Background: an optimization exercise with open tools, aiming at small area. Do not read the settings as production practice.
Only simulation tests tie the RTL to the original design; equivalence was not proved.
The series may have gaps, and a smaller design here may also do less where the tests do not look.
The flow treats the clock pin as an ideal source, which a real chip does not have.
Power figures rest on the tool's default switching activity, not on a simulated workload.

===== flow/config.mk =====
export PLATFORM = sky130hd
export DESIGN_NAME = missile_predictor_fpga
export DESIGN_NICKNAME = missile_predictor_fpga
export VERILOG_FILES = /design/flow/design.v
export SDC_FILE = /design/flow/constraint.sdc
export NUM_CORES = 4
export LEC_CHECK = 0
export CAP_MARGIN = 20
export CORE_MARGIN = 2
export CORE_UTILIZATION = 40
export SLEW_MARGIN = 20

===== flow/constraint.sdc =====
create_clock -name core_clock -period 20.0 [get_ports {clk50mhz}]
set_input_delay 4.0000 -clock core_clock [delete_from_list [all_inputs] [get_ports {clk50mhz}]]
set_output_delay 4.0000 -clock core_clock [all_outputs]
set_load 0.01 [all_outputs]

===== flow/design.v =====
module missile_predictor_fpga(
    input clk50mhz,
    input rst,
    input uart_rx,
    output reg servo_pwm_out_x,
    output reg servo_pwm_out_y,
    output uart_tx
);
    reg [10:0] rx_sh;
    reg [12:0] rx_baud;
    reg        rx_dv;
    wire       rx_idle = rx_sh[0];
    wire       rx_tick = (rx_baud == 13'd0);
    always @(posedge clk50mhz) begin
        if (rst) begin
            rx_sh[0] <= 1'b1;
            rx_dv <= 1'b0;
        end else begin
            rx_dv <= 1'b0;
            if (rx_idle) begin
                if (!uart_rx) begin
                    rx_sh <= 11'b100_0000_0000;
                    rx_baud <= 13'd2604;
                end
            end else if (rx_tick) begin
                rx_sh <= {uart_rx, rx_sh[10:1]};
                rx_baud <= 13'd5207;
                rx_dv <= rx_sh[1];
            end else begin
                rx_baud <= rx_baud - 13'd1;
            end
        end
    end
    wire [7:0] rx_byte = rx_sh[8:1];
    reg        byte_state;
    reg [7:0]  ux, uy, lx, ly, hx, hy, xpos, ypos;
    reg [4:0]  cnt;
    wire       window = (cnt == 5'd20);
    wire       differs = (ux != lx) || (uy != ly);
    wire [8:0] dx = {1'b0, lx} - {1'b0, hx};
    wire [8:0] dy = {1'b0, ly} - {1'b0, hy};
    wire [8:0] px = {1'b0, lx} + {dx[8], dx[8:2], 1'b0};
    wire [8:0] py = {1'b0, ly} + {dy[8], dy[8:2], 1'b0};
    wire [7:0] fx = px[8] ? 8'd0 : px[7:0];
    wire [7:0] fy = py[8] ? 8'd0 : py[7:0];
    wire [7:0] fvx = dx[8] ? 8'd0 : {2'b00, dx[7:2]};
    wire [7:0] fvy = dy[8] ? 8'd0 : {2'b00, dy[7:2]};
    always @(posedge clk50mhz) begin
        if (rst) begin
            byte_state <= 1'b0;
            uy <= 8'd128;
            lx <= 8'd128;
            ly <= 8'd128;
            xpos <= 8'd128;
            ypos <= 8'd128;
            cnt <= 5'd0;
        end else if (rx_dv) begin
            byte_state <= ~byte_state;
            if (!byte_state) begin
                ux <= rx_byte;
            end else begin
                uy <= rx_byte;
                if (differs) begin
                    lx <= ux;
                    ly <= uy;
                    if (cnt == 5'd14) begin
                        hx <= ux;
                        hy <= uy;
                    end
                    if (!window)
                        cnt <= cnt + 5'd1;
                end
                if (window) begin
                    xpos <= fx;
                    ypos <= fy;
                    cnt <= 5'd0;
                end
            end
        end
    end
    reg [8:0]  pr;
    reg [12:0] pq;
    wire       pr_wrap = (pr == 9'd293);
    wire       p_end = (pq == 13'd3316) && (pr == 9'd95);
    wire       pq_low = (pq[12:8] == 5'd0);
    wire       lt_x = pq[12] | (pq_low & (pq[7:0] < xpos));
    wire       lt_y = pq[12] | (pq_low & (pq[7:0] < ypos));
    always @(posedge clk50mhz) begin
        if (rst || p_end) begin
            pr <= 9'd284;
            pq <= -13'sd86;
        end else if (pr_wrap) begin
            pr <= 9'd0;
            pq <= pq + 13'd1;
        end else begin
            pr <= pr + 9'd1;
        end
    end
    always @(posedge clk50mhz) begin
        if (rst) begin
            servo_pwm_out_x <= 1'b0;
            servo_pwm_out_y <= 1'b0;
        end else begin
            servo_pwm_out_x <= window & lt_x;
            servo_pwm_out_y <= window & lt_y;
        end
    end
    reg [2:0]  tx_state;
    reg [10:0] tx_sh;
    reg [12:0] tx_baud;
    wire       tx_busy = |tx_sh[10:1];
    wire       tx_tick = (tx_baud == 13'd0);
    reg [7:0]  tx_byte;
    always @(*) begin
        case (tx_state[1:0])
            2'd0: tx_byte = fy;
            2'd1: tx_byte = fx;
            2'd2: tx_byte = fvy;
            default: tx_byte = fvx;
        endcase
    end
    assign uart_tx = tx_sh[0];
    always @(posedge clk50mhz) begin
        if (rst) begin
            tx_state <= 3'd0;
            tx_sh <= 11'd1;
        end else if (tx_busy) begin
            if (tx_tick) begin
                tx_sh <= {1'b0, tx_sh[10:1]};
                tx_baud <= 13'd5207;
            end else begin
                tx_baud <= tx_baud - 13'd1;
            end
        end else if (window) begin
            if (tx_state[2]) begin
                tx_state <= 3'd0;
            end else begin
                tx_sh <= {1'b1, tx_byte, 1'b0, 1'b1};
                tx_baud <= 13'd5208;
                tx_state <= tx_state + 3'd1;
            end
        end
    end
endmodule

===== flow/run.sh =====
#!/bin/bash
# synth_recipe.tcl (not shown) runs the flow's synth.tcl, then flattens the netlist and writes it again
# the make line also repeats each setting of config.mk as NAME=value (left out here)
make -C /OpenROAD-flow-scripts/flow DESIGN_CONFIG=/design/flow/config.mk WORK_HOME=/design/flow/orfs CLKGATE_MAP_FILE= SYNTH_SCRIPT=/design/flow/synth_recipe.tcl finish

==> run_1/routing.png <==
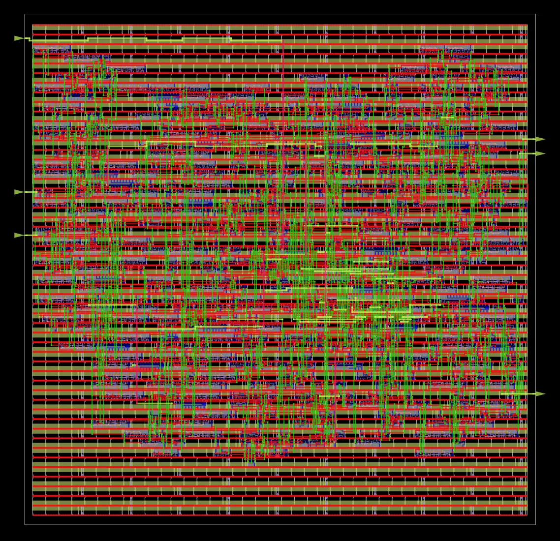
DR WL met3: 530 um
M1 WL: 7.44 mm
routed len/inst: 14.3 um
top sig layer: met4
DR WL met2: 7.51 mm

==> run_1/cell_density.png <==
(2 px per um) The die is cut into 14 by 14 equal tiles; dark blue is low, red is high, 0 to 100% covered.
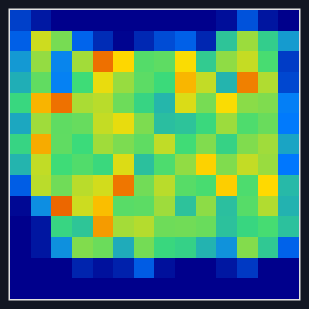
fullest tile	88%
nearly empty tiles	17%
mean over tiles	41%
emptiest ninth of the die	south-west
tiles over 75% full	7.1%

==> run_1/placement_by_type.png <==
(3 px per um)
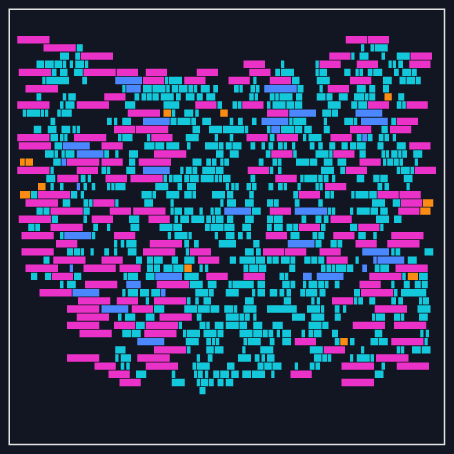
colour	class	cells
cyan	combinational and other logic	640
orange	remaining buffers and delay cells	12
blue	clock drivers and dummy loads	32
magenta	sequential cells	146

==> metrics.md, run 1 <==
| Metric | Value |
|---|---|
| Multi-input combinational area share | 0.457 |
| Final Setup Violations | 0 |
| Int Pwr | 521 uW |
| Largest net degree at the start of global routing | 54 |
| Top cell type by total area after synthesis | edfxtp_1 |
| Layout net count | 880 |
| TNS Setup | 0 ns |
| RSZ-0062 raised after global routing | no |
| Core area | 19400 um^2 |
| FMAX | 186 MHz |
| Post-synthesis mux area share | 0.0215 |
| WHS | 0.452 ns |
| First-pass GRT wire length | 26.4 mm |
| Sequential share of power | 0.485 |
| Critical Path Start | rst |
| Pwr per Cell Area | between 70 and 80 nW/um^2 |
| Final Hold Fails | 0 |
| Setup crit end | pr[5] |
| Post-synth EDFFs | 60 |
| WHS Path Cells | 2 |
| Vias per std cell | 5.13 |
| Final worst slack | about 15 ns |
| Worst slew pin tran | around 1.1 ns |
| Seq/Total Area, Yosys | 0.446 |
| Worst hold start | xpos[1] |
| Total gr overflow | 0 |
| Net Sw Frac | 0.201 |
| Busiest grt layer | met2 |
| Main power group | the clock network |
| CP max stage cell | buf_4 |
| Vias in the first global route | between 5000 and 6000 |
| Grt met1 use | 0.204 |
| Clock network power share | 0.499 |
| Post-synthesis compound-gate area fraction | 0.127 |
| CP cell instances | buf_2, buf_4, inv_1, o21a_1, nand2b_1, nor2_1 |
| Worst-path fanout max | 53 |
| Leading cell kind | multi-input combinational cells |
| Sink Count | 146 |
| Die width | 145 um |
| Ranking of synthesized cells by area | edfxtp_1 23%, dfxtp_1 22%, ha_1 9.2% |
| Synthesis-stage register bit count | approximately 150 |
| Worst Hold End | xpos[1] |
| Static Leak | 0.00322 uW |
| Clk pwr | around 330 uW |
| Fin. max-slew vios | 0 |
| Met2 usage in global routing | 0.271 |
| Port Buffers | 5 |
| Syn nets | about 880 |
| Max cap viols | 0 |
| Final clock-cell share | 0.0694 |
| Vias | 5613 |
| XOR/XNOR share of the synthesized area | 0.0853 |
| Comb power | 10.4 uW |
| GRT met3 Usage | 0.0437 |
| Number of sequential cells | 146 |
| Placed cell count | 1063 |
| Antenna Cells | 0 |
| Post-layout power | 652 uW |
| Commonest non-fill, non-tap cells in the layout | 86 x dfxtp_1, 68 x nand2_1, 64 x nor2_1 |
| Comb power frac | 0.016 |
| TAP cells | 265 |
| Synth cell count leaders | 86 x dfxtp_1, 68 x nand2_1, 65 x nor2_1 |
| CTS Buffer Depth | 2 |
| TritonRoute pass-1 iters | 5 |
| Die Area | 20900 um^2 |
| Post-CTS Hold Buffers | 0 |
| DRT Wirelength | 15.7 mm |
| Mapped cell area | 7900 um^2 |
| Starting DRT DRC Count | approximately 300 |
| Arr. time, crit path | between 5 and 6 ns |
| Chip Height | 145 um |
| Share of flip-flops with an asynchronous set or reset | 0 |
| Post-DP HPWL | 11.3 mm |
| Worst r2r path cells | 13 |
| Multi-input gate area | 4030 um^2 |
| FF/Latch Area | 3520 um^2 |
| Crit path depth | 6 |
| Synth Warn # | 1 |
| Sequential share of cell area | 0.399 |
| FILL cells | 1896 |
| Non-CTS buffers | 12 |
| Fin util | 0.455 |
| R2R Setup Slk | approximately 16 ns |
| Worst Setup Start Kind | input port |
| Initial antenna violation count | 0 |
| I/O pins | 6 |
| Worst-Skew Late Latency | 0.43 ns |
| Count leader, synth | dfxtp_1 |
| Non-clock buffering overhead | 0.0111 |
| Adder-cell area share of the yosys netlist | 0.0969 |
| H-tree depth | 4 |
| Initial Utilization | 0.407 |
| Clkbuf count | 24 |
| Post-DRT Antenna Nets | 0 |
| Max-slew headroom | 0.286 |
| Worst r2r src | lx[2] |
| TritonCTS buffer count | 17 |
| CTS root buf | clkbuf_16 |
| Critical setup path kind | in -> reg |
| Status | finished clean |
| Worst path bufs/invs | 3 |
| Hold crit path type | reg -> reg |
| Area share of the largest cell type after synthesis | 0.228 |
| Seq. pwr | roughly 320 uW |
| Multi-In Gates | 579 |
| Commonest non-fill, non-tap cell in the layout | dfxtp_1 |
| NetSw | 131 uW |
| GRT Total Usage | 0.161 |
| VDD IR max | 0.0000592 V |
| Kind of end point of the critical path | flop |
| Crit-path leading delay family | buffers and inverters |
| Cells after synthesis | 814 |
| Regs by FF count | pq (13), rx_baud (13), tx_baud (13) |
| Synth cell types | 71 |
| TritonCTS clock tree | yes |
| DRC viols | 0 |
| Rows | just over 50 |
| Fin crit period | 5.38 ns |
| Post-synthesis simple-gate area fraction | 0.178 |
| Gpl congestion | 0.805 |
| Placed Area | 8210 um^2 |
| Critical path required time | 20.32 ns |
| Clk slew on worst S/H paths | approximately 0.060 ns |
| Pre-CTS setup slack | ~14 ns |
| Biggest cell delay along the critical path | 0.47 ns |
| Inverter count | 61 |
| Fin cells | 1095 |
| Mapped Avg Cell Area | a little under 10 um^2 |
| Period utilisation layout | 0.269 |
| Layout cell share with drive strength beyond 1 | 0.0711 |
| Post CTS Setup Buffer Count | 0 |
| RR Endpoint | tx_sh[3] |
| Post-route cell area | slightly below 9000 um^2 |
| Clock skew | 0.00676 ns |
| Post-CTS resize count | 0 |
| Ys flop type | dfxtp_1 |
| Largest family of logic cells by synthesized area | simple AND/OR/NAND/NOR gates |
| Synth-to-layout area growth | 11.6% |
==> run_1/logic_types.png <==
(3 px per um)
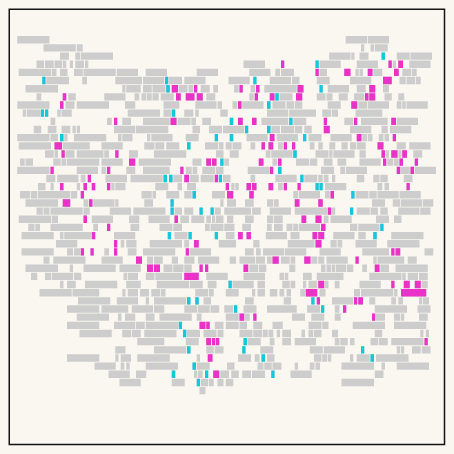

==> run 2: a larger rewrite; changed files in full <==
==> flow/design.v <==
module missile_predictor_fpga(
    input clk50mhz,
    input rst,
    input uart_rx,
    output reg servo_pwm_out_x,
    output reg servo_pwm_out_y,
    output uart_tx
);
    reg [10:0] rx_sh;
    reg        rx_dv;
    wire       rx_idle = rx_sh[0];
    reg [2:0]  rx_c8;
    reg [1:0]  rx_c3;
    reg [2:0]  rx_c7;
    reg [4:0]  rx_c31;
    wire       rx_tick = (&rx_c8) & rx_c3[1] & ~|rx_c7[2:1] & ~|rx_c31[4:1];
    wire       rx_start = rx_idle & ~uart_rx;
    always @(posedge clk50mhz) begin
        if (rx_start) begin
            rx_c8 <= 3'd3;
            rx_c3 <= 2'b10;
            rx_c7 <= 3'b001;
            rx_c31 <= 5'b00001;
        end else begin
            rx_c8 <= rx_c8 + 3'd1;
            rx_c3 <= {rx_c3[0], ~|rx_c3};
            rx_c7 <= {rx_c7[1:0], rx_c7[2] ^ rx_c7[1]};
            rx_c31 <= {rx_c31[3:0], rx_c31[4] ^ rx_c31[2]};
        end
    end
    always @(posedge clk50mhz) begin
        if (rst) begin
            rx_sh[0] <= 1'b1;
            rx_dv <= 1'b0;
        end else begin
            rx_dv <= 1'b0;
            if (rx_idle) begin
                if (!uart_rx)
                    rx_sh <= 11'b100_0000_0000;
            end else if (rx_tick) begin
                rx_sh <= {uart_rx, rx_sh[10:1]};
                rx_dv <= rx_sh[1];
            end
        end
    end
    wire [7:0] rx_byte = rx_sh[8:1];
    reg        byte_state;
    reg [7:0]  ux, uy, lx, ly, hx, hy, xpos, ypos;
    reg [4:0]  cnt;
    wire       window = ~cnt[0] & cnt[1] & ~cnt[2];
    wire       cnt14 = ~cnt[0] & ~cnt[3] & ~cnt[4];
    wire       differs = (ux != lx) || (uy != ly);
    wire [8:0] dx = {1'b0, lx} - {1'b0, hx};
    wire [8:0] dy = {1'b0, ly} - {1'b0, hy};
    wire [8:0] px = {1'b0, lx} + {dx[8], dx[8:2], 1'b0};
    wire [8:0] py = {1'b0, ly} + {dy[8], dy[8:2], 1'b0};
    wire [7:0] fx = px[8] ? 8'd0 : px[7:0];
    wire [7:0] fy = py[8] ? 8'd0 : py[7:0];
    wire [7:0] fvx = dx[8] ? 8'd0 : {2'b00, dx[7:2]};
    wire [7:0] fvy = dy[8] ? 8'd0 : {2'b00, dy[7:2]};
    always @(posedge clk50mhz) begin
        if (rst) begin
            byte_state <= 1'b0;
            uy <= 8'd128;
            lx <= 8'd128;
            ly <= 8'd128;
            xpos <= 8'd128;
            ypos <= 8'd128;
            cnt <= 5'b00101;
        end else if (rx_dv) begin
            byte_state <= ~byte_state;
            if (!byte_state) begin
                ux <= rx_byte;
            end else begin
                uy <= rx_byte;
                if (differs) begin
                    lx <= ux;
                    ly <= uy;
                    if (cnt14) begin
                        hx <= ux;
                        hy <= uy;
                    end
                    if (!window)
                        cnt <= {cnt[3:0], cnt[4] ^ cnt[2]};
                end
                if (window) begin
                    xpos <= fx;
                    ypos <= fy;
                    cnt <= 5'b00101;
                end
            end
        end
    end
    reg [8:0]  pr;
    reg [7:0]  pq;
    reg [3:0]  pu;
    wire       pr_wrap = (pr[5:0] == 6'b000100);               
    wire       pr_95 = pr[8] & pr[7] & ~pr[6] & ~pr[5] & pr[3] & ~pr[2];
    wire       pu_pre = (pu[3:1] == 3'b000);
    wire       pu_mid = ~pu[3] & ~pu[2] & ~pu[0];
    wire       pu_last = pu[3] & ~pu[1] & ~pu[0];
    wire       p_end = pu_last & (pq == 8'd244) & pr_95;
    wire       lt_x = pu_pre | (pu_mid & (pq < xpos));
    wire       lt_y = pu_pre | (pu_mid & (pq < ypos));
    always @(posedge clk50mhz) begin
        if (rst || p_end) begin
            pr <= 9'b110101110;                                 
            pq <= 8'd170;
            pu <= 4'b0001;
        end else if (pr_wrap) begin
            pr <= 9'b001010101;                                 
            pq <= pq + 8'd1;
            if (&pq)
                pu <= {pu[2:0], pu[3] ^ pu[2]};
        end else begin
            pr <= {pr[7:0], pr[8] ^ pr[4]};
        end
    end
    always @(posedge clk50mhz) begin
        if (rst) begin
            servo_pwm_out_x <= 1'b0;
            servo_pwm_out_y <= 1'b0;
        end else begin
            servo_pwm_out_x <= window & lt_x;
            servo_pwm_out_y <= window & lt_y;
        end
    end
    reg [2:0]  tx_state;
    reg [11:0] tx_sh;
    wire       tx_busy = |tx_sh[11:1];
    reg [7:0]  tx_byte;
    reg [2:0]  tx_c8;
    reg [1:0]  tx_c3;
    reg [2:0]  tx_c7;
    reg [4:0]  tx_c31;
    wire       tx_tick = (&tx_c8) & tx_c3[1] & ~|tx_c7[2:1] & ~|tx_c31[4:1];
    wire       tx_load = ~tx_busy & window & ~tx_state[2];
    always @(posedge clk50mhz) begin
        if (tx_load) begin
            tx_c8 <= 3'd7;
            tx_c3 <= 2'b10;
            tx_c7 <= 3'b001;
            tx_c31 <= 5'b00001;
        end else begin
            tx_c8 <= tx_c8 + 3'd1;
            tx_c3 <= {tx_c3[0], ~|tx_c3};
            tx_c7 <= {tx_c7[1:0], tx_c7[2] ^ tx_c7[1]};
            tx_c31 <= {tx_c31[3:0], tx_c31[4] ^ tx_c31[2]};
        end
    end
    always @(*) begin
        case (tx_state[1:0])
            2'd0: tx_byte = fy;
            2'd1: tx_byte = fx;
            2'd2: tx_byte = fvy;
            default: tx_byte = fvx;
        endcase
    end
    assign uart_tx = tx_sh[0];
    always @(posedge clk50mhz) begin
        if (rst) begin
            tx_state <= 3'd0;
            tx_sh <= 12'd1;
        end else if (tx_busy) begin
            if (tx_tick)
                tx_sh <= {1'b0, tx_sh[11:1]};
        end else if (window) begin
            if (tx_state[2]) begin
                tx_state <= 3'd0;
            end else begin
                tx_sh <= {1'b1, tx_byte, 1'b0, 1'b1, 1'b1};
                tx_state <= tx_state + 3'd1;
            end
        end
    end
endmodule
==> run_2/logic_types.png <==
(3 px per um)
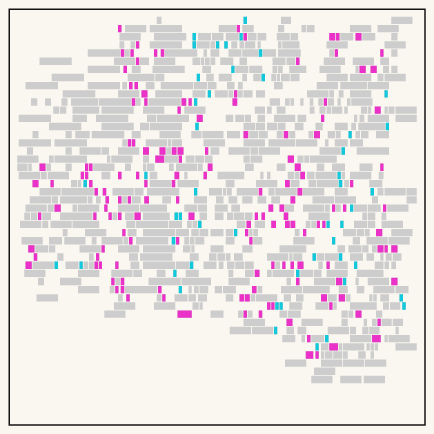
colour	family	cells	most used
cyan	inv cells	49	inv_1
magenta	nand cells	150	nand2_1

==> run_2/cell_density.png <==
(3 px per um) The die is cut into 14 by 14 equal tiles; dark blue is low, red is high, 0 to 100% covered.
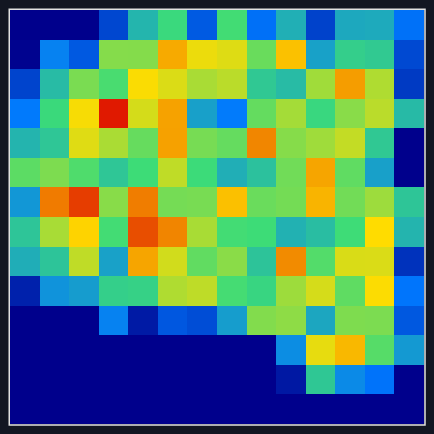
emptiest ninth of the die	south-west
nearly empty tiles	21%
mean over tiles	41%
fullest tile	97%

==> metrics.md, run 2 <==
| Metric | Value |
|---|---|
| Vias in the first global route | 5270 |
| H-tree depth | 4 |
| Pwr per Cell Area | 86.5 nW/um^2 |
| Largest net degree at the start of global routing | between 50 and 60 |
| Max-slew headroom | 0.238 |
| Commonest non-fill, non-tap cells in the layout | 112 x dfxtp_1, 92 x nand2_1, 63 x a21oi_1 |
| Main power group | the clock network |
| Clock skew | 0.00562 ns |
| CTS root buf | clkbuf_16 |
| Fin cells | between 900 and 1000 |
| Area share of the largest cell type after synthesis | 0.312 |
| Post-CTS resize count | 0 |
| Setup crit end | hy[6] |
| Mapped cell area | between 7000 and 8000 um^2 |
| Cells after synthesis | 752 |
| Clkbuf count | 20 |
| Initial Utilization | 0.405 |
| Seq. pwr | approximately 330 uW |
| Status | finished clean |
| Regs by FF count | tx_sh (12), rx_sh (11), pr (9) |
| Placed cell count | 962 |
| Worst-path fanout max | 58 |
| TNS Setup | 0 ns |
| R2R Setup Slk | 16.11 ns |
| First-pass GRT wire length | roughly 25 mm |
| Fin util | 0.453 |
| Ys flop type | dfxtp_1 |
| Multi-In Gates | 530 |
| Count leader, synth | dfxtp_1 |
| Syn nets | just over 800 |
| WHS Path Cells | 1 |
| Antenna Cells | 0 |
| Net Sw Frac | 0.207 |
| Critical path required time | 20.13 ns |
| Fin. max-slew vios | 0 |
| Worst-Skew Late Latency | 0.42 ns |
| Synthesis-stage register bit count | approximately 150 |
| Kind of end point of the critical path | flop |
| Non-clock buffering overhead | 0.00839 |
| Crit-path leading delay family | buffers and inverters |
| Seq/Total Area, Yosys | 0.454 |
| RSZ-0062 raised after global routing | no |
| Gpl congestion | 0.839 |
| Post-layout power | 697 uW |
| Non-CTS buffers | 8 |
| Layout cell share with drive strength beyond 1 | 0.0784 |
| Final clock-cell share | 0.0789 |
| Number of sequential cells | 146 |
| Int Pwr | 553 uW |
| Leading cell kind | multi-input combinational cells |
| Synth cell count leaders | 112 x dfxtp_1, 92 x nand2_1, 63 x a21oi_1 |
| Biggest cell delay along the critical path | 0.73 ns |
| Final worst slack | approximately 14 ns |
| Clk pwr | about 340 uW |
| Grt met1 use | 0.198 |
| FILL cells | 1665 |
| Ranking of synthesized cells by area | dfxtp_1 31%, edfxtp_1 14%, ha_1 9.9% |
| Worst Hold End | tx_c8[0] |
| Comb power frac | 0.041 |
| VDD IR max | between 0.00005 and 0.00006 V |
| Adder-cell area share of the yosys netlist | 0.105 |
| CP cell instances | buf_2, buf_4, inv_1, nand4b_1, nor4_2, buf_4 |
| Post-route cell area | 8060 um^2 |
| Met2 usage in global routing | 0.282 |
| Inverter count | 49 |
| Arr. time, crit path | roughly 6 ns |
| DRC viols | 0 |
| XOR/XNOR share of the synthesized area | 0.0607 |
| Synth-to-layout area growth | 12.0% |
| Initial antenna violation count | 0 |
| Share of flip-flops with an asynchronous set or reset | 0 |
| Core area | 17800 um^2 |
| I/O pins | 6 |
| Worst Setup Start Kind | input port |
| Worst hold start | tx_c8[0] |
| Static Leak | a little over 0.003 uW |
| DR WL met3 | 509 um |
| GRT Total Usage | 0.163 |
| Post-DP HPWL | 11.2 mm |
| Sink Count | 146 |
| DR WL met2 | 7.54 mm |
| FMAX | 168 MHz |
| Post-synthesis simple-gate area fraction | 0.181 |
| Crit path depth | 6 |
| TritonCTS buffer count | 17 |
| Multi-input combinational area share | 0.449 |
| Critical Path Start | rst |
| Hold crit path type | reg -> reg |
| Multi-input gate area | 3620 um^2 |
| Post-synthesis mux area share | 0.00557 |
| Fin crit period | 5.96 ns |
| Total gr overflow | 0 |
| Clk slew on worst S/H paths | approximately 0.06 ns |
| Die width | between 100 and 150 um |
| Largest family of logic cells by synthesized area | simple AND/OR/NAND/NOR gates |
| Top sig layer | met4 |
| Die Area | 19100 um^2 |
| Busiest grt layer | met2 |
| Synth Warn # | 1 |
| Starting DRT DRC Count | ~270 |
| NetSw | 144 uW |
==> run_2/routing.png <==
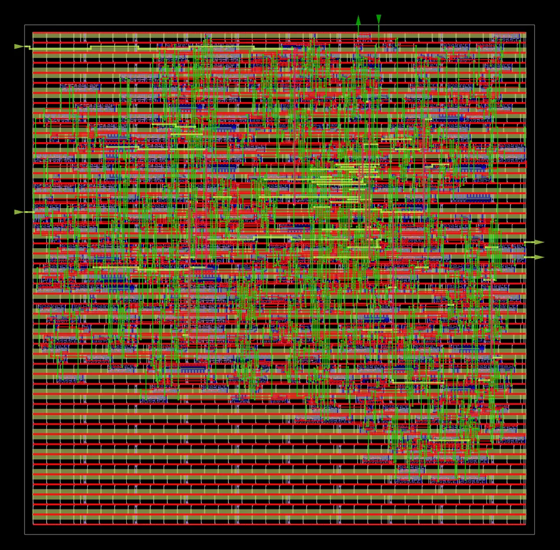
vias: 5242
DRT Wirelength: 15.2 mm
routed len/inst: 15.3 um
M1 WL: 6.82 mm

==> run_2/metal_density.png <==
(3 px per um) The die is cut into 28 by 28 equal tiles; dark blue is low, red is high, scaled to the fullest tile. Values are wire area over tile area, all layers added.
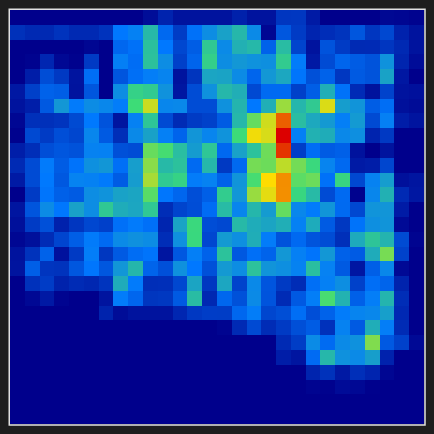

==> inputs of run 3 (changes only) <==
==> flow/flow/run.sh (new file) <==
#!/bin/bash
# The standard layout (standard.sh: standard synthesis, floorplan,
# placement, CTS, routing, finish), with one change to clock tree synthesis:
# no dummy loads, and small leaf buffers (clkbuf_4) under a clkbuf_8 root.
set -euo pipefail
export CTS_ARGS="-sink_clustering_enable -repair_clock_nets -dont_use_dummy_load -root_buf sky130_fd_sc_hd__clkbuf_8 -buf_list sky130_fd_sc_hd__clkbuf_4"
bash standard.sh > standard_flow.log 2>&1
==> flow/standard.sh (new file) <==
#!/bin/bash
# synth_recipe.tcl (not shown) runs the flow's synth.tcl, then flattens the netlist and writes it again
# the make line also repeats each setting of config.mk as NAME=value (left out here)
make -C /OpenROAD-flow-scripts/flow DESIGN_CONFIG=/design/flow/config.mk WORK_HOME=/design/flow/orfs CLKGATE_MAP_FILE= SYNTH_SCRIPT=/design/flow/synth_recipe.tcl "${@:-finish}"
removed: flow/run.sh
==> run_3/metal_density.png <==
(3 px per um) The die is cut into 28 by 28 equal tiles; dark blue is low, red is high, scaled to the fullest tile. Values are wire area over tile area, all layers added.
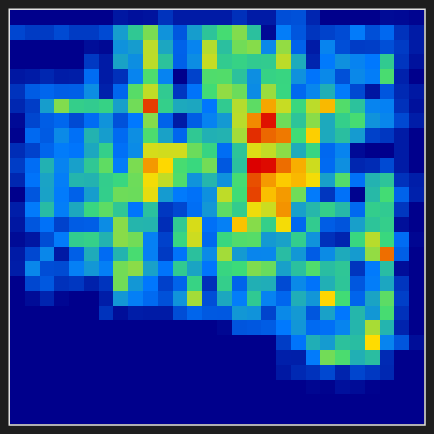
tiles over half the peak	15%
emptiest ninth of the die	south-west
nearly empty tiles	27%

==> run_3/routing.png <==
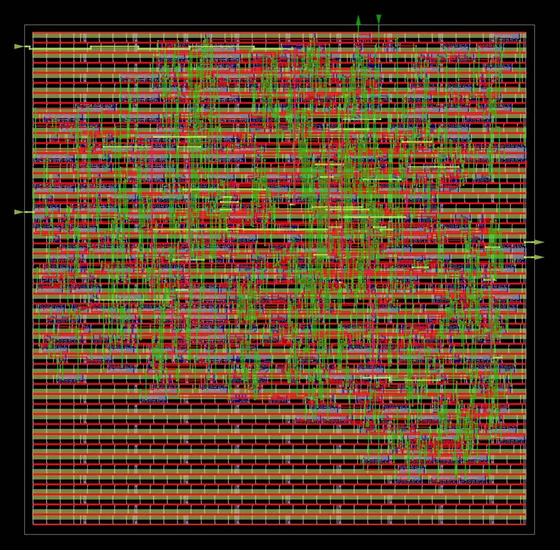
GRT Total Usage: 0.161
routed len/inst: 15.3 um
vias: 5183

==> metrics.md, run 3 <==
| Metric | Value |
|---|---|
| Non-CTS buffers | 8 |
| Count leader, synth | dfxtp_1 |
| Worst path bufs/invs | 4 |
| Critical Path Start | rst |
| FF/Latch Area | 3260 um^2 |
| Mapped cell area | between 7000 and 8000 um^2 |
| Port Buffers | 5 |
| Arr. time, crit path | 6.07 ns |
| Worst r2r path cells | 12 |
| Post CTS Setup Buffer Count | 0 |
| Ranking of synthesized cells by area | dfxtp_1 31%, edfxtp_1 14%, ha_1 9.9% |
| Layout cell share with drive strength beyond 1 | 0.0613 |
| Worst-path fanout max | between 50 and 60 |
| I/O pins | 6 |
| Post-layout power | 486 uW |
| Seq. pwr | 330 uW |
| WHS | 0.386 ns |
| Pwr per Cell Area | ~64 nW/um^2 |
| Worst hold start | rx_c3[1] |
| Seq/Total Area, Yosys | 0.454 |
| Clk pwr | 127 uW |
| Top sig layer | met4 |
| Sink Count | 146 |
| Synth cell types | 72 |
| Post-DRT Antenna Nets | 0 |
| FILL cells | 1723 |
| Final clock-cell share | 0.0177 |
| Chip Height | approximately 140 um |
| H-tree depth | 4 |
| Clock skew | between 0.03 and 0.04 ns |
| NetSw | around 110 uW |
| DRC viols | 0 |
| Vias in the first global route | about 5200 |
| Final worst slack | 14.04 ns |
| RSZ-0062 raised after global routing | no |
| First-pass GRT wire length | 25.0 mm |
| Critical path required time | 20.12 ns |
| Top cell type by total area after synthesis | dfxtp_1 |
| Final Setup Violations | 0 |
| Largest net degree at the start of global routing | a little under 60 |
| Non-clock buffering overhead | 0.00894 |
| Regs by FF count | tx_sh (12), rx_sh (11), pr (9) |
| Die width | 138 um |
| Synth cell count leaders | 112 x dfxtp_1, 92 x nand2_1, 63 x a21oi_1 |
| Post-synthesis mux area share | 0.00557 |
| Worst-Skew Late Latency | 0.43 ns |
| CTS root buf | clkbuf_8 |
| DR WL met2 | between 7 and 8 mm |
| Critical setup path kind | in -> reg |
| Placed Area | 7420 um^2 |
| Synthesis-stage register bit count | 146 |
| RR Endpoint | tx_sh[4] |
| Syn nets | 814 |
| Sequential share of power | 0.679 |
| Final Hold Fails | 0 |
| TritonRoute pass-1 iters | 4 |
| Commonest non-fill, non-tap cell in the layout | dfxtp_1 |
| Die Area | 19100 um^2 |
| Initial antenna violation count | 0 |
| Max cap viols | 0 |
| Setup crit end | hy[5] |
| TNS Setup | 0 ns |
| Inverter count | 49 |
| DRT Wirelength | 15.0 mm |
| Post-route cell area | 7560 um^2 |
| Largest family of logic cells by synthesized area | simple AND/OR/NAND/NOR gates |
| Status | finished clean |
| Comb power frac | 0.059 |
| Number of sequential cells | 146 |
| Max-slew headroom | 0.252 |
| Static Leak | 0.00280 uW |
| GRT met3 Usage | 0.0357 |
| Int Pwr | 378 uW |
| Crit path depth | 6 |
| Post-synthesis simple-gate area fraction | 0.181 |
| TAP cells | around 230 |
| Worst slew pin tran | 1.12 ns |
| CTS Buffer Depth | 2 |
| Busiest grt layer | met2 |
| Total gr overflow | 0 |
| Cells after synthesis | about 750 |
| Antenna Cells | 0 |
| Sequential share of cell area | 0.432 |
| Hold crit path type | reg -> reg |
| CP cell instances | buf_2, buf_4, inv_1, nand4b_1, nor4_2, buf_4 |
| R2R Setup Slk | between 15 and 20 ns |
| Kind of end point of the critical path | flop |
| Vias per std cell | 5.29 |
| Multi-input combinational area share | 0.479 |
| Post-DP HPWL | 11.2 mm |
| Gpl congestion | 0.839 |
| Multi-In Gates | 530 |
| Share of flip-flops with an asynchronous set or reset | 0 |
| Adder-cell area share of the yosys netlist | 0.105 |
| CP max stage cell | nor4_2 |
| Leading cell kind | multi-input combinational cells |
| Biggest cell delay along the critical path | about 0.74 ns |
| Worst r2r src | ly[2] |
| Period utilisation layout | 0.298 |
| Starting DRT DRC Count | 287 |
| Comb power | 28.9 uW |
| Area share of the largest cell type after synthesis | 0.312 |
| Fin cells | 979 |
| Post-synth EDFFs | 34 |
| Fin crit period | 5.96 ns |
==> run_3/cell_density.png <==
(3 px per um) The die is cut into 14 by 14 equal tiles; dark blue is low, red is high, 0 to 100% covered.
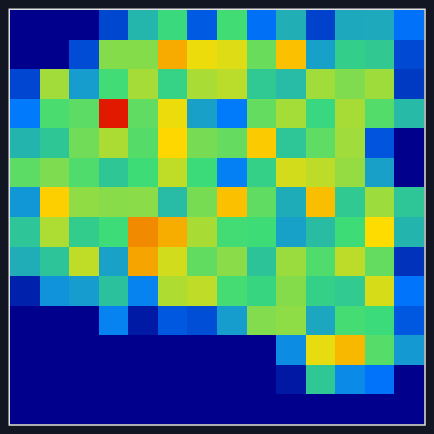
core area: 17800 um^2
Initial Utilization: 0.405
fin util: 0.425

==> run_3/placement_by_type.png <==
(3 px per um)
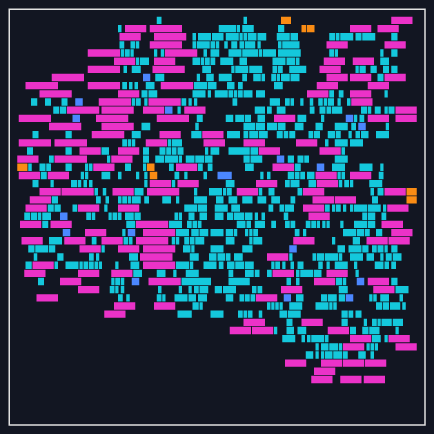

==> inputs of run 4 (changes only) <==
--- a/flow/design.v
+++ b/flow/design.v
@@ -50,14 +50,39 @@
     wire       window = ~cnt[0] & cnt[1] & ~cnt[2];
     wire       cnt14 = ~cnt[0] & ~cnt[3] & ~cnt[4];
     wire       differs = (ux != lx) || (uy != ly);
-    wire [8:0] dx = {1'b0, lx} - {1'b0, hx};
-    wire [8:0] dy = {1'b0, ly} - {1'b0, hy};
-    wire [8:0] px = {1'b0, lx} + {dx[8], dx[8:2], 1'b0};
-    wire [8:0] py = {1'b0, ly} + {dy[8], dy[8:2], 1'b0};
-    wire [7:0] fx = px[8] ? 8'd0 : px[7:0];
-    wire [7:0] fy = py[8] ? 8'd0 : py[7:0];
-    wire [7:0] fvx = dx[8] ? 8'd0 : {2'b00, dx[7:2]};
-    wire [7:0] fvy = dy[8] ? 8'd0 : {2'b00, dy[7:2]};
+    wire [8:0] bx, by;                   
+    wire [7:0] dx, dy;                   
+    wire [7:0] cx, cy;                   
+    wire [7:0] sx, sy;                   
+    assign bx[0] = 1'b0;
+    assign by[0] = 1'b0;
+    assign cx[0] = 1'b0;
+    assign cy[0] = 1'b0;
+    genvar gi;
+    generate
+        for (gi = 0; gi < 8; gi = gi + 1) begin : g_sub
+            assign dx[gi] = lx[gi] ^ hx[gi] ^ bx[gi];
+            assign bx[gi+1] = (~lx[gi] & hx[gi]) | (~lx[gi] & bx[gi]) | (hx[gi] & bx[gi]);
+            assign dy[gi] = ly[gi] ^ hy[gi] ^ by[gi];
+            assign by[gi+1] = (~ly[gi] & hy[gi]) | (~ly[gi] & by[gi]) | (hy[gi] & by[gi]);
+        end
+    endgenerate
+    wire [6:0] vx = {bx[8], dx[7:2]};
+    wire [6:0] vy = {by[8], dy[7:2]};
+    generate
+        for (gi = 0; gi < 7; gi = gi + 1) begin : g_add
+            assign sx[gi] = lx[gi+1] ^ vx[gi] ^ cx[gi];
+            assign sy[gi] = ly[gi+1] ^ vy[gi] ^ cy[gi];
+            assign cx[gi+1] = (lx[gi+1] & vx[gi]) | (lx[gi+1] & cx[gi]) | (vx[gi] & cx[gi]);
+            assign cy[gi+1] = (ly[gi+1] & vy[gi]) | (ly[gi+1] & cy[gi]) | (vy[gi] & cy[gi]);
+        end
+    endgenerate
+    assign sx[7] = vx[6] ^ cx[7];
+    assign sy[7] = vy[6] ^ cy[7];
+    wire [7:0] fx = sx[7] ? 8'd0 : {sx[6:0], lx[0]};
+    wire [7:0] fy = sy[7] ? 8'd0 : {sy[6:0], ly[0]};
+    wire [7:0] fvx = vx[6] ? 8'd0 : {2'b00, vx[5:0]};
+    wire [7:0] fvy = vy[6] ? 8'd0 : {2'b00, vy[5:0]};
     always @(posedge clk50mhz) begin
         if (rst) begin
             byte_state <= 1'b0;
@@ -94,17 +119,16 @@
     reg [8:0]  pr;
     reg [7:0]  pq;
     reg [3:0]  pu;
+    reg        lt_x, lt_y;
     wire       pr_wrap = (pr[5:0] == 6'b000100);               
-    wire       pr_95 = pr[8] & pr[7] & ~pr[6] & ~pr[5] & pr[3] & ~pr[2];
+    wire       pr_96 = ~pr[7] & ~pr[6] & (pr[3:0] == 4'b0000);
     wire       pu_pre = (pu[3:1] == 3'b000);
     wire       pu_mid = ~pu[3] & ~pu[2] & ~pu[0];
     wire       pu_last = pu[3] & ~pu[1] & ~pu[0];
-    wire       p_end = pu_last & (pq == 8'd244) & pr_95;
-    wire       lt_x = pu_pre | (pu_mid & (pq < xpos));
-    wire       lt_y = pu_pre | (pu_mid & (pq < ypos));
+    wire       p_end = pu_last & (pq == 8'd244) & pr_96;       
     always @(posedge clk50mhz) begin
         if (rst || p_end) begin
-            pr <= 9'b110101110;                                 
+            pr <= 9'b101011101;                                 
             pq <= 8'd170;
             pu <= 4'b0001;
         end else if (pr_wrap) begin
@@ -115,6 +139,10 @@
         end else begin
             pr <= {pr[7:0], pr[8] ^ pr[4]};
         end
+    end
+    always @(posedge clk50mhz) begin
+        lt_x <= pu_pre | p_end | (lt_x & ~(pu_mid & (pq == xpos)));
+        lt_y <= pu_pre | p_end | (lt_y & ~(pu_mid & (pq == ypos)));
     end
     always @(posedge clk50mhz) begin
         if (rst) begin
==> flow/flow/run.sh (replaced) <==
#!/bin/bash
# The standard layout (standard.sh: standard synthesis, floorplan,
# placement, CTS, routing, finish), with one change to clock tree synthesis:
# no dummy loads, and clkbuf_8 buffers throughout the tree.
set -euo pipefail
export CTS_ARGS="-sink_clustering_enable -repair_clock_nets -dont_use_dummy_load -root_buf sky130_fd_sc_hd__clkbuf_8 -buf_list sky130_fd_sc_hd__clkbuf_8"
bash standard.sh > standard_flow.log 2>&1
==> run_4/placement_by_type.png <==
(4 px per um)
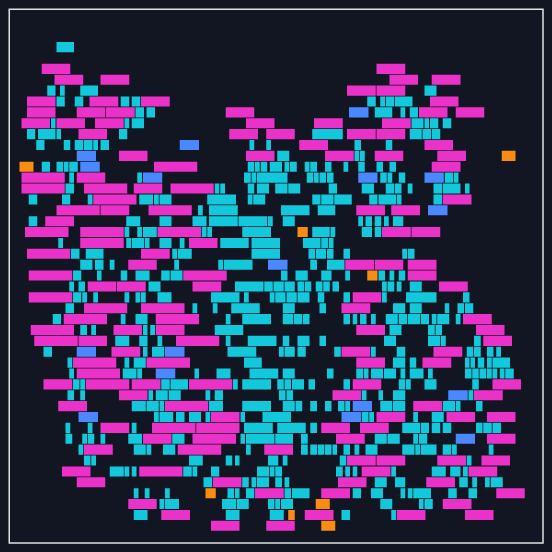
colour	class	cells
blue	clock drivers	17
magenta	sequential cells	148
cyan	combinational and other logic	477
orange	remaining buffers and delay cells	8

==> run_4/cell_density.png <==
(3 px per um) The die is cut into 13 by 13 equal tiles; dark blue is low, red is high, 0 to 100% covered.
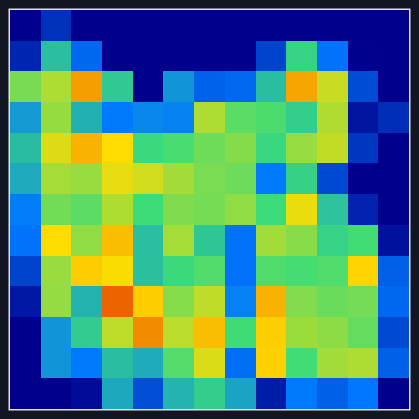
emptiest ninth of the die	north
densest ninth of the die	west
fullest tile	89%

==> metrics.md, run 4 <==
| Metric | Value |
|---|---|
| Non-clock buffering overhead | 0.00948 |
| Critical path required time | 20.34 ns |
| Antenna Cells | 0 |
| Inverter count | 31 |
| Worst Setup Start Kind | flop |
| Multi-input combinational area share | 0.439 |
| Vias in the first global route | 4375 |
| Hold crit path type | reg -> reg |
| CP max stage cell | xnor2_1 |
| Die Area | 17700 um^2 |
| Pre-CTS setup slack | approximately 14 ns |
| Critical Path Start | ly[0] |
| Placed Area | around 6900 um^2 |
| Crit-path leading delay family | adder cells |
| FILL cells | 1581 |
| Total gr overflow | 0 |
| Synthesis-stage register bit count | around 150 |
| Multi-input gate area | 3130 um^2 |
| Fin crit period | 5.94 ns |
| Worst-Skew Late Latency | between 0.4 and 0.5 ns |
| Ys flop type | dfxtp_1 |
| Clock network power share | 0.334 |
| M1 WL | 5.82 mm |
| Main power group | registers |
| Busiest grt layer | met2 |
| GRT met3 Usage | 0.0421 |
| DRT Wirelength | ~13 mm |
| Post-layout power | 499 uW |
| Synth cell count leaders | 114 x dfxtp_1, 92 x nand2_1, 41 x a21oi_1 |
| Mapped Avg Cell Area | approximately 10 um^2 |
| NetSw | ~100 uW |
| Syn nets | 696 |
| Commonest non-fill, non-tap cell in the layout | dfxtp_1 |
| Worst slew pin tran | 0.962 ns |
| Layout net count | 695 |
| Number of sequential cells | 148 |
| Arr. time, crit path | 6.27 ns |
| Fin. max-slew vios | 0 |
| Initial Utilization | 0.406 |
| Area share of the largest cell type after synthesis | 0.343 |
| Non-CTS buffers | 8 |
| Fin util | 0.434 |
| Post-synthesis mux area share | 0.0286 |
| Seq. pwr | about 320 uW |
| Post-synthesis simple-gate area fraction | 0.209 |
| Synth Warn # | 1 |
| Clkbuf count | 17 |
| Regs by FF count | tx_sh (12), rx_sh (11), pr (9) |
| TritonCTS clock tree | yes |
| Grt met1 use | 0.184 |
| Layout cell share with drive strength beyond 1 | 0.0538 |
| CTS root buf | clkbuf_8 |
| Comb power | 15.3 uW |
| Cells after synthesis | 653 |
| H-tree depth | 4 |
| DR WL met2 | 6.60 mm |
| Int Pwr | 395 uW |
| Worst Hold End | tx_c8[0] |
| Worst r2r path cells | 15 |
| Initial antenna violation count | 0 |
| Period utilisation layout | 0.297 |
| Critical setup path kind | reg -> reg |
| Post-CTS resize count | 0 |
| Count leader, synth | dfxtp_1 |
| Post-synthesis compound-gate area fraction | 0.0669 |
| Status | finished clean |
| TAP cells | 220 |
| Leading cell kind | sequential cells |
| Starting DRT DRC Count | 240 |
| R2R Setup Slk | approximately 14 ns |
| Sink Count | around 150 |
| Vias | 4422 |
| Final Setup Violations | 0 |
| Worst path bufs/invs | 0 |
| Share of flip-flops with an asynchronous set or reset | 0 |
| Post-synth EDFFs | 34 |
| Port Buffers | 5 |
| GRT Total Usage | 0.154 |
| WHS | 0.391 ns |
| Ranking of synthesized cells by area | dfxtp_1 34%, edfxtp_1 15%, fa_1 7.2% |
| Vias per std cell | 5.08 |
| Post-DRT Antenna Nets | 0 |
| Final worst slack | ~14 ns |
| Crit path depth | 15 |
| Fin cells | 870 |
| VDD IR max | 0.0000476 V |
| Largest net degree at the start of global routing | 49 |
| XOR/XNOR share of the synthesized area | 0.0592 |
| CP cell instances | nand2b_1, maj3_1, fa_1, fa_1, fa_1, fa_1, fa_1, fa_1, fa_1, fa_1, xnor2_1, nand3_1, a21oi_1, a2111oi_0, nor3_1 |
| RR Endpoint | tx_sh[5] |
| Met2 usage in global routing | 0.269 |
| Commonest non-fill, non-tap cells in the layout | 114 x dfxtp_1, 92 x nand2_1, 41 x a21oi_1 |
| Biggest cell delay along the critical path | 0.78 ns |
| FMAX | about 170 MHz |
| Post-CTS Hold Buffers | 0 |
| Post-DP HPWL | 9.61 mm |
| Pwr per Cell Area | roughly 70 nW/um^2 |
| Final clock-cell share | 0.0328 |
| FF/Latch Area | 3300 um^2 |
| Die width | 133 um |
| Clk slew on worst S/H paths | about 0.06 ns |
| Multi-In Gates | approximately 450 |
| Comb power frac | 0.031 |
| Worst r2r src | ly[0] |
| Top sig layer | met4 |
==> run_4/metal_density.png <==
(3 px per um) The die is cut into 27 by 27 equal tiles; dark blue is low, red is high, scaled to the fullest tile. Values are wire area over tile area, all layers added.
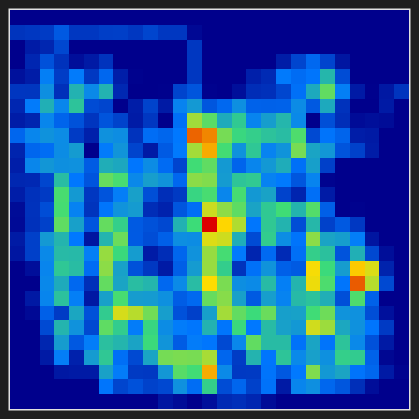
fullest tile	0.53
emptiest ninth of the die	north-east
nearly empty tiles	26%
tiles over half the peak	10%
densest ninth of the die	centre
mean over tiles	0.11

==> run_4/chip.png <==
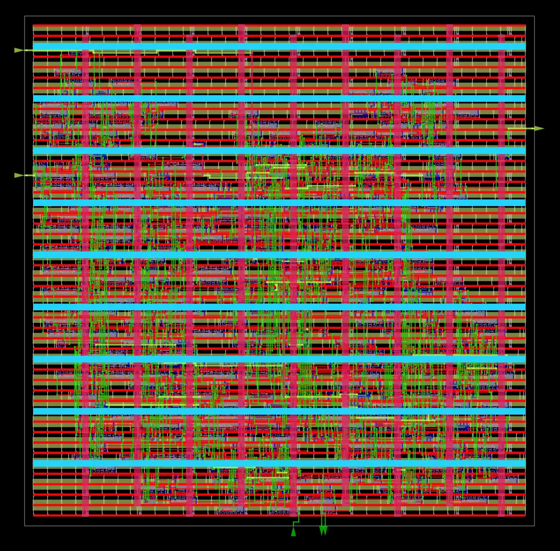

==> inputs of run 5 (changes only) <==
--- a/flow/design.v
+++ b/flow/design.v
@@ -2,8 +2,8 @@
     input clk50mhz,
     input rst,
     input uart_rx,
-    output reg servo_pwm_out_x,
-    output reg servo_pwm_out_y,
+    output servo_pwm_out_x,
+    output servo_pwm_out_y,
     output uart_tx
 );
     reg [10:0] rx_sh;
@@ -119,16 +119,15 @@
     reg [8:0]  pr;
     reg [7:0]  pq;
     reg [3:0]  pu;
-    reg        lt_x, lt_y;
+    reg        lt_x, lt_y, win_d;
     wire       pr_wrap = (pr[5:0] == 6'b000100);               
-    wire       pr_96 = ~pr[7] & ~pr[6] & (pr[3:0] == 4'b0000);
+    wire       pr_95 = pr[8] & pr[7] & ~pr[6] & ~pr[5] & pr[3] & ~pr[2];
     wire       pu_pre = (pu[3:1] == 3'b000);
-    wire       pu_mid = ~pu[3] & ~pu[2] & ~pu[0];
     wire       pu_last = pu[3] & ~pu[1] & ~pu[0];
-    wire       p_end = pu_last & (pq == 8'd244) & pr_96;       
+    wire       p_end = pu_last & (&pq[7:4]) & pq[2] & pr_95;   
     always @(posedge clk50mhz) begin
         if (rst || p_end) begin
-            pr <= 9'b101011101;                                 
+            pr <= 9'b110101110;                                 
             pq <= 8'd170;
             pu <= 4'b0001;
         end else if (pr_wrap) begin
@@ -141,32 +140,26 @@
         end
     end
     always @(posedge clk50mhz) begin
-        lt_x <= pu_pre | p_end | (lt_x & ~(pu_mid & (pq == xpos)));
-        lt_y <= pu_pre | p_end | (lt_y & ~(pu_mid & (pq == ypos)));
+        lt_x <= pu_pre | (lt_x & ~(pq == xpos));
+        lt_y <= pu_pre | (lt_y & ~(pq == ypos));
+        win_d <= ~rst & window;
     end
-    always @(posedge clk50mhz) begin
-        if (rst) begin
-            servo_pwm_out_x <= 1'b0;
-            servo_pwm_out_y <= 1'b0;
-        end else begin
-            servo_pwm_out_x <= window & lt_x;
-            servo_pwm_out_y <= window & lt_y;
-        end
-    end
+    assign servo_pwm_out_x = win_d & lt_x;
+    assign servo_pwm_out_y = win_d & lt_y;
     reg [2:0]  tx_state;
-    reg [11:0] tx_sh;
-    wire       tx_busy = |tx_sh[11:1];
+    reg [10:0] tx_sh;
+    wire       tx_busy = |tx_sh[10:1];
     reg [7:0]  tx_byte;
     reg [2:0]  tx_c8;
     reg [1:0]  tx_c3;
     reg [2:0]  tx_c7;
     reg [4:0]  tx_c31;
-    wire       tx_tick = (&tx_c8) & tx_c3[1] & ~|tx_c7[2:1] & ~|tx_c31[4:1];
+    wire       tx_tick = (&tx_c8) & ~tx_c3[1] & tx_c3[0] & ~|tx_c7[2:1] & ~|tx_c31[4:1];
     wire       tx_load = ~tx_busy & window & ~tx_state[2];
     always @(posedge clk50mhz) begin
         if (tx_load) begin
             tx_c8 <= 3'd7;
-            tx_c3 <= 2'b10;
+            tx_c3 <= 2'b11;
             tx_c7 <= 3'b001;
             tx_c31 <= 5'b00001;
         end else begin
@@ -188,15 +181,15 @@
     always @(posedge clk50mhz) begin
         if (rst) begin
             tx_state <= 3'd0;
-            tx_sh <= 12'd1;
+            tx_sh <= 11'd1;
         end else if (tx_busy) begin
             if (tx_tick)
-                tx_sh <= {1'b0, tx_sh[11:1]};
+                tx_sh <= {1'b0, tx_sh[10:1]};
         end else if (window) begin
             if (tx_state[2]) begin
                 tx_state <= 3'd0;
             end else begin
-                tx_sh <= {1'b1, tx_byte, 1'b0, 1'b1, 1'b1};
+                tx_sh <= {1'b1, tx_byte, 1'b0, 1'b1};
                 tx_state <= tx_state + 3'd1;
             end
         end
==> flow/flow/run.sh (replaced) <==
#!/bin/bash
# The standard layout (standard.sh) with two changes:
#  - synthesis: flow/synth.tcl, the standard synthesis with an area-oriented
#    ABC mapping script (flow/area.abc);
#  - clock tree synthesis: no dummy loads, clkbuf_8 buffers throughout.
set -euo pipefail
here=$(pwd)
export CTS_ARGS="-sink_clustering_enable -repair_clock_nets -dont_use_dummy_load -root_buf sky130_fd_sc_hd__clkbuf_8 -buf_list sky130_fd_sc_hd__clkbuf_8"
bash standard.sh SYNTH_SCRIPT="$here/flow/synth.tcl" finish > standard_flow.log 2>&1
==> flow/flow/area.abc (new file) <==
&get -n
&st
&dch
&nf -a
&put
==> flow/flow/synth.tcl (new file) <==
# The standard synthesis script (synth_recipe.tcl), with one change: ABC
# maps the logic with an area-oriented script (flow/area.abc) in place of
# ORFS's delay-oriented one. Everything before ABC, the flip-flop mapping
# included, is unchanged, so the registers are the standard synthesis's.
set area_abc [file join [file dirname [file normalize [info script]]] area.abc]
proc synth {args} { yosys synth -nofsm -noshare {*}$args }
proc abc {args} {
  set i [lsearch -exact $args -script]
  if {$i >= 0} { set args [lreplace $args [expr {$i + 1}] [expr {$i + 1}] $::area_abc] }
  yosys abc {*}$args
}
source $::env(SCRIPTS_DIR)/synth.tcl
# left out here: clear keep_hierarchy, flatten, clean up, hide names made inside functions, write 1_2_yosys.v
==> run_5/chip.png <==
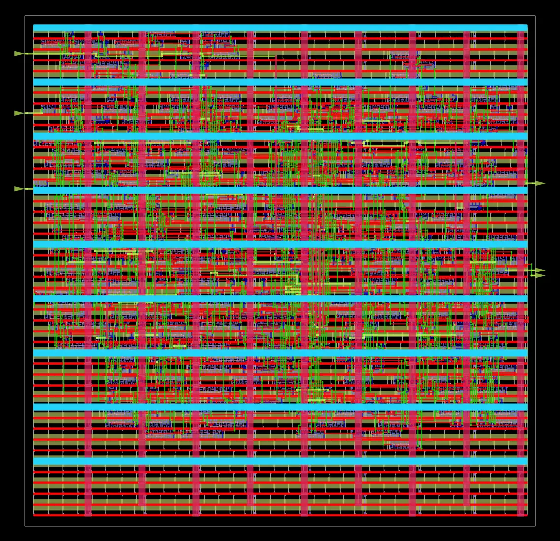
fin util: 0.444
post-route cell area: 6730 um^2
Chip Height: 128 um

==> run_5/placement_by_type.png <==
(4 px per um)
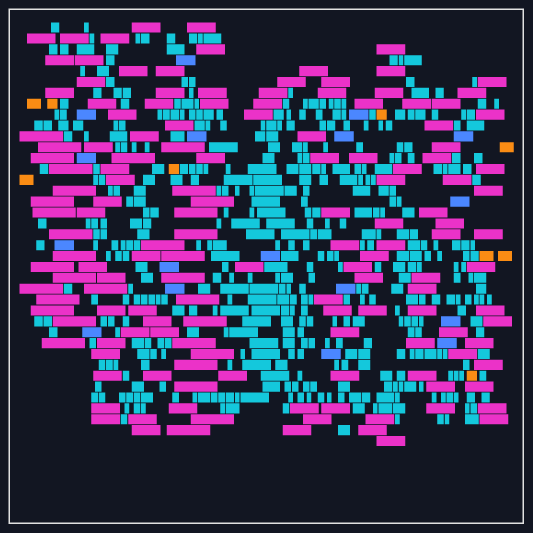
colour	class	cells
blue	clock drivers	17
magenta	sequential cells	146
orange	remaining buffers and delay cells	9
cyan	combinational and other logic	444

==> metrics.md, run 5 <==
| Metric | Value |
|---|---|
| Multi-input gate area | 2750 um^2 |
| Mapped cell area | 6170 um^2 |
| Largest net degree at the start of global routing | 41 |
| Inverter count | 44 |
| Kind of end point of the critical path | flop |
| Crit-path leading delay family | buffers and inverters |
| Comb power | 25.7 uW |
| Ranking of synthesized cells by area | dfxtp_1 36%, edfxtp_1 17%, fa_1 7.8% |
| Mapped Avg Cell Area | 10.5 um^2 |
| RR Endpoint | tx_sh[2] |
| DR WL met3 | 375 um |
| Critical setup path kind | in -> reg |
| DRC viols | 0 |
| FMAX | 161 MHz |
| TAP cells | 188 |
| Post-CTS resize count | 0 |
| Multi-input combinational area share | 0.409 |
| Synth cell count leaders | 112 x dfxtp_1, 55 x a21oi_1, 55 x o21ai_0 |
| Initial antenna violation count | 0 |
| Starting DRT DRC Count | between 200 and 250 |
| Final Hold Fails | 0 |
| Number of sequential cells | 146 |
| Post-synthesis compound-gate area fraction | 0.123 |
| Final Setup Violations | 0 |
| Critical Path Start | rst |
| Post-synthesis simple-gate area fraction | 0.146 |
| Commonest non-fill, non-tap cells in the layout | 112 x dfxtp_1, 55 x o21ai_0, 54 x a21oi_1 |
| Pre-CTS setup slack | 13.36 ns |
| Cells after synthesis | 590 |
| Post-DRT Antenna Nets | 0 |
| CTS Buffer Depth | 2 |
| Vias per std cell | between 5 and 6 |
| Gpl congestion | 0.891 |
| DRT Wirelength | 11.8 mm |
| Non-CTS buffers | 9 |
| Rows | 45 |
| Net Sw Frac | 0.211 |
| Comb power frac | 0.050 |
| Post-DP HPWL | 8.55 mm |
| Static Leak | 0.00246 uW |
| Status | finished clean |
| RSZ-0062 raised after global routing | no |
| Total gr overflow | 0 |
| Worst Hold End | rx_c8[0] |
| Ys flop type | dfxtp_1 |
| Post-synth EDFFs | 34 |
| First-pass GRT wire length | 20.0 mm |
| Pwr per Cell Area | 76.8 nW/um^2 |
| Top sig layer | met4 |
| Worst r2r src | lx[0] |
| Regs by FF count | rx_sh (11), tx_sh (11), pr (9) |
| M1 WL | 5.61 mm |
| Int Pwr | 408 uW |
| Layout net count | 659 |
| R2R Setup Slk | 14.16 ns |
| Seq. pwr | 329 uW |
| Count leader, synth | dfxtp_1 |
| Post-layout power | 517 uW |
| Adder-cell area share of the yosys netlist | 0.110 |
| Area share of the largest cell type after synthesis | 0.364 |
| Top cell type by total area after synthesis | dfxtp_1 |
| Worst-path fanout max | 40 |
| Synthesis-stage register bit count | 146 |
| Busiest grt layer | met2 |
| Clk pwr | between 150 and 200 uW |
==> run_5/logic_types.png <==
(4 px per um)
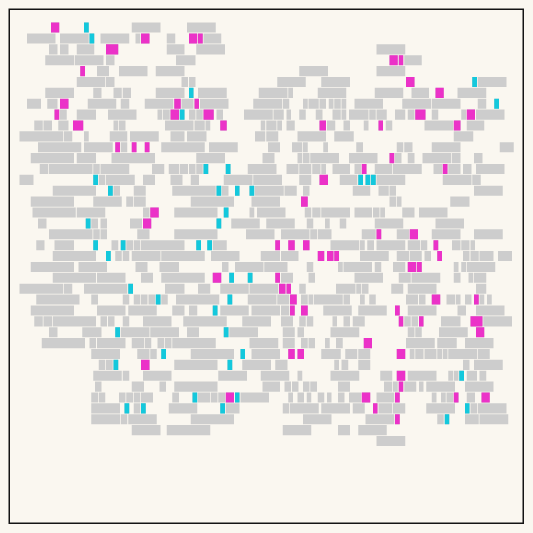
colour	family	cells	most used
cyan	inv cells	44	clkinv_1
magenta	nand cells	73	nand2_1

==> run_5/cell_density.png <==
(3 px per um) The die is cut into 13 by 13 equal tiles; dark blue is low, red is high, 0 to 100% covered.
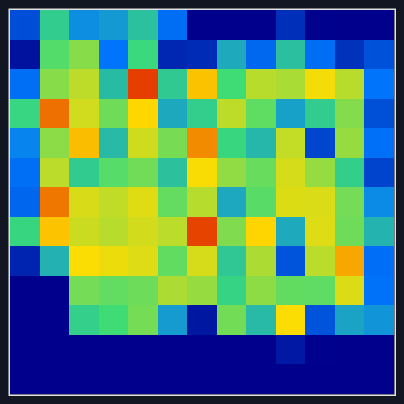

==> inputs of run 6 (changes only) <==
==> flow/flow/run.sh (replaced) <==
#!/bin/bash
# The standard layout (standard.sh) with three changes:
#  - synthesis: flow/synth.tcl, the standard synthesis with an area-oriented
#    ABC mapping script (flow/area.abc);
#  - clock tree synthesis: no dummy loads, clkbuf_8 buffers throughout;
#  - after CTS, flow/resize_clk.tcl swaps a clkbuf_8 for a clkbuf_4 where
#    the estimated slew at the clock pins stays under 100 ps.
set -euo pipefail
here=$(pwd)
export CTS_ARGS="-sink_clustering_enable -repair_clock_nets -dont_use_dummy_load -root_buf sky130_fd_sc_hd__clkbuf_8 -buf_list sky130_fd_sc_hd__clkbuf_8"
bash standard.sh SYNTH_SCRIPT="$here/flow/synth.tcl" cts > standard_flow_1.log 2>&1
RESULTS_DIR="$here/orfs/results/sky130hd/missile_predictor_fpga/base" PLATFORM_DIR="$FLOW_HOME/platforms/sky130hd" CLK_SLEW_LIMIT_PS=100 \
  openroad -no_init -exit "$here/flow/resize_clk.tcl" > resize_clk.log 2>&1
bash standard.sh SYNTH_SCRIPT="$here/flow/synth.tcl" finish > standard_flow_2.log 2>&1
==> flow/flow/resize_clk.tcl (new file) <==
# Downsize clock tree buffers (clkbuf_8 -> clkbuf_4) where the estimated
# slew at the flip-flop clock pins they drive stays under a limit.
set results $::env(RESULTS_DIR)
set plat $::env(PLATFORM_DIR)
read_liberty $plat/lib/sky130_fd_sc_hd__tt_025C_1v80.lib
read_db $results/4_cts.odb
read_sdc $results/4_cts.sdc
source $plat/setRC.tcl
set_propagated_clock [all_clocks]
estimate_parasitics -placement
set limit [expr {[info exists ::env(CLK_SLEW_LIMIT_PS)] ? $::env(CLK_SLEW_LIMIT_PS) : 90.0}]
proc sink_slew {inst} {
  set worst 0
  foreach pin [get_pins -of_objects [get_nets -of_objects [get_pins [get_full_name $inst]/X]]] {
    if {[get_property $pin direction] ne "input"} continue
    foreach e {rise fall} {
      set s [get_property $pin slew_max_$e]
      set ps [expr {[sta::time_ui_sta $s] * 1e12}]
      if {$ps > $worst} { set worst $ps }
    }
  }
  return $worst
}
set block [ord::get_db_block]
foreach inst [get_cells *] {
  set m [get_property $inst ref_name]
  if {$m ne "sky130_fd_sc_hd__clkbuf_8"} continue
  set before [sink_slew $inst]
  replace_cell $inst sky130_fd_sc_hd__clkbuf_4
  estimate_parasitics -placement
  set after [sink_slew $inst]
  # the root also sets the slew at every leaf buffer's input
  set worst_all 0
  foreach p [get_pins -hierarchical */CLK] { foreach e {rise fall} { set s [expr {[sta::time_ui_sta [get_property $p slew_max_$e]] * 1e12}]; if {$s > $worst_all} { set worst_all $s } } }
  if {$after > $limit || $worst_all > $limit} {
    replace_cell $inst sky130_fd_sc_hd__clkbuf_8
    estimate_parasitics -placement
    puts "keep [get_full_name $inst]: $before -> $after ps (worst $worst_all)"
  } else {
    puts "down [get_full_name $inst]: $before -> $after ps (worst $worst_all)"
  }
}
detailed_placement
check_placement
write_db [expr {[info exists ::env(OUT_ODB)] ? $::env(OUT_ODB) : "$results/4_cts.odb"}]
==> run_6/cell_density.png <==
(3 px per um) The die is cut into 13 by 13 equal tiles; dark blue is low, red is high, 0 to 100% covered.
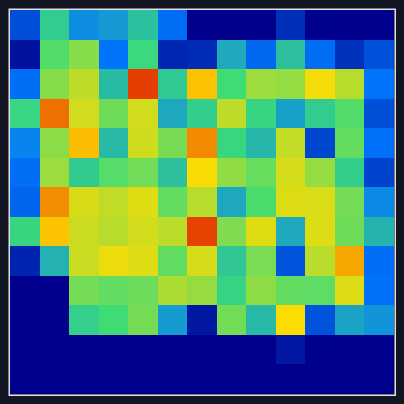
fin util: 0.441
core area: 15100 um^2
Initial Utilization: 0.407

==> run_6/chip.png <==
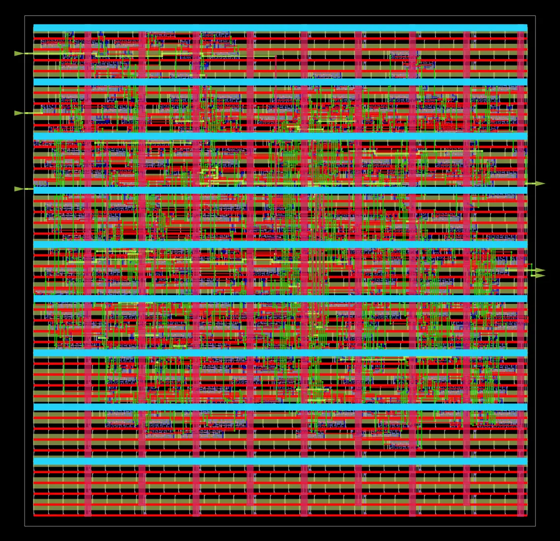
Rows: 45
post-route cell area: 6680 um^2
Die Area: 16400 um^2

==> metrics.md, run 6 <==
| Metric | Value |
|---|---|
| Post-layout power | 497 uW |
| Worst path bufs/invs | 3 |
| Mapped Avg Cell Area | 10.5 um^2 |
| Adder-cell area share of the yosys netlist | 0.110 |
| Worst hold start | rx_c8[0] |
| Final clock-cell share | 0.0266 |
| FMAX | 161 MHz |
| Worst-Skew Late Latency | 0.44 ns |
| Commonest non-fill, non-tap cell in the layout | dfxtp_1 |
| Mapped cell area | 6170 um^2 |
| VDD IR max | 0.0000505 V |
| Starting DRT DRC Count | roughly 200 |
| Status | finished clean |
| Initial antenna violation count | 0 |
| GRT met3 Usage | 0.0430 |
| TritonCTS clock tree | yes |
| Post-synth EDFFs | 34 |
| Vias per std cell | about 5.2 |
| NetSw | approximately 110 uW |
| Chip Height | approximately 130 um |
| Clock network power share | 0.287 |
| Max cap viols | 0 |
| Post CTS Setup Buffer Count | 0 |
| Fin cells | 804 |
| H-tree depth | 4 |
| Hold crit path type | reg -> reg |
| RSZ-0062 raised after global routing | no |
| CP max stage cell | clkinv_1 |
| Final Setup Violations | 0 |
| Clkbuf count | 17 |
| DR WL met3 | 400 um |
| Multi-In Gates | 400 |
| Comb power frac | 0.052 |
| Clock skew | between 0.02 and 0.03 ns |
| Synthesis-stage register bit count | 146 |
| Critical Path Start | rst |
| Int Pwr | 389 uW |
| I/O pins | 6 |
| Top sig layer | met4 |
| Worst Hold End | rx_c8[0] |
| Sequential share of power | 0.661 |
| Clk slew on worst S/H paths | 0.07 ns |
| Fin. max-slew vios | 0 |
| Port Buffers | 5 |
| CP cell instances | clkdlybuf4s50_1, buf_4, clkinv_1, and3_1 |
| Biggest cell delay along the critical path | 0.83 ns |
| Post-synthesis simple-gate area fraction | 0.146 |
| CTS root buf | clkbuf_8 |
| Grt met1 use | 0.199 |
| GRT Total Usage | 0.156 |
| Synth-to-layout area growth | 8.26% |
| Sequential share of cell area | 0.489 |
| Worst-path fanout max | 40 |
| Period utilisation layout | 0.310 |
| Share of flip-flops with an asynchronous set or reset | 0 |
| Routed len/inst | between 10 and 15 um |
| Fin crit period | 6.20 ns |
| Commonest non-fill, non-tap cells in the layout | 112 x dfxtp_1, 55 x o21ai_0, 54 x a21oi_1 |
| Placed Area | roughly 6500 um^2 |
| Post-CTS Hold Buffers | 0 |
| Post-DRT Antenna Nets | 0 |
| Crit path depth | 4 |
| DRT Wirelength | between 10 and 15 mm |
| CTS Buffer Depth | 2 |
| WHS Path Cells | 1 |
| Pre-CTS setup slack | 13.36 ns |
| Inverter count | 44 |
| Regs by FF count | rx_sh (11), tx_sh (11), pr (9) |
| First-pass GRT wire length | roughly 20 mm |
| Top cell type by total area after synthesis | dfxtp_1 |
| Main power group | registers |
| Kind of end point of the critical path | flop |
| Number of sequential cells | 146 |
| Clk pwr | 143 uW |
| Final worst slack | 13.80 ns |
| Sink Count | 146 |
| Non-clock buffering overhead | 0.0120 |
| M1 WL | between 5 and 6 mm |
| DRC viols | 0 |
| Final Hold Fails | 0 |
| Cells after synthesis | 590 |
| Worst Setup Start Kind | input port |
| WHS | 0.386 ns |
| TritonRoute pass-1 iters | 5 |
| Post-synthesis mux area share | 0.00487 |
| Largest family of logic cells by synthesized area | simple AND/OR/NAND/NOR gates |
| Met2 usage in global routing | 0.243 |
| Synth cell count leaders | 112 x dfxtp_1, 55 x a21oi_1, 55 x o21ai_0 |
| Worst r2r src | lx[0] |
| Post-synthesis compound-gate area fraction | 0.123 |
| Total gr overflow | 0 |
| TAP cells | 188 |
| Multi-input gate area | 2750 um^2 |
| TNS Setup | 0 ns |
==> run_6/placement_by_type.png <==
(4 px per um)
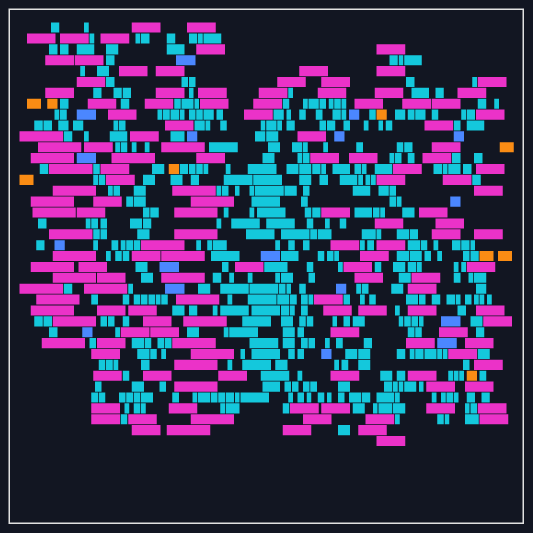
colour	class	cells
cyan	combinational and other logic	444
orange	remaining buffers and delay cells	9
blue	clock drivers	17
magenta	sequential cells	146

==> run_6/logic_types.png <==
(4 px per um)
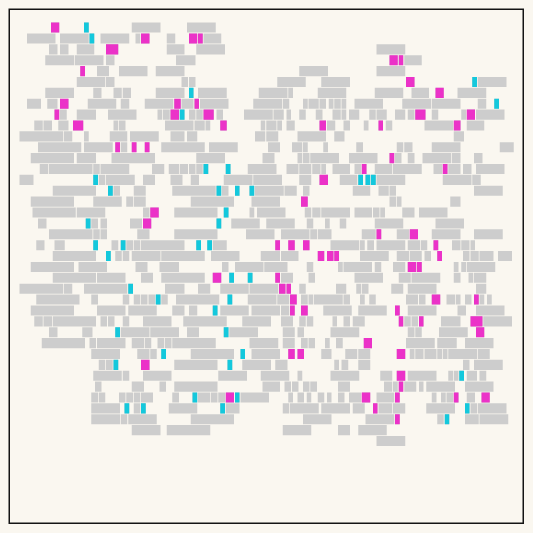

==> inputs of run 7 (changes only) <==
==> flow/flow/area.abc (replaced) <==
strash
dch
amap
==> run_7/logic_types.png <==
(4 px per um)
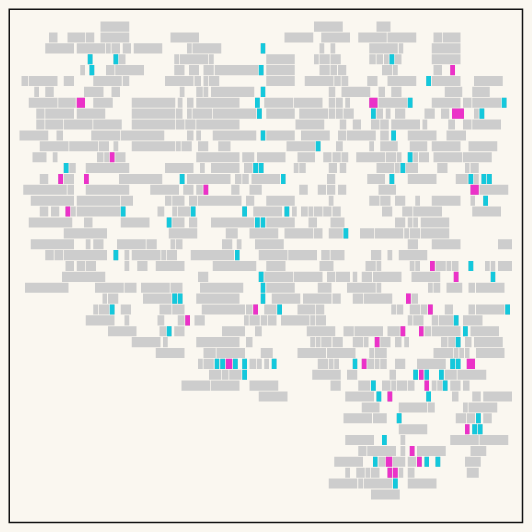
colour	family	cells	most used	where
magenta	nand cells	31	nand2_1	all over the die
cyan	inv cells	78	clkinv_1	all over the die

==> run_7/placement_by_type.png <==
(4 px per um)
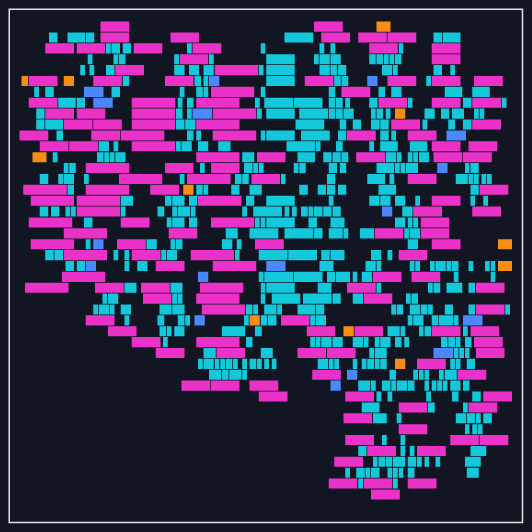
colour	class	cells
cyan	combinational and other logic	457
orange	remaining buffers and delay cells	11
magenta	sequential cells	146
blue	clock drivers	17

==> metrics.md, run 7 <==
| Metric | Value |
|---|---|
| Post-synthesis simple-gate area fraction | 0.142 |
| Post-synth EDFFs | 34 |
| Ranking of synthesized cells by area | dfxtp_1 37%, edfxtp_1 17%, fa_1 7.8% |
| FILL cells | 1424 |
| Kind of end point of the critical path | flop |
| Die width | 128 um |
| Worst Hold End | tx_c8[0] |
| Chip Height | roughly 130 um |
| Largest family of logic cells by synthesized area | compound AO/OA/AOI/OAI gates |
| Starting DRT DRC Count | 395 |
| TAP cells | between 150 and 200 |
| Multi-input gate area | about 2600 um^2 |
| TNS Setup | 0 ns |
| Routed len/inst | between 10 and 15 um |
| DRC viols | 0 |
| Status | finished clean |
| WHS | 0.394 ns |
| NetSw | roughly 110 uW |
| Vias in the first global route | between 4000 and 5000 |
| Post-synthesis compound-gate area fraction | 0.168 |
| Worst-Skew Late Latency | 0.44 ns |
| Clk slew on worst S/H paths | 0.09 ns |
| CTS Buffer Depth | 2 |
| Non-CTS buffers | 11 |
| Ys flop type | dfxtp_1 |
| Final Hold Fails | 0 |
| Initial Utilization | 0.407 |
| GRT met3 Usage | 0.0463 |
| Sequential share of cell area | 0.491 |
| Final clock-cell share | 0.0258 |
| Placed Area | about 6500 um^2 |
| Post CTS Setup Buffer Count | 0 |
| Busiest grt layer | met2 |
| Leading cell kind | sequential cells |
| Worst Setup Start Kind | flop |
| Fin cells | between 800 and 900 |
| Synthesis-stage register bit count | 146 |
| Sequential share of power | 0.655 |
| Critical Path Start | lx[1] |
| Commonest non-fill, non-tap cells in the layout | 112 x dfxtp_1, 92 x nor2_1, 78 x clkinv_1 |
| Share of flip-flops with an asynchronous set or reset | 0 |
| Synth-to-layout area growth | 8.27% |
| Adder-cell area share of the yosys netlist | 0.107 |
| Static Leak | 0.00236 uW |
| Synth cell count leaders | 112 x dfxtp_1, 92 x nor2_1, 78 x clkinv_1 |
| Clock network power share | 0.287 |
| Port Buffers | 5 |
| H-tree depth | 4 |
| Worst hold start | tx_c8[0] |
| Net Sw Frac | 0.227 |
| Worst r2r src | lx[1] |
| CP max stage cell | a222oi_1 |
| Clock skew | 0.0244 ns |
| Clkbuf count | 17 |
| Max-slew headroom | 0.295 |
| Post-layout power | 501 uW |
| Number of sequential cells | 146 |
| Hold crit path type | reg -> reg |
| Fin util | 0.441 |
| TritonCTS clock tree | yes |
| Vias per std cell | 5.30 |
| Final worst slack | 14.37 ns |
| Post-route cell area | 6650 um^2 |
| Critical setup path kind | reg -> reg |
| Vias | roughly 4300 |
| Largest net degree at the start of global routing | 54 |
| Gpl congestion | 0.789 |
| Period utilisation layout | 0.282 |
| Post-DP HPWL | 8.95 mm |
| Comb power | 28.9 uW |
| Multi-input combinational area share | 0.391 |
| Main power group | registers |
| Top cell type by total area after synthesis | dfxtp_1 |
| Worst slew pin tran | 1.06 ns |
| Met2 usage in global routing | 0.253 |
| Layout cell share with drive strength beyond 1 | 0.0396 |
| Crit-path leading delay family | adder cells |
| Commonest non-fill, non-tap cell in the layout | dfxtp_1 |
| Worst-path fanout max | 8 |
| Post-DRT Antenna Nets | 0 |
| Pwr per Cell Area | 75.4 nW/um^2 |
| RSZ-0062 raised after global routing | no |
| Die Area | ~16000 um^2 |
| R2R Setup Slk | 14.37 ns |
| Inverter count | 78 |
| Fin crit period | 5.63 ns |
| Initial antenna violation count | 0 |
| Mapped cell area | 6140 um^2 |
| Area share of the largest cell type after synthesis | 0.365 |
| FF/Latch Area | between 3000 and 4000 um^2 |
| Seq/Total Area, Yosys | 0.531 |
| CTS root buf | clkbuf_8 |
| XOR/XNOR share of the synthesized area | 0.00428 |
| Sink Count | 146 |
| RR Endpoint | tx_sh[4] |
| Int Pwr | 388 uW |
| VDD IR max | 0.0000629 V |
| DRT Wirelength | 12.2 mm |
| Max cap viols | 0 |
| Rows | 45 |
| Pre-CTS setup slack | 14.05 ns |
| Worst r2r path cells | 19 |
| Multi-In Gates | 379 |
| Final Setup Violations | 0 |
| Layout net count | 674 |
| Post-CTS Hold Buffers | 0 |
| Mapped Avg Cell Area | 10.2 um^2 |
| First-pass GRT wire length | 20.6 mm |
| I/O pins | 6 |
| DR WL met3 | roughly 470 um |
| Setup crit end | tx_sh[4] |
| Grt met1 use | 0.209 |
| Synth Warn # | 1 |
| Core area | about 15000 um^2 |
| Crit path depth | 19 |
| Antenna Cells | 0 |
| DR WL met2 | 5.58 mm |
| Arr. time, crit path | about 6.0 ns |
| Non-clock buffering overhead | 0.0135 |
| Worst path bufs/invs | 2 |
| Clk pwr | 144 uW |
| Biggest cell delay along the critical path | 0.52 ns |
| CP cell instances | clkinv_1, or2_0, a32oi_1, fa_1, fa_1, fa_1, fa_1, fa_1, fa_1, fa_1, clkinv_1, fa_1, nor2_1, a21oi_1, nor2b_1, a222oi_1, o21ai_0, a22oi_1, nor2_1 |
| TritonRoute pass-1 iters | 7 |
| Post-synthesis mux area share | 0 |
| Syn nets | 644 |
| Top sig layer | met4 |
| Count leader, synth | dfxtp_1 |
| FMAX | ~180 MHz |
==> run_7/metal_density.png <==
(3 px per um) The die is cut into 26 by 26 equal tiles; dark blue is low, red is high, scaled to the fullest tile. Values are wire area over tile area, all layers added.
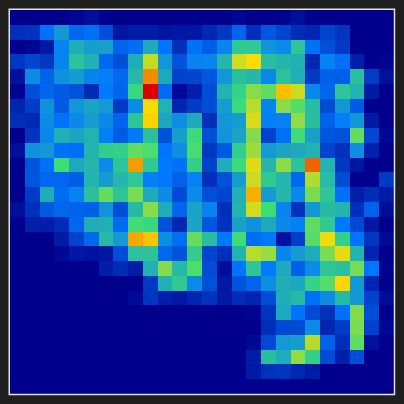
mean over tiles	0.12
emptiest ninth of the die	south-west
nearly empty tiles	30%

==> run_7/cell_density.png <==
(3 px per um) The die is cut into 13 by 13 equal tiles; dark blue is low, red is high, 0 to 100% covered.
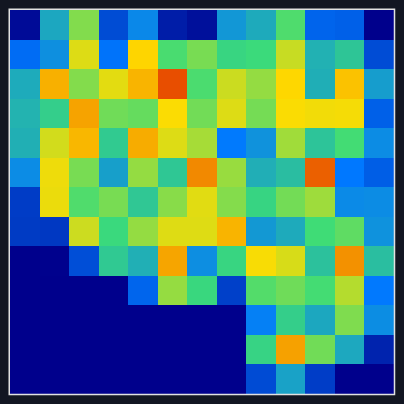

==> inputs of run 8 (changes only) <==
==> flow/flow/run.sh (replaced) <==
#!/bin/bash
# The standard layout (standard.sh) with three changes:
#  - synthesis: flow/synth.tcl, the standard synthesis with an area-oriented
#    ABC mapping script (flow/area.abc: a 30 s &deepsyn run, then
#    &dch and area-mode &nf);
#  - clock tree synthesis: no dummy loads, clkbuf_8 buffers throughout;
#  - after CTS, flow/resize_clk.tcl swaps a clkbuf_8 for a clkbuf_4 where
#    the estimated slew at the clock pins stays under 110 ps.
set -euo pipefail
here=$(pwd)
export CTS_ARGS="-sink_clustering_enable -repair_clock_nets -dont_use_dummy_load -root_buf sky130_fd_sc_hd__clkbuf_8 -buf_list sky130_fd_sc_hd__clkbuf_8"
bash standard.sh SYNTH_SCRIPT="$here/flow/synth.tcl" cts > standard_flow_1.log 2>&1
RESULTS_DIR="$here/orfs/results/sky130hd/missile_predictor_fpga/base" PLATFORM_DIR="$FLOW_HOME/platforms/sky130hd" CLK_SLEW_LIMIT_PS=110 \
  openroad -no_init -exit "$here/flow/resize_clk.tcl" > resize_clk.log 2>&1
bash standard.sh SYNTH_SCRIPT="$here/flow/synth.tcl" finish > standard_flow_2.log 2>&1
==> flow/flow/area.abc (replaced) <==
strash
&get -n
&deepsyn -T 30
&st
&dch
&nf -a
&put
==> run_8/cell_density.png <==
(3 px per um) The die is cut into 13 by 13 equal tiles; dark blue is low, red is high, 0 to 100% covered.
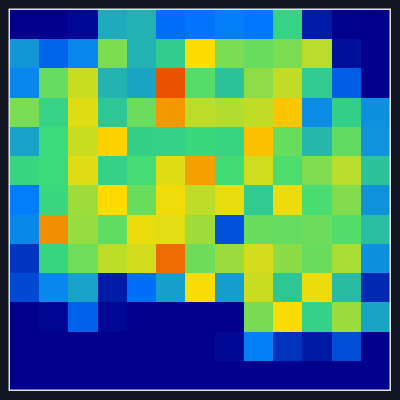
nearly empty tiles	21%
densest ninth of the die	centre
emptiest ninth of the die	south-west

==> run_8/logic_types.png <==
(4 px per um)
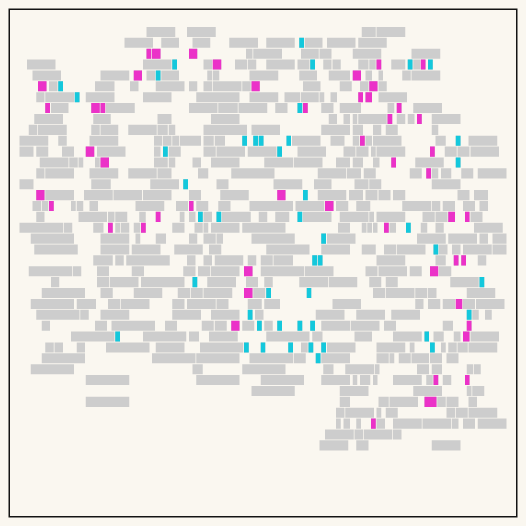
colour	family	cells	most used
magenta	nand cells	50	nand2_1
cyan	inv cells	46	clkinv_1

==> metrics.md, run 8 <==
| Metric | Value |
|---|---|
| Setup crit end | hy[6] |
| Arr. time, crit path | about 6 ns |
| Chip Height | 127 um |
| Max-slew headroom | 0.334 |
| Period utilisation layout | 0.303 |
| Post-route cell area | 6490 um^2 |
| Largest net degree at the start of global routing | 24 |
| Final clock-cell share | 0.0255 |
| Kind of end point of the critical path | flop |
| Final Setup Violations | 0 |
| Worst r2r path cells | 14 |
| Met2 usage in global routing | 0.259 |
| Multi-input combinational area share | 0.399 |
| WHS Path Cells | 1 |
| Int Pwr | 368 uW |
| Synth-to-layout area growth | 8.02% |
| Share of flip-flops with an asynchronous set or reset | 0 |
| FILL cells | between 1000 and 1500 |
| Fin cells | 727 |
| Clkbuf count | 17 |
| Sequential share of cell area | 0.503 |
| Clock skew | 0.0309 ns |
| Seq. pwr | between 300 and 400 uW |
| Rows | 44 |
| FF/Latch Area | between 3000 and 4000 um^2 |
| Sequential share of power | 0.671 |
| FMAX | 165 MHz |
| Port Buffers | 5 |
| Die width | 127 um |
| R2R Setup Slk | 14.44 ns |
| Post-DP HPWL | 9.04 mm |
| TritonRoute pass-1 iters | 5 |
| Commonest non-fill, non-tap cells in the layout | 112 x dfxtp_1, 46 x clkinv_1, 39 x a22o_1 |
| Post-synthesis mux area share | 0.00188 |
| Pre-CTS setup slack | 13.33 ns |
| CP max stage cell | clkdlybuf4s50_1 |
| Leading cell kind | sequential cells |
| Synth cell count leaders | 112 x dfxtp_1, 46 x clkinv_1, 39 x a22o_1 |
| CTS root buf | clkbuf_8 |
| Worst-Skew Late Latency | 0.43 ns |
| Fin util | 0.445 |
| WHS | 0.391 ns |
| Post CTS Setup Buffer Count | 0 |
| DRC viols | 0 |
| Synthesis-stage register bit count | 146 |
| Fin. max-slew vios | 0 |
| Post-layout power | 467 uW |
| Multi-In Gates | 327 |
| Post-CTS Hold Buffers | 0 |
| Top sig layer | met4 |
| Number of sequential cells | ~150 |
| Seq/Total Area, Yosys | 0.543 |
| TNS Setup | 0 ns |
| Commonest non-fill, non-tap cell in the layout | dfxtp_1 |
| Critical path required time | 20.10 ns |
| Status | finished clean |
| Mapped cell area | 6000 um^2 |
| Clk pwr | 139 uW |
| Busiest grt layer | met2 |
| Critical setup path kind | in -> reg |
| Worst Setup Start Kind | input port |
| Inverter count | 46 |
| CTS Buffer Depth | 2 |
| Count leader, synth | dfxtp_1 |
| Final Hold Fails | 0 |
| Ranking of synthesized cells by area | dfxtp_1 37%, edfxtp_1 17%, fa_1 8.0% |
| Post-DRT Antenna Nets | 0 |
| GRT met3 Usage | 0.0409 |
| Critical Path Start | rst |
| CP cell instances | clkdlybuf4s50_1, or2_0, a31oi_1, buf_4, nor4b_2, buf_4 |
| Worst Hold End | rx_c8[0] |
| Worst r2r src | ly[0] |
| Static Leak | 0.00240 uW |
| Post-synthesis simple-gate area fraction | 0.132 |
| TritonCTS clock tree | yes |
| NetSw | slightly below 100 uW |
| Crit path depth | 6 |
| Ys flop type | dfxtp_1 |
| Vias per std cell | 5.34 |
| Placed cell count | between 700 and 800 |
| Max cap viols | 0 |
| Main power group | registers |
| TAP cells | 184 |
| Pwr per Cell Area | 71.9 nW/um^2 |
| Worst hold start | rx_c8[0] |
| Clock network power share | 0.299 |
| Vias | 3883 |
| Comb power frac | 0.031 |
==> run_8/routing.png <==
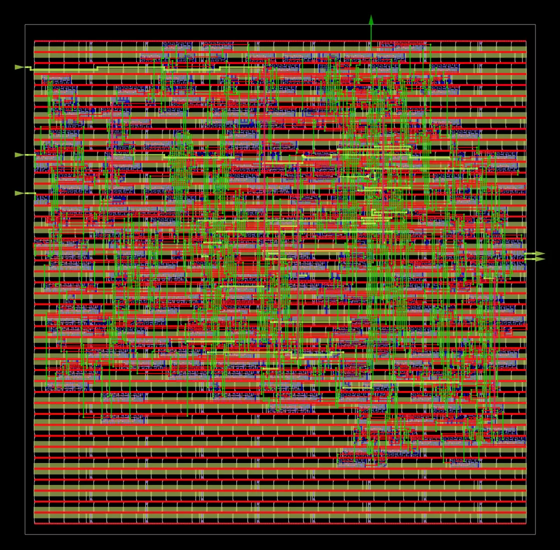
routed len/inst: 16.5 um
DR WL met3: 498 um
DRT Wirelength: 12.0 mm
M1 WL: 5.61 mm

==> run_8/metal_density.png <==
(3 px per um) The die is cut into 25 by 25 equal tiles; dark blue is low, red is high, scaled to the fullest tile. Values are wire area over tile area, all layers added.
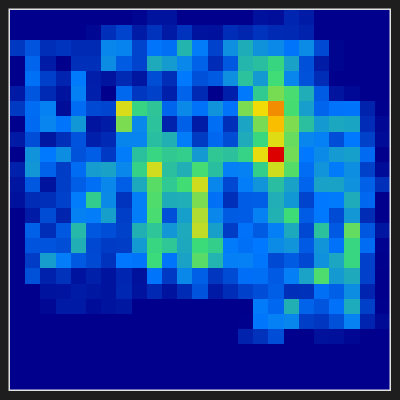

==> inputs of run 9 (changes only) <==
--- a/flow/config.mk
+++ b/flow/config.mk
@@ -7,5 +7,5 @@
 export LEC_CHECK = 0
 export CAP_MARGIN = 20
 export CORE_MARGIN = 2
-export CORE_UTILIZATION = 40
+export CORE_UTILIZATION = 65
 export SLEW_MARGIN = 20
==> run_9/metal_density.png <==
(4 px per um) The die is cut into 20 by 20 equal tiles; dark blue is low, red is high, scaled to the fullest tile. Values are wire area over tile area, all layers added.
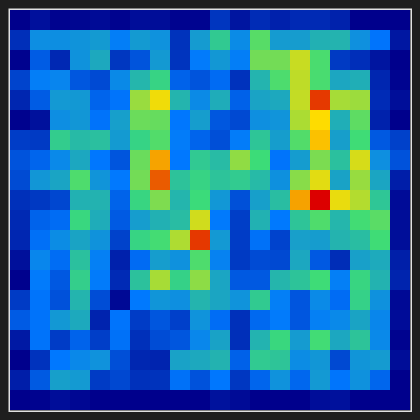
nearly empty tiles	8.7%
mean over tiles	0.18
emptiest ninth of the die	south-west

==> run_9/logic_types.png <==
(4 px per um)
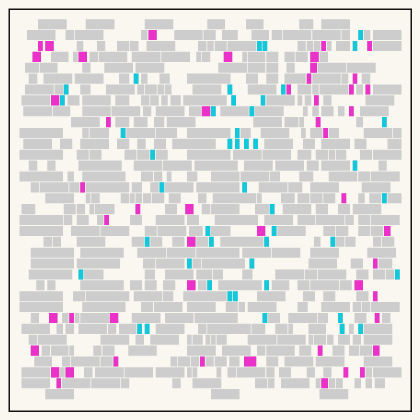
colour	family	cells	most used
cyan	inv cells	46	clkinv_1
magenta	nand cells	50	nand2_1

==> metrics.md, run 9 <==
| Metric | Value |
|---|---|
| Status | finished clean |
| Regs by FF count | rx_sh (11), tx_sh (11), pr (9) |
| Kind of end point of the critical path | flop |
| Clk slew on worst S/H paths | 0.09 ns |
| TNS Setup | 0 ns |
| Critical setup path kind | in -> reg |
| Final worst slack | 13.88 ns |
| Grt met1 use | 0.335 |
| Fin crit period | 6.12 ns |
| RSZ-0062 raised after global routing | no |
| FMAX | about 160 MHz |
| DRC viols | 0 |
| Synth cell types | 47 |
| Pre-CTS setup slack | 13.31 ns |
| Leading cell kind | sequential cells |
| Initial antenna violation count | 0 |
| Commonest non-fill, non-tap cells in the layout | 112 x dfxtp_1, 46 x clkinv_1, 39 x a22o_1 |
| Die width | about 100 um |
| VDD IR max | 0.0000456 V |
| Post-synthesis simple-gate area fraction | 0.132 |
| NetSw | 97.8 uW |
| CP max stage cell | clkdlybuf4s50_1 |
| Main power group | registers |
| Static Leak | 0.00240 uW |
| Worst-Skew Late Latency | 0.41 ns |
| M1 WL | 5.43 mm |
| Non-CTS buffers | 8 |
| WHS | approximately 0.4 ns |
| Vias | 3968 |
| Critical Path Start | rst |
| Mapped Avg Cell Area | 11.6 um^2 |
| Rows | 35 |
| Vias per std cell | 6.06 |
| Post-CTS resize count | 0 |
| Worst Setup Start Kind | input port |
| Post-DP HPWL | approximately 8.8 mm |
| Worst Hold End | tx_c8[0] |
| Cells after synthesis | between 500 and 600 |
| Synth-to-layout area growth | 6.31% |
| Worst r2r src | ly[0] |
| Fin cells | 655 |
| Chip Height | 100 um |
| Setup crit end | ypos[5] |
| TritonCTS buffer count | 17 |
| Non-clock buffering overhead | 0.0114 |
| Synth cell count leaders | 112 x dfxtp_1, 46 x clkinv_1, 39 x a22o_1 |
| Final Hold Fails | 0 |
| Clock network power share | 0.291 |
| TritonCTS clock tree | yes |
| CP cell instances | clkdlybuf4s50_1, nor2_1, nand2_1, nor2_1, nand2_1, o21ai_0 |
| Commonest non-fill, non-tap cell in the layout | dfxtp_1 |
| Comb power | 14.5 uW |
| Largest family of logic cells by synthesized area | compound AO/OA/AOI/OAI gates |
| Post-synthesis compound-gate area fraction | 0.153 |
| Max cap viols | 0 |
| Mapped cell area | between 6000 and 7000 um^2 |
| Multi-input combinational area share | 0.405 |
| Int Pwr | 364 uW |
| Critical path required time | 20.32 ns |
| Layout net count | just under 600 |
| Synthesis-stage register bit count | 146 |
| Post-synth EDFFs | 34 |
| Top cell type by total area after synthesis | dfxtp_1 |
| Crit-path leading delay family | simple AND/OR/NAND/NOR gates |
| RR Endpoint | tx_sh[2] |
| Gpl congestion | 0.946 |
| Worst r2r path cells | 14 |
| Period utilisation layout | 0.306 |
| Worst path bufs/invs | 1 |
| Syn nets | 560 |
| CTS Buffer Depth | 2 |
| Biggest cell delay along the critical path | between 0.7 and 0.8 ns |
| Port Buffers | 5 |
| Share of flip-flops with an asynchronous set or reset | 0 |
| Met2 usage in global routing | 0.385 |
| Count leader, synth | dfxtp_1 |
| Adder-cell area share of the yosys netlist | 0.111 |
| Sequential share of power | 0.678 |
| Clkbuf count | 17 |
| Clock skew | 0.0312 ns |
| Net Sw Frac | 0.212 |
| Busiest grt layer | met2 |
| WHS Path Cells | 1 |
| Placed Area | 6220 um^2 |
| Vias in the first global route | 3796 |
| Final clock-cell share | 0.0239 |
| Starting DRT DRC Count | 232 |
| TAP cells | 111 |
| Sequential share of cell area | 0.511 |
| Inverter count | 46 |
| Worst-path fanout max | 15 |
| Crit path depth | 6 |
| Final Setup Violations | 0 |
| Multi-In Gates | roughly 330 |
| Max-slew headroom | 0.256 |
| Worst slew pin tran | approximately 1.1 ns |
| R2R Setup Slk | approximately 14 ns |
| Fin. max-slew vios | 0 |
| Seq. pwr | 313 uW |
| Ranking of synthesized cells by area | dfxtp_1 37%, edfxtp_1 17%, fa_1 8.0% |
| Worst hold start | tx_c8[0] |
| DR WL met2 | 5.40 mm |
| XOR/XNOR share of the synthesized area | 0.0306 |
| Die Area | 10000 um^2 |
| Largest net degree at the start of global routing | 24 |
| Ys flop type | dfxtp_1 |
| Post-DRT Antenna Nets | 0 |
| TritonRoute pass-1 iters | 5 |
| Sink Count | 146 |
| Pwr per Cell Area | 72.3 nW/um^2 |
| DR WL met3 | 520 um |
| Top sig layer | met4 |
| Hold crit path type | reg -> reg |
| H-tree depth | 4 |
| Area share of the largest cell type after synthesis | 0.373 |
| Total gr overflow | 0 |
| DRT Wirelength | 11.6 mm |
| Post-layout power | about 460 uW |
| CTS root buf | clkbuf_8 |
| Synth Warn # | 1 |
| FF/Latch Area | 3260 um^2 |
| Layout cell share with drive strength beyond 1 | 0.0423 |
| Post-CTS Hold Buffers | 0 |
| Arr. time, crit path | 6.43 ns |
| FILL cells | 717 |
| Number of sequential cells | 146 |
| Post CTS Setup Buffer Count | 0 |
| Post-synthesis mux area share | 0.00188 |
| GRT met3 Usage | 0.0669 |
| Seq/Total Area, Yosys | 0.543 |
| Comb power frac | 0.031 |
| Multi-input gate area | 2580 um^2 |
| GRT Total Usage | 0.247 |
| Routed len/inst | 17.7 um |
| Placed cell count | between 600 and 700 |
| Antenna Cells | 0 |
| First-pass GRT wire length | 18.8 mm |
| Post-route cell area | 6380 um^2 |
| Clk pwr | about 130 uW |
| I/O pins | 6 |
==> run_9/cell_density.png <==
(4 px per um) The die is cut into 10 by 10 equal tiles; dark blue is low, red is high, 0 to 100% covered.
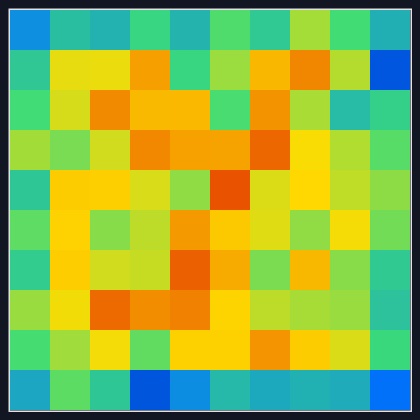
fin util: 0.701
Initial Utilization: 0.659
core area: 9110 um^2

==> run_9/routing.png <==
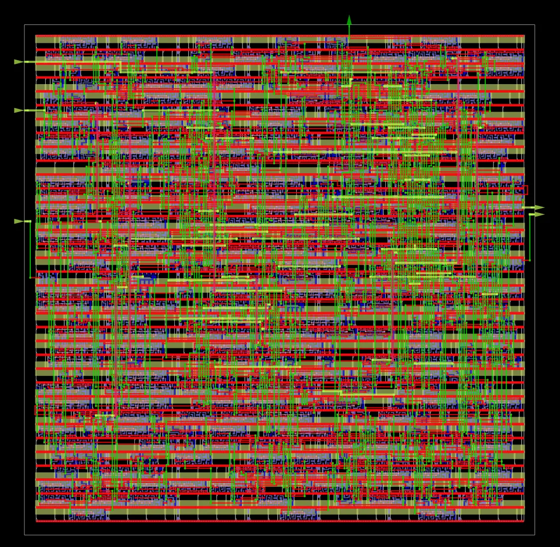

==> inputs of run 10 (changes only) <==
--- a/flow/flow/run.sh
+++ b/flow/flow/run.sh
@@ -2,7 +2,7 @@
 # The standard layout (standard.sh) with three changes:
 #  - synthesis: flow/synth.tcl, the standard synthesis with an area-oriented
 #    ABC mapping script (flow/area.abc: a 30 s &deepsyn run, then
-#    &dch and area-mode &nf);
+#    &dch and area-mode &nf with the delay constraint relaxed);
 #  - clock tree synthesis: no dummy loads, clkbuf_8 buffers throughout;
 #  - after CTS, flow/resize_clk.tcl swaps a clkbuf_8 for a clkbuf_4 where
 #    the estimated slew at the clock pins stays under 110 ps.
==> flow/flow/area.abc (replaced) <==
strash
&get -n
&deepsyn -T 30
&st
&dch
&nf -a -R 1000 -p -F 8 -A 8 -C 32
&put
==> run_10/routing.png <==
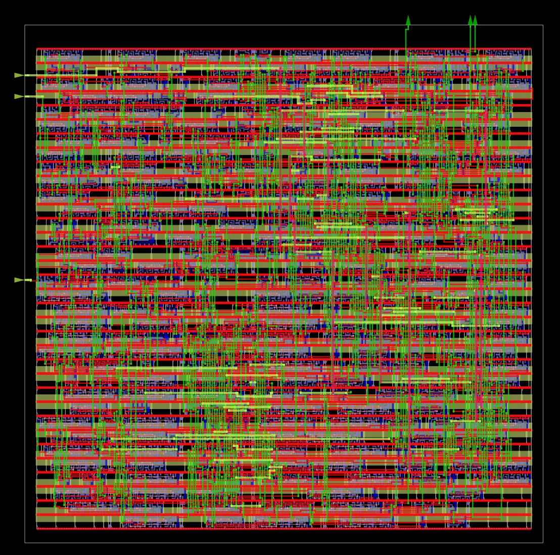
routed len/inst: 17.8 um
vias: 3949

==> run_10/metal_density.png <==
(4 px per um) The die is cut into 20 by 20 equal tiles; dark blue is low, red is high, scaled to the fullest tile. Values are wire area over tile area, all layers added.
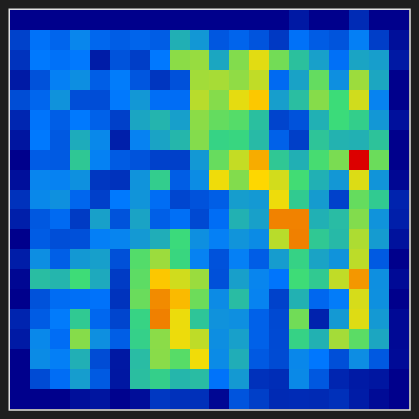
nearly empty tiles	10%
fullest tile	0.62
mean over tiles	0.18
tiles over half the peak	18%
emptiest ninth of the die	north-west

==> metrics.md, run 10 <==
| Metric | Value |
|---|---|
| Status | finished clean |
| Seq. pwr | 330 uW |
| Synthesis-stage register bit count | 146 |
| Antenna Cells | 0 |
| Crit-path leading delay family | simple AND/OR/NAND/NOR gates |
| Post-DP HPWL | 8.55 mm |
| CP max stage cell | clkdlybuf4s50_1 |
| Placed Area | 6180 um^2 |
| Post-synthesis mux area share | 0.00189 |
| Kind of end point of the critical path | flop |
| Critical path required time | 20.27 ns |
| Layout cell share with drive strength beyond 1 | 0.0414 |
| Non-clock buffering overhead | 0.0115 |
| FILL cells | 658 |
| Hold crit path type | reg -> reg |
| Count leader, synth | dfxtp_1 |
| Ranking of synthesized cells by area | dfxtp_1 38%, edfxtp_1 17%, fa_1 8.1% |
| Int Pwr | around 380 uW |
| Vias per std cell | around 6 |
| Fin crit period | 6.36 ns |
| Die Area | 9960 um^2 |
| Ys flop type | dfxtp_1 |
| Post-DRT Antenna Nets | 0 |
| Critical Path Start | rst |
| Post-synth EDFFs | 34 |
| Multi-input combinational area share | 0.401 |
| Layout net count | approximately 570 |
| H-tree depth | 4 |
| Grt met1 use | 0.342 |
| Arr. time, crit path | 6.64 ns |
| Synth Warn # | 1 |
| Number of sequential cells | 146 |
| CP cell instances | clkdlybuf4s50_1, or2_0, a41oi_1, buf_4, nor2_1, nand2_1, nor2_1, a31oi_1 |
| Worst r2r path cells | 17 |
| Mapped Avg Cell Area | 11.8 um^2 |
| Vias in the first global route | 3952 |
| WHS Path Cells | 1 |
| Final clock-cell share | 0.0241 |
| Worst slew pin tran | 1.04 ns |
| Worst-Skew Late Latency | 0.42 ns |
| CTS root buf | clkbuf_8 |
| Max-slew headroom | 0.304 |
| DR WL met2 | 5.33 mm |
| Leading cell kind | sequential cells |
| XOR/XNOR share of the synthesized area | 0.0264 |
| Initial Utilization | 0.677 |
| Synth cell types | 45 |
| Post-synthesis compound-gate area fraction | 0.165 |
| FF/Latch Area | around 3300 um^2 |
| TritonCTS clock tree | yes |
| Critical setup path kind | in -> reg |
| Top cell type by total area after synthesis | dfxtp_1 |
| Static Leak | 0.00241 uW |
| Comb power frac | 0.058 |
| Inverter count | 46 |
| Busiest grt layer | met2 |
| Post-layout power | around 490 uW |
| Net Sw Frac | 0.217 |
| Max cap viols | 0 |
| Gpl congestion | 0.846 |
| Worst-path fanout max | 23 |
| Clock skew | 0.0321 ns |
| WHS | 0.399 ns |
| Area share of the largest cell type after synthesis | 0.376 |
==> run_10/chip.png <==
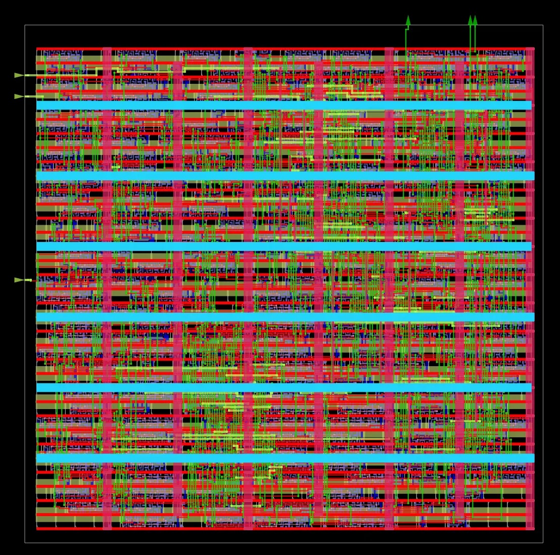
post-route cell area: 6340 um^2
fin util: 0.720
I/O pins: 6
Chip Height: 99.8 um
DRT Wirelength: 11.4 mm

==> run_10/cell_density.png <==
(4 px per um) The die is cut into 10 by 10 equal tiles; dark blue is low, red is high, 0 to 100% covered.
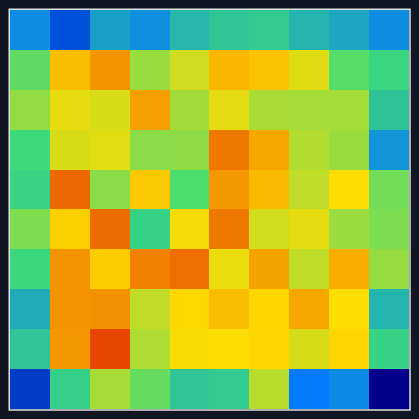

==> inputs of run 11 (changes only) <==
--- a/flow/flow/run.sh
+++ b/flow/flow/run.sh
@@ -1,13 +1,15 @@
 #!/bin/bash
-# The standard layout (standard.sh) with three changes:
+# The standard layout (standard.sh) with four changes:
 #  - synthesis: flow/synth.tcl, the standard synthesis with an area-oriented
 #    ABC mapping script (flow/area.abc: a 30 s &deepsyn run, then
 #    &dch and area-mode &nf with the delay constraint relaxed);
+#  - port buffers: buf_1 (the smallest buffer) in place of clkdlybuf4s50_1;
 #  - clock tree synthesis: no dummy loads, clkbuf_8 buffers throughout;
 #  - after CTS, flow/resize_clk.tcl swaps a clkbuf_8 for a clkbuf_4 where
 #    the estimated slew at the clock pins stays under 110 ps.
 set -euo pipefail
 here=$(pwd)
+export BUFFER_PORTS_ARGS="-buffer_cell sky130_fd_sc_hd__buf_1"
 export CTS_ARGS="-sink_clustering_enable -repair_clock_nets -dont_use_dummy_load -root_buf sky130_fd_sc_hd__clkbuf_8 -buf_list sky130_fd_sc_hd__clkbuf_8"
 bash standard.sh SYNTH_SCRIPT="$here/flow/synth.tcl" cts > standard_flow_1.log 2>&1
 RESULTS_DIR="$here/orfs/results/sky130hd/missile_predictor_fpga/base" PLATFORM_DIR="$FLOW_HOME/platforms/sky130hd" CLK_SLEW_LIMIT_PS=110 \
==> run_11/cell_density.png <==
(4 px per um) The die is cut into 10 by 10 equal tiles; dark blue is low, red is high, 0 to 100% covered.
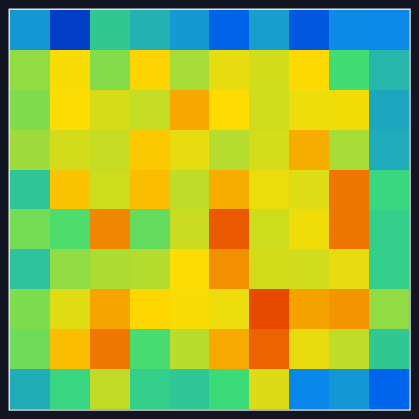
fullest tile	92%
tiles over 75% full	22%
mean over tiles	62%
emptiest ninth of the die	north-east

==> run_11/chip.png <==
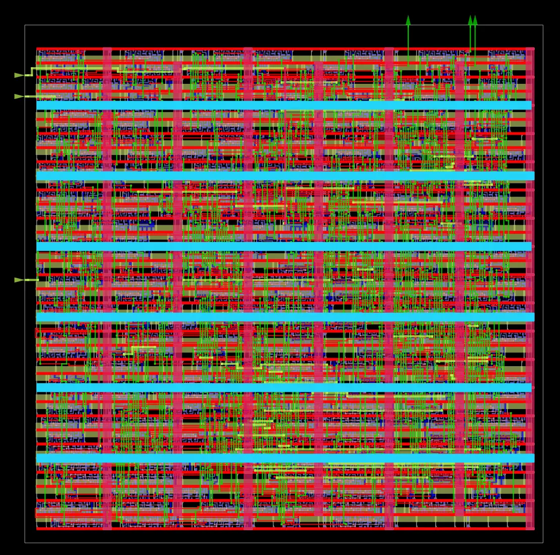
fin util: 0.716
die width: 99.8 um

==> metrics.md, run 11 <==
| Metric | Value |
|---|---|
| NetSw | 105 uW |
| Total gr overflow | 0 |
| Share of flip-flops with an asynchronous set or reset | 0 |
| Multi-input gate area | about 2500 um^2 |
| Synthesis-stage register bit count | 146 |
| H-tree depth | 4 |
| GRT met3 Usage | 0.0550 |
| Ranking of synthesized cells by area | dfxtp_1 38%, edfxtp_1 17%, fa_1 8.1% |
| Inverter count | between 40 and 50 |
| DRT Wirelength | 11.3 mm |
| Die Area | 9960 um^2 |
| Initial Utilization | 0.677 |
| Starting DRT DRC Count | 297 |
| DR WL met3 | 551 um |
| Comb power frac | 0.057 |
| Area share of the largest cell type after synthesis | 0.376 |
| M1 WL | ~5.3 mm |
| Post-DP HPWL | 8.62 mm |
| Main power group | registers |
| Fin crit period | 5.99 ns |
| Port Buffers | 5 |
| Rows | 34 |
| Seq. pwr | 330 uW |
| Clk pwr | 131 uW |
| Period utilisation layout | 0.300 |
| Ys flop type | dfxtp_1 |
| Pwr per Cell Area | 77.4 nW/um^2 |
| Syn nets | ~550 |
| Post-route cell area | 6310 um^2 |
| Arr. time, crit path | 6.27 ns |
| Regs by FF count | rx_sh (11), tx_sh (11), pr (9) |
| FMAX | 167 MHz |
| Critical Path Start | rst |
| DRC viols | 0 |
| Sequential share of cell area | 0.517 |
| Post-DRT Antenna Nets | 0 |
| Initial antenna violation count | 0 |
| TritonRoute pass-1 iters | 5 |
| I/O pins | 6 |
| Final Hold Fails | 0 |
| Max cap viols | 0 |
| CTS root buf | clkbuf_8 |
| Post-CTS resize count | 0 |
| Post-synthesis simple-gate area fraction | 0.118 |
| Static Leak | ~0.0024 uW |
| TritonCTS clock tree | yes |
| Synth Warn # | 1 |
| Non-CTS buffers | 8 |
| TNS Setup | 0 ns |
| Leading cell kind | sequential cells |
| RSZ-0062 raised after global routing | no |
| Worst-path fanout max | 23 |
| TritonCTS buffer count | 17 |
| Post-synth EDFFs | 34 |
| Post-CTS Hold Buffers | 0 |
| RR Endpoint | tx_sh[2] |
| Mapped Avg Cell Area | 11.8 um^2 |
| WHS Path Cells | 1 |
| Clock network power share | 0.267 |
| Worst path bufs/invs | 2 |
| Post-layout power | 489 uW |
| Crit-path leading delay family | simple AND/OR/NAND/NOR gates |
| Layout cell share with drive strength beyond 1 | 0.0433 |
| Largest net degree at the start of global routing | 24 |
| Multi-In Gates | between 300 and 400 |
| Status | finished clean |
| Worst r2r src | lx[0] |
| Vias per std cell | 6.07 |
| Busiest grt layer | met2 |
| Routed len/inst | 17.6 um |
| Met2 usage in global routing | 0.392 |
| Vias | 3881 |
| CP max stage cell | nor2_1 |
| Synth cell types | 45 |
| Count leader, synth | dfxtp_1 |
| Synth-to-layout area growth | 5.77% |
| Crit path depth | 8 |
| Worst hold start | tx_c8[0] |
| Clock skew | 0.0247 ns |
| Number of sequential cells | 146 |
| R2R Setup Slk | 14.42 ns |
| Critical path required time | 20.28 ns |
| Critical setup path kind | in -> reg |
| Seq/Total Area, Yosys | 0.547 |
| Worst r2r path cells | 17 |
| Clkbuf count | 17 |
| Core area | a little under 9000 um^2 |
| Synth cell count leaders | 112 x dfxtp_1, 52 x a22o_1, 46 x clkinv_1 |
| Final clock-cell share | 0.0242 |
| Clk slew on worst S/H paths | 0.09 ns |
| GRT Total Usage | 0.250 |
| Int Pwr | roughly 380 uW |
==> run_11/logic_types.png <==
(4 px per um)
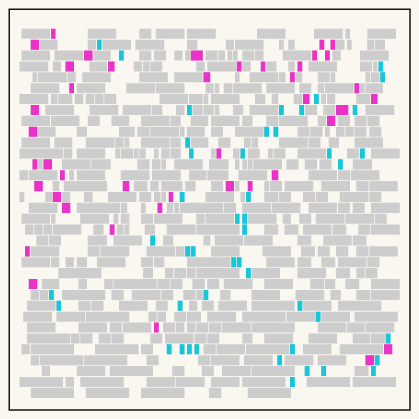
commonest non-fill, non-tap cell in the layout: dfxtp_1
fin cells: 639
multi-input combinational area share: 0.403

static timing again, ports no longer ideal:
In the flow no input, the clock included, has a driving cell. The finished layouts below were timed again as built, in two steps. Step 1, drivers: a clkbuf_16 drives clk50mhz and a buf_2 each remaining input, both assumed. Step 2, shift: input delay + t, output delay - t, t = (earliest + latest rising clock arrival at the registers) / 2. This alone moves slack from input paths to output paths. Slacks: ideal / step 1 / step 2; pairs: ideal / step 1.
run	t, ns	setup slack, ns	worst slew at a driven data input, ns
run 1	0.465	14.620 / 14.628 / 14.179	0.03
run 2	0.459	14.036 / 14.059 / 13.600	0.03
run 3	0.449	14.044 / 14.063 / 13.614	0.03
run 4	0.469	14.064 / 14.064 / 13.942	0.03
run 5	0.467	13.787 / 13.802 / 13.335	0.03
run 6	0.459	13.799 / 13.813 / 13.354	0.03
run 7	0.466	14.365 / 14.365 / 14.060	0.03
run 8	0.449	13.941 / 13.956 / 13.507	0.03
run 9	0.426	13.884 / 13.898 / 13.471	0.03
run 10	0.431	13.636 / 13.647 / 13.216	0.03
run 11	0.419	14.006 / 14.010 / 13.590	0.03
After both steps every run listed still meets setup and hold. The setup slack of run 5, which loses most, moves by +0.015 ns with the drivers and by -0.452 ns with both steps.
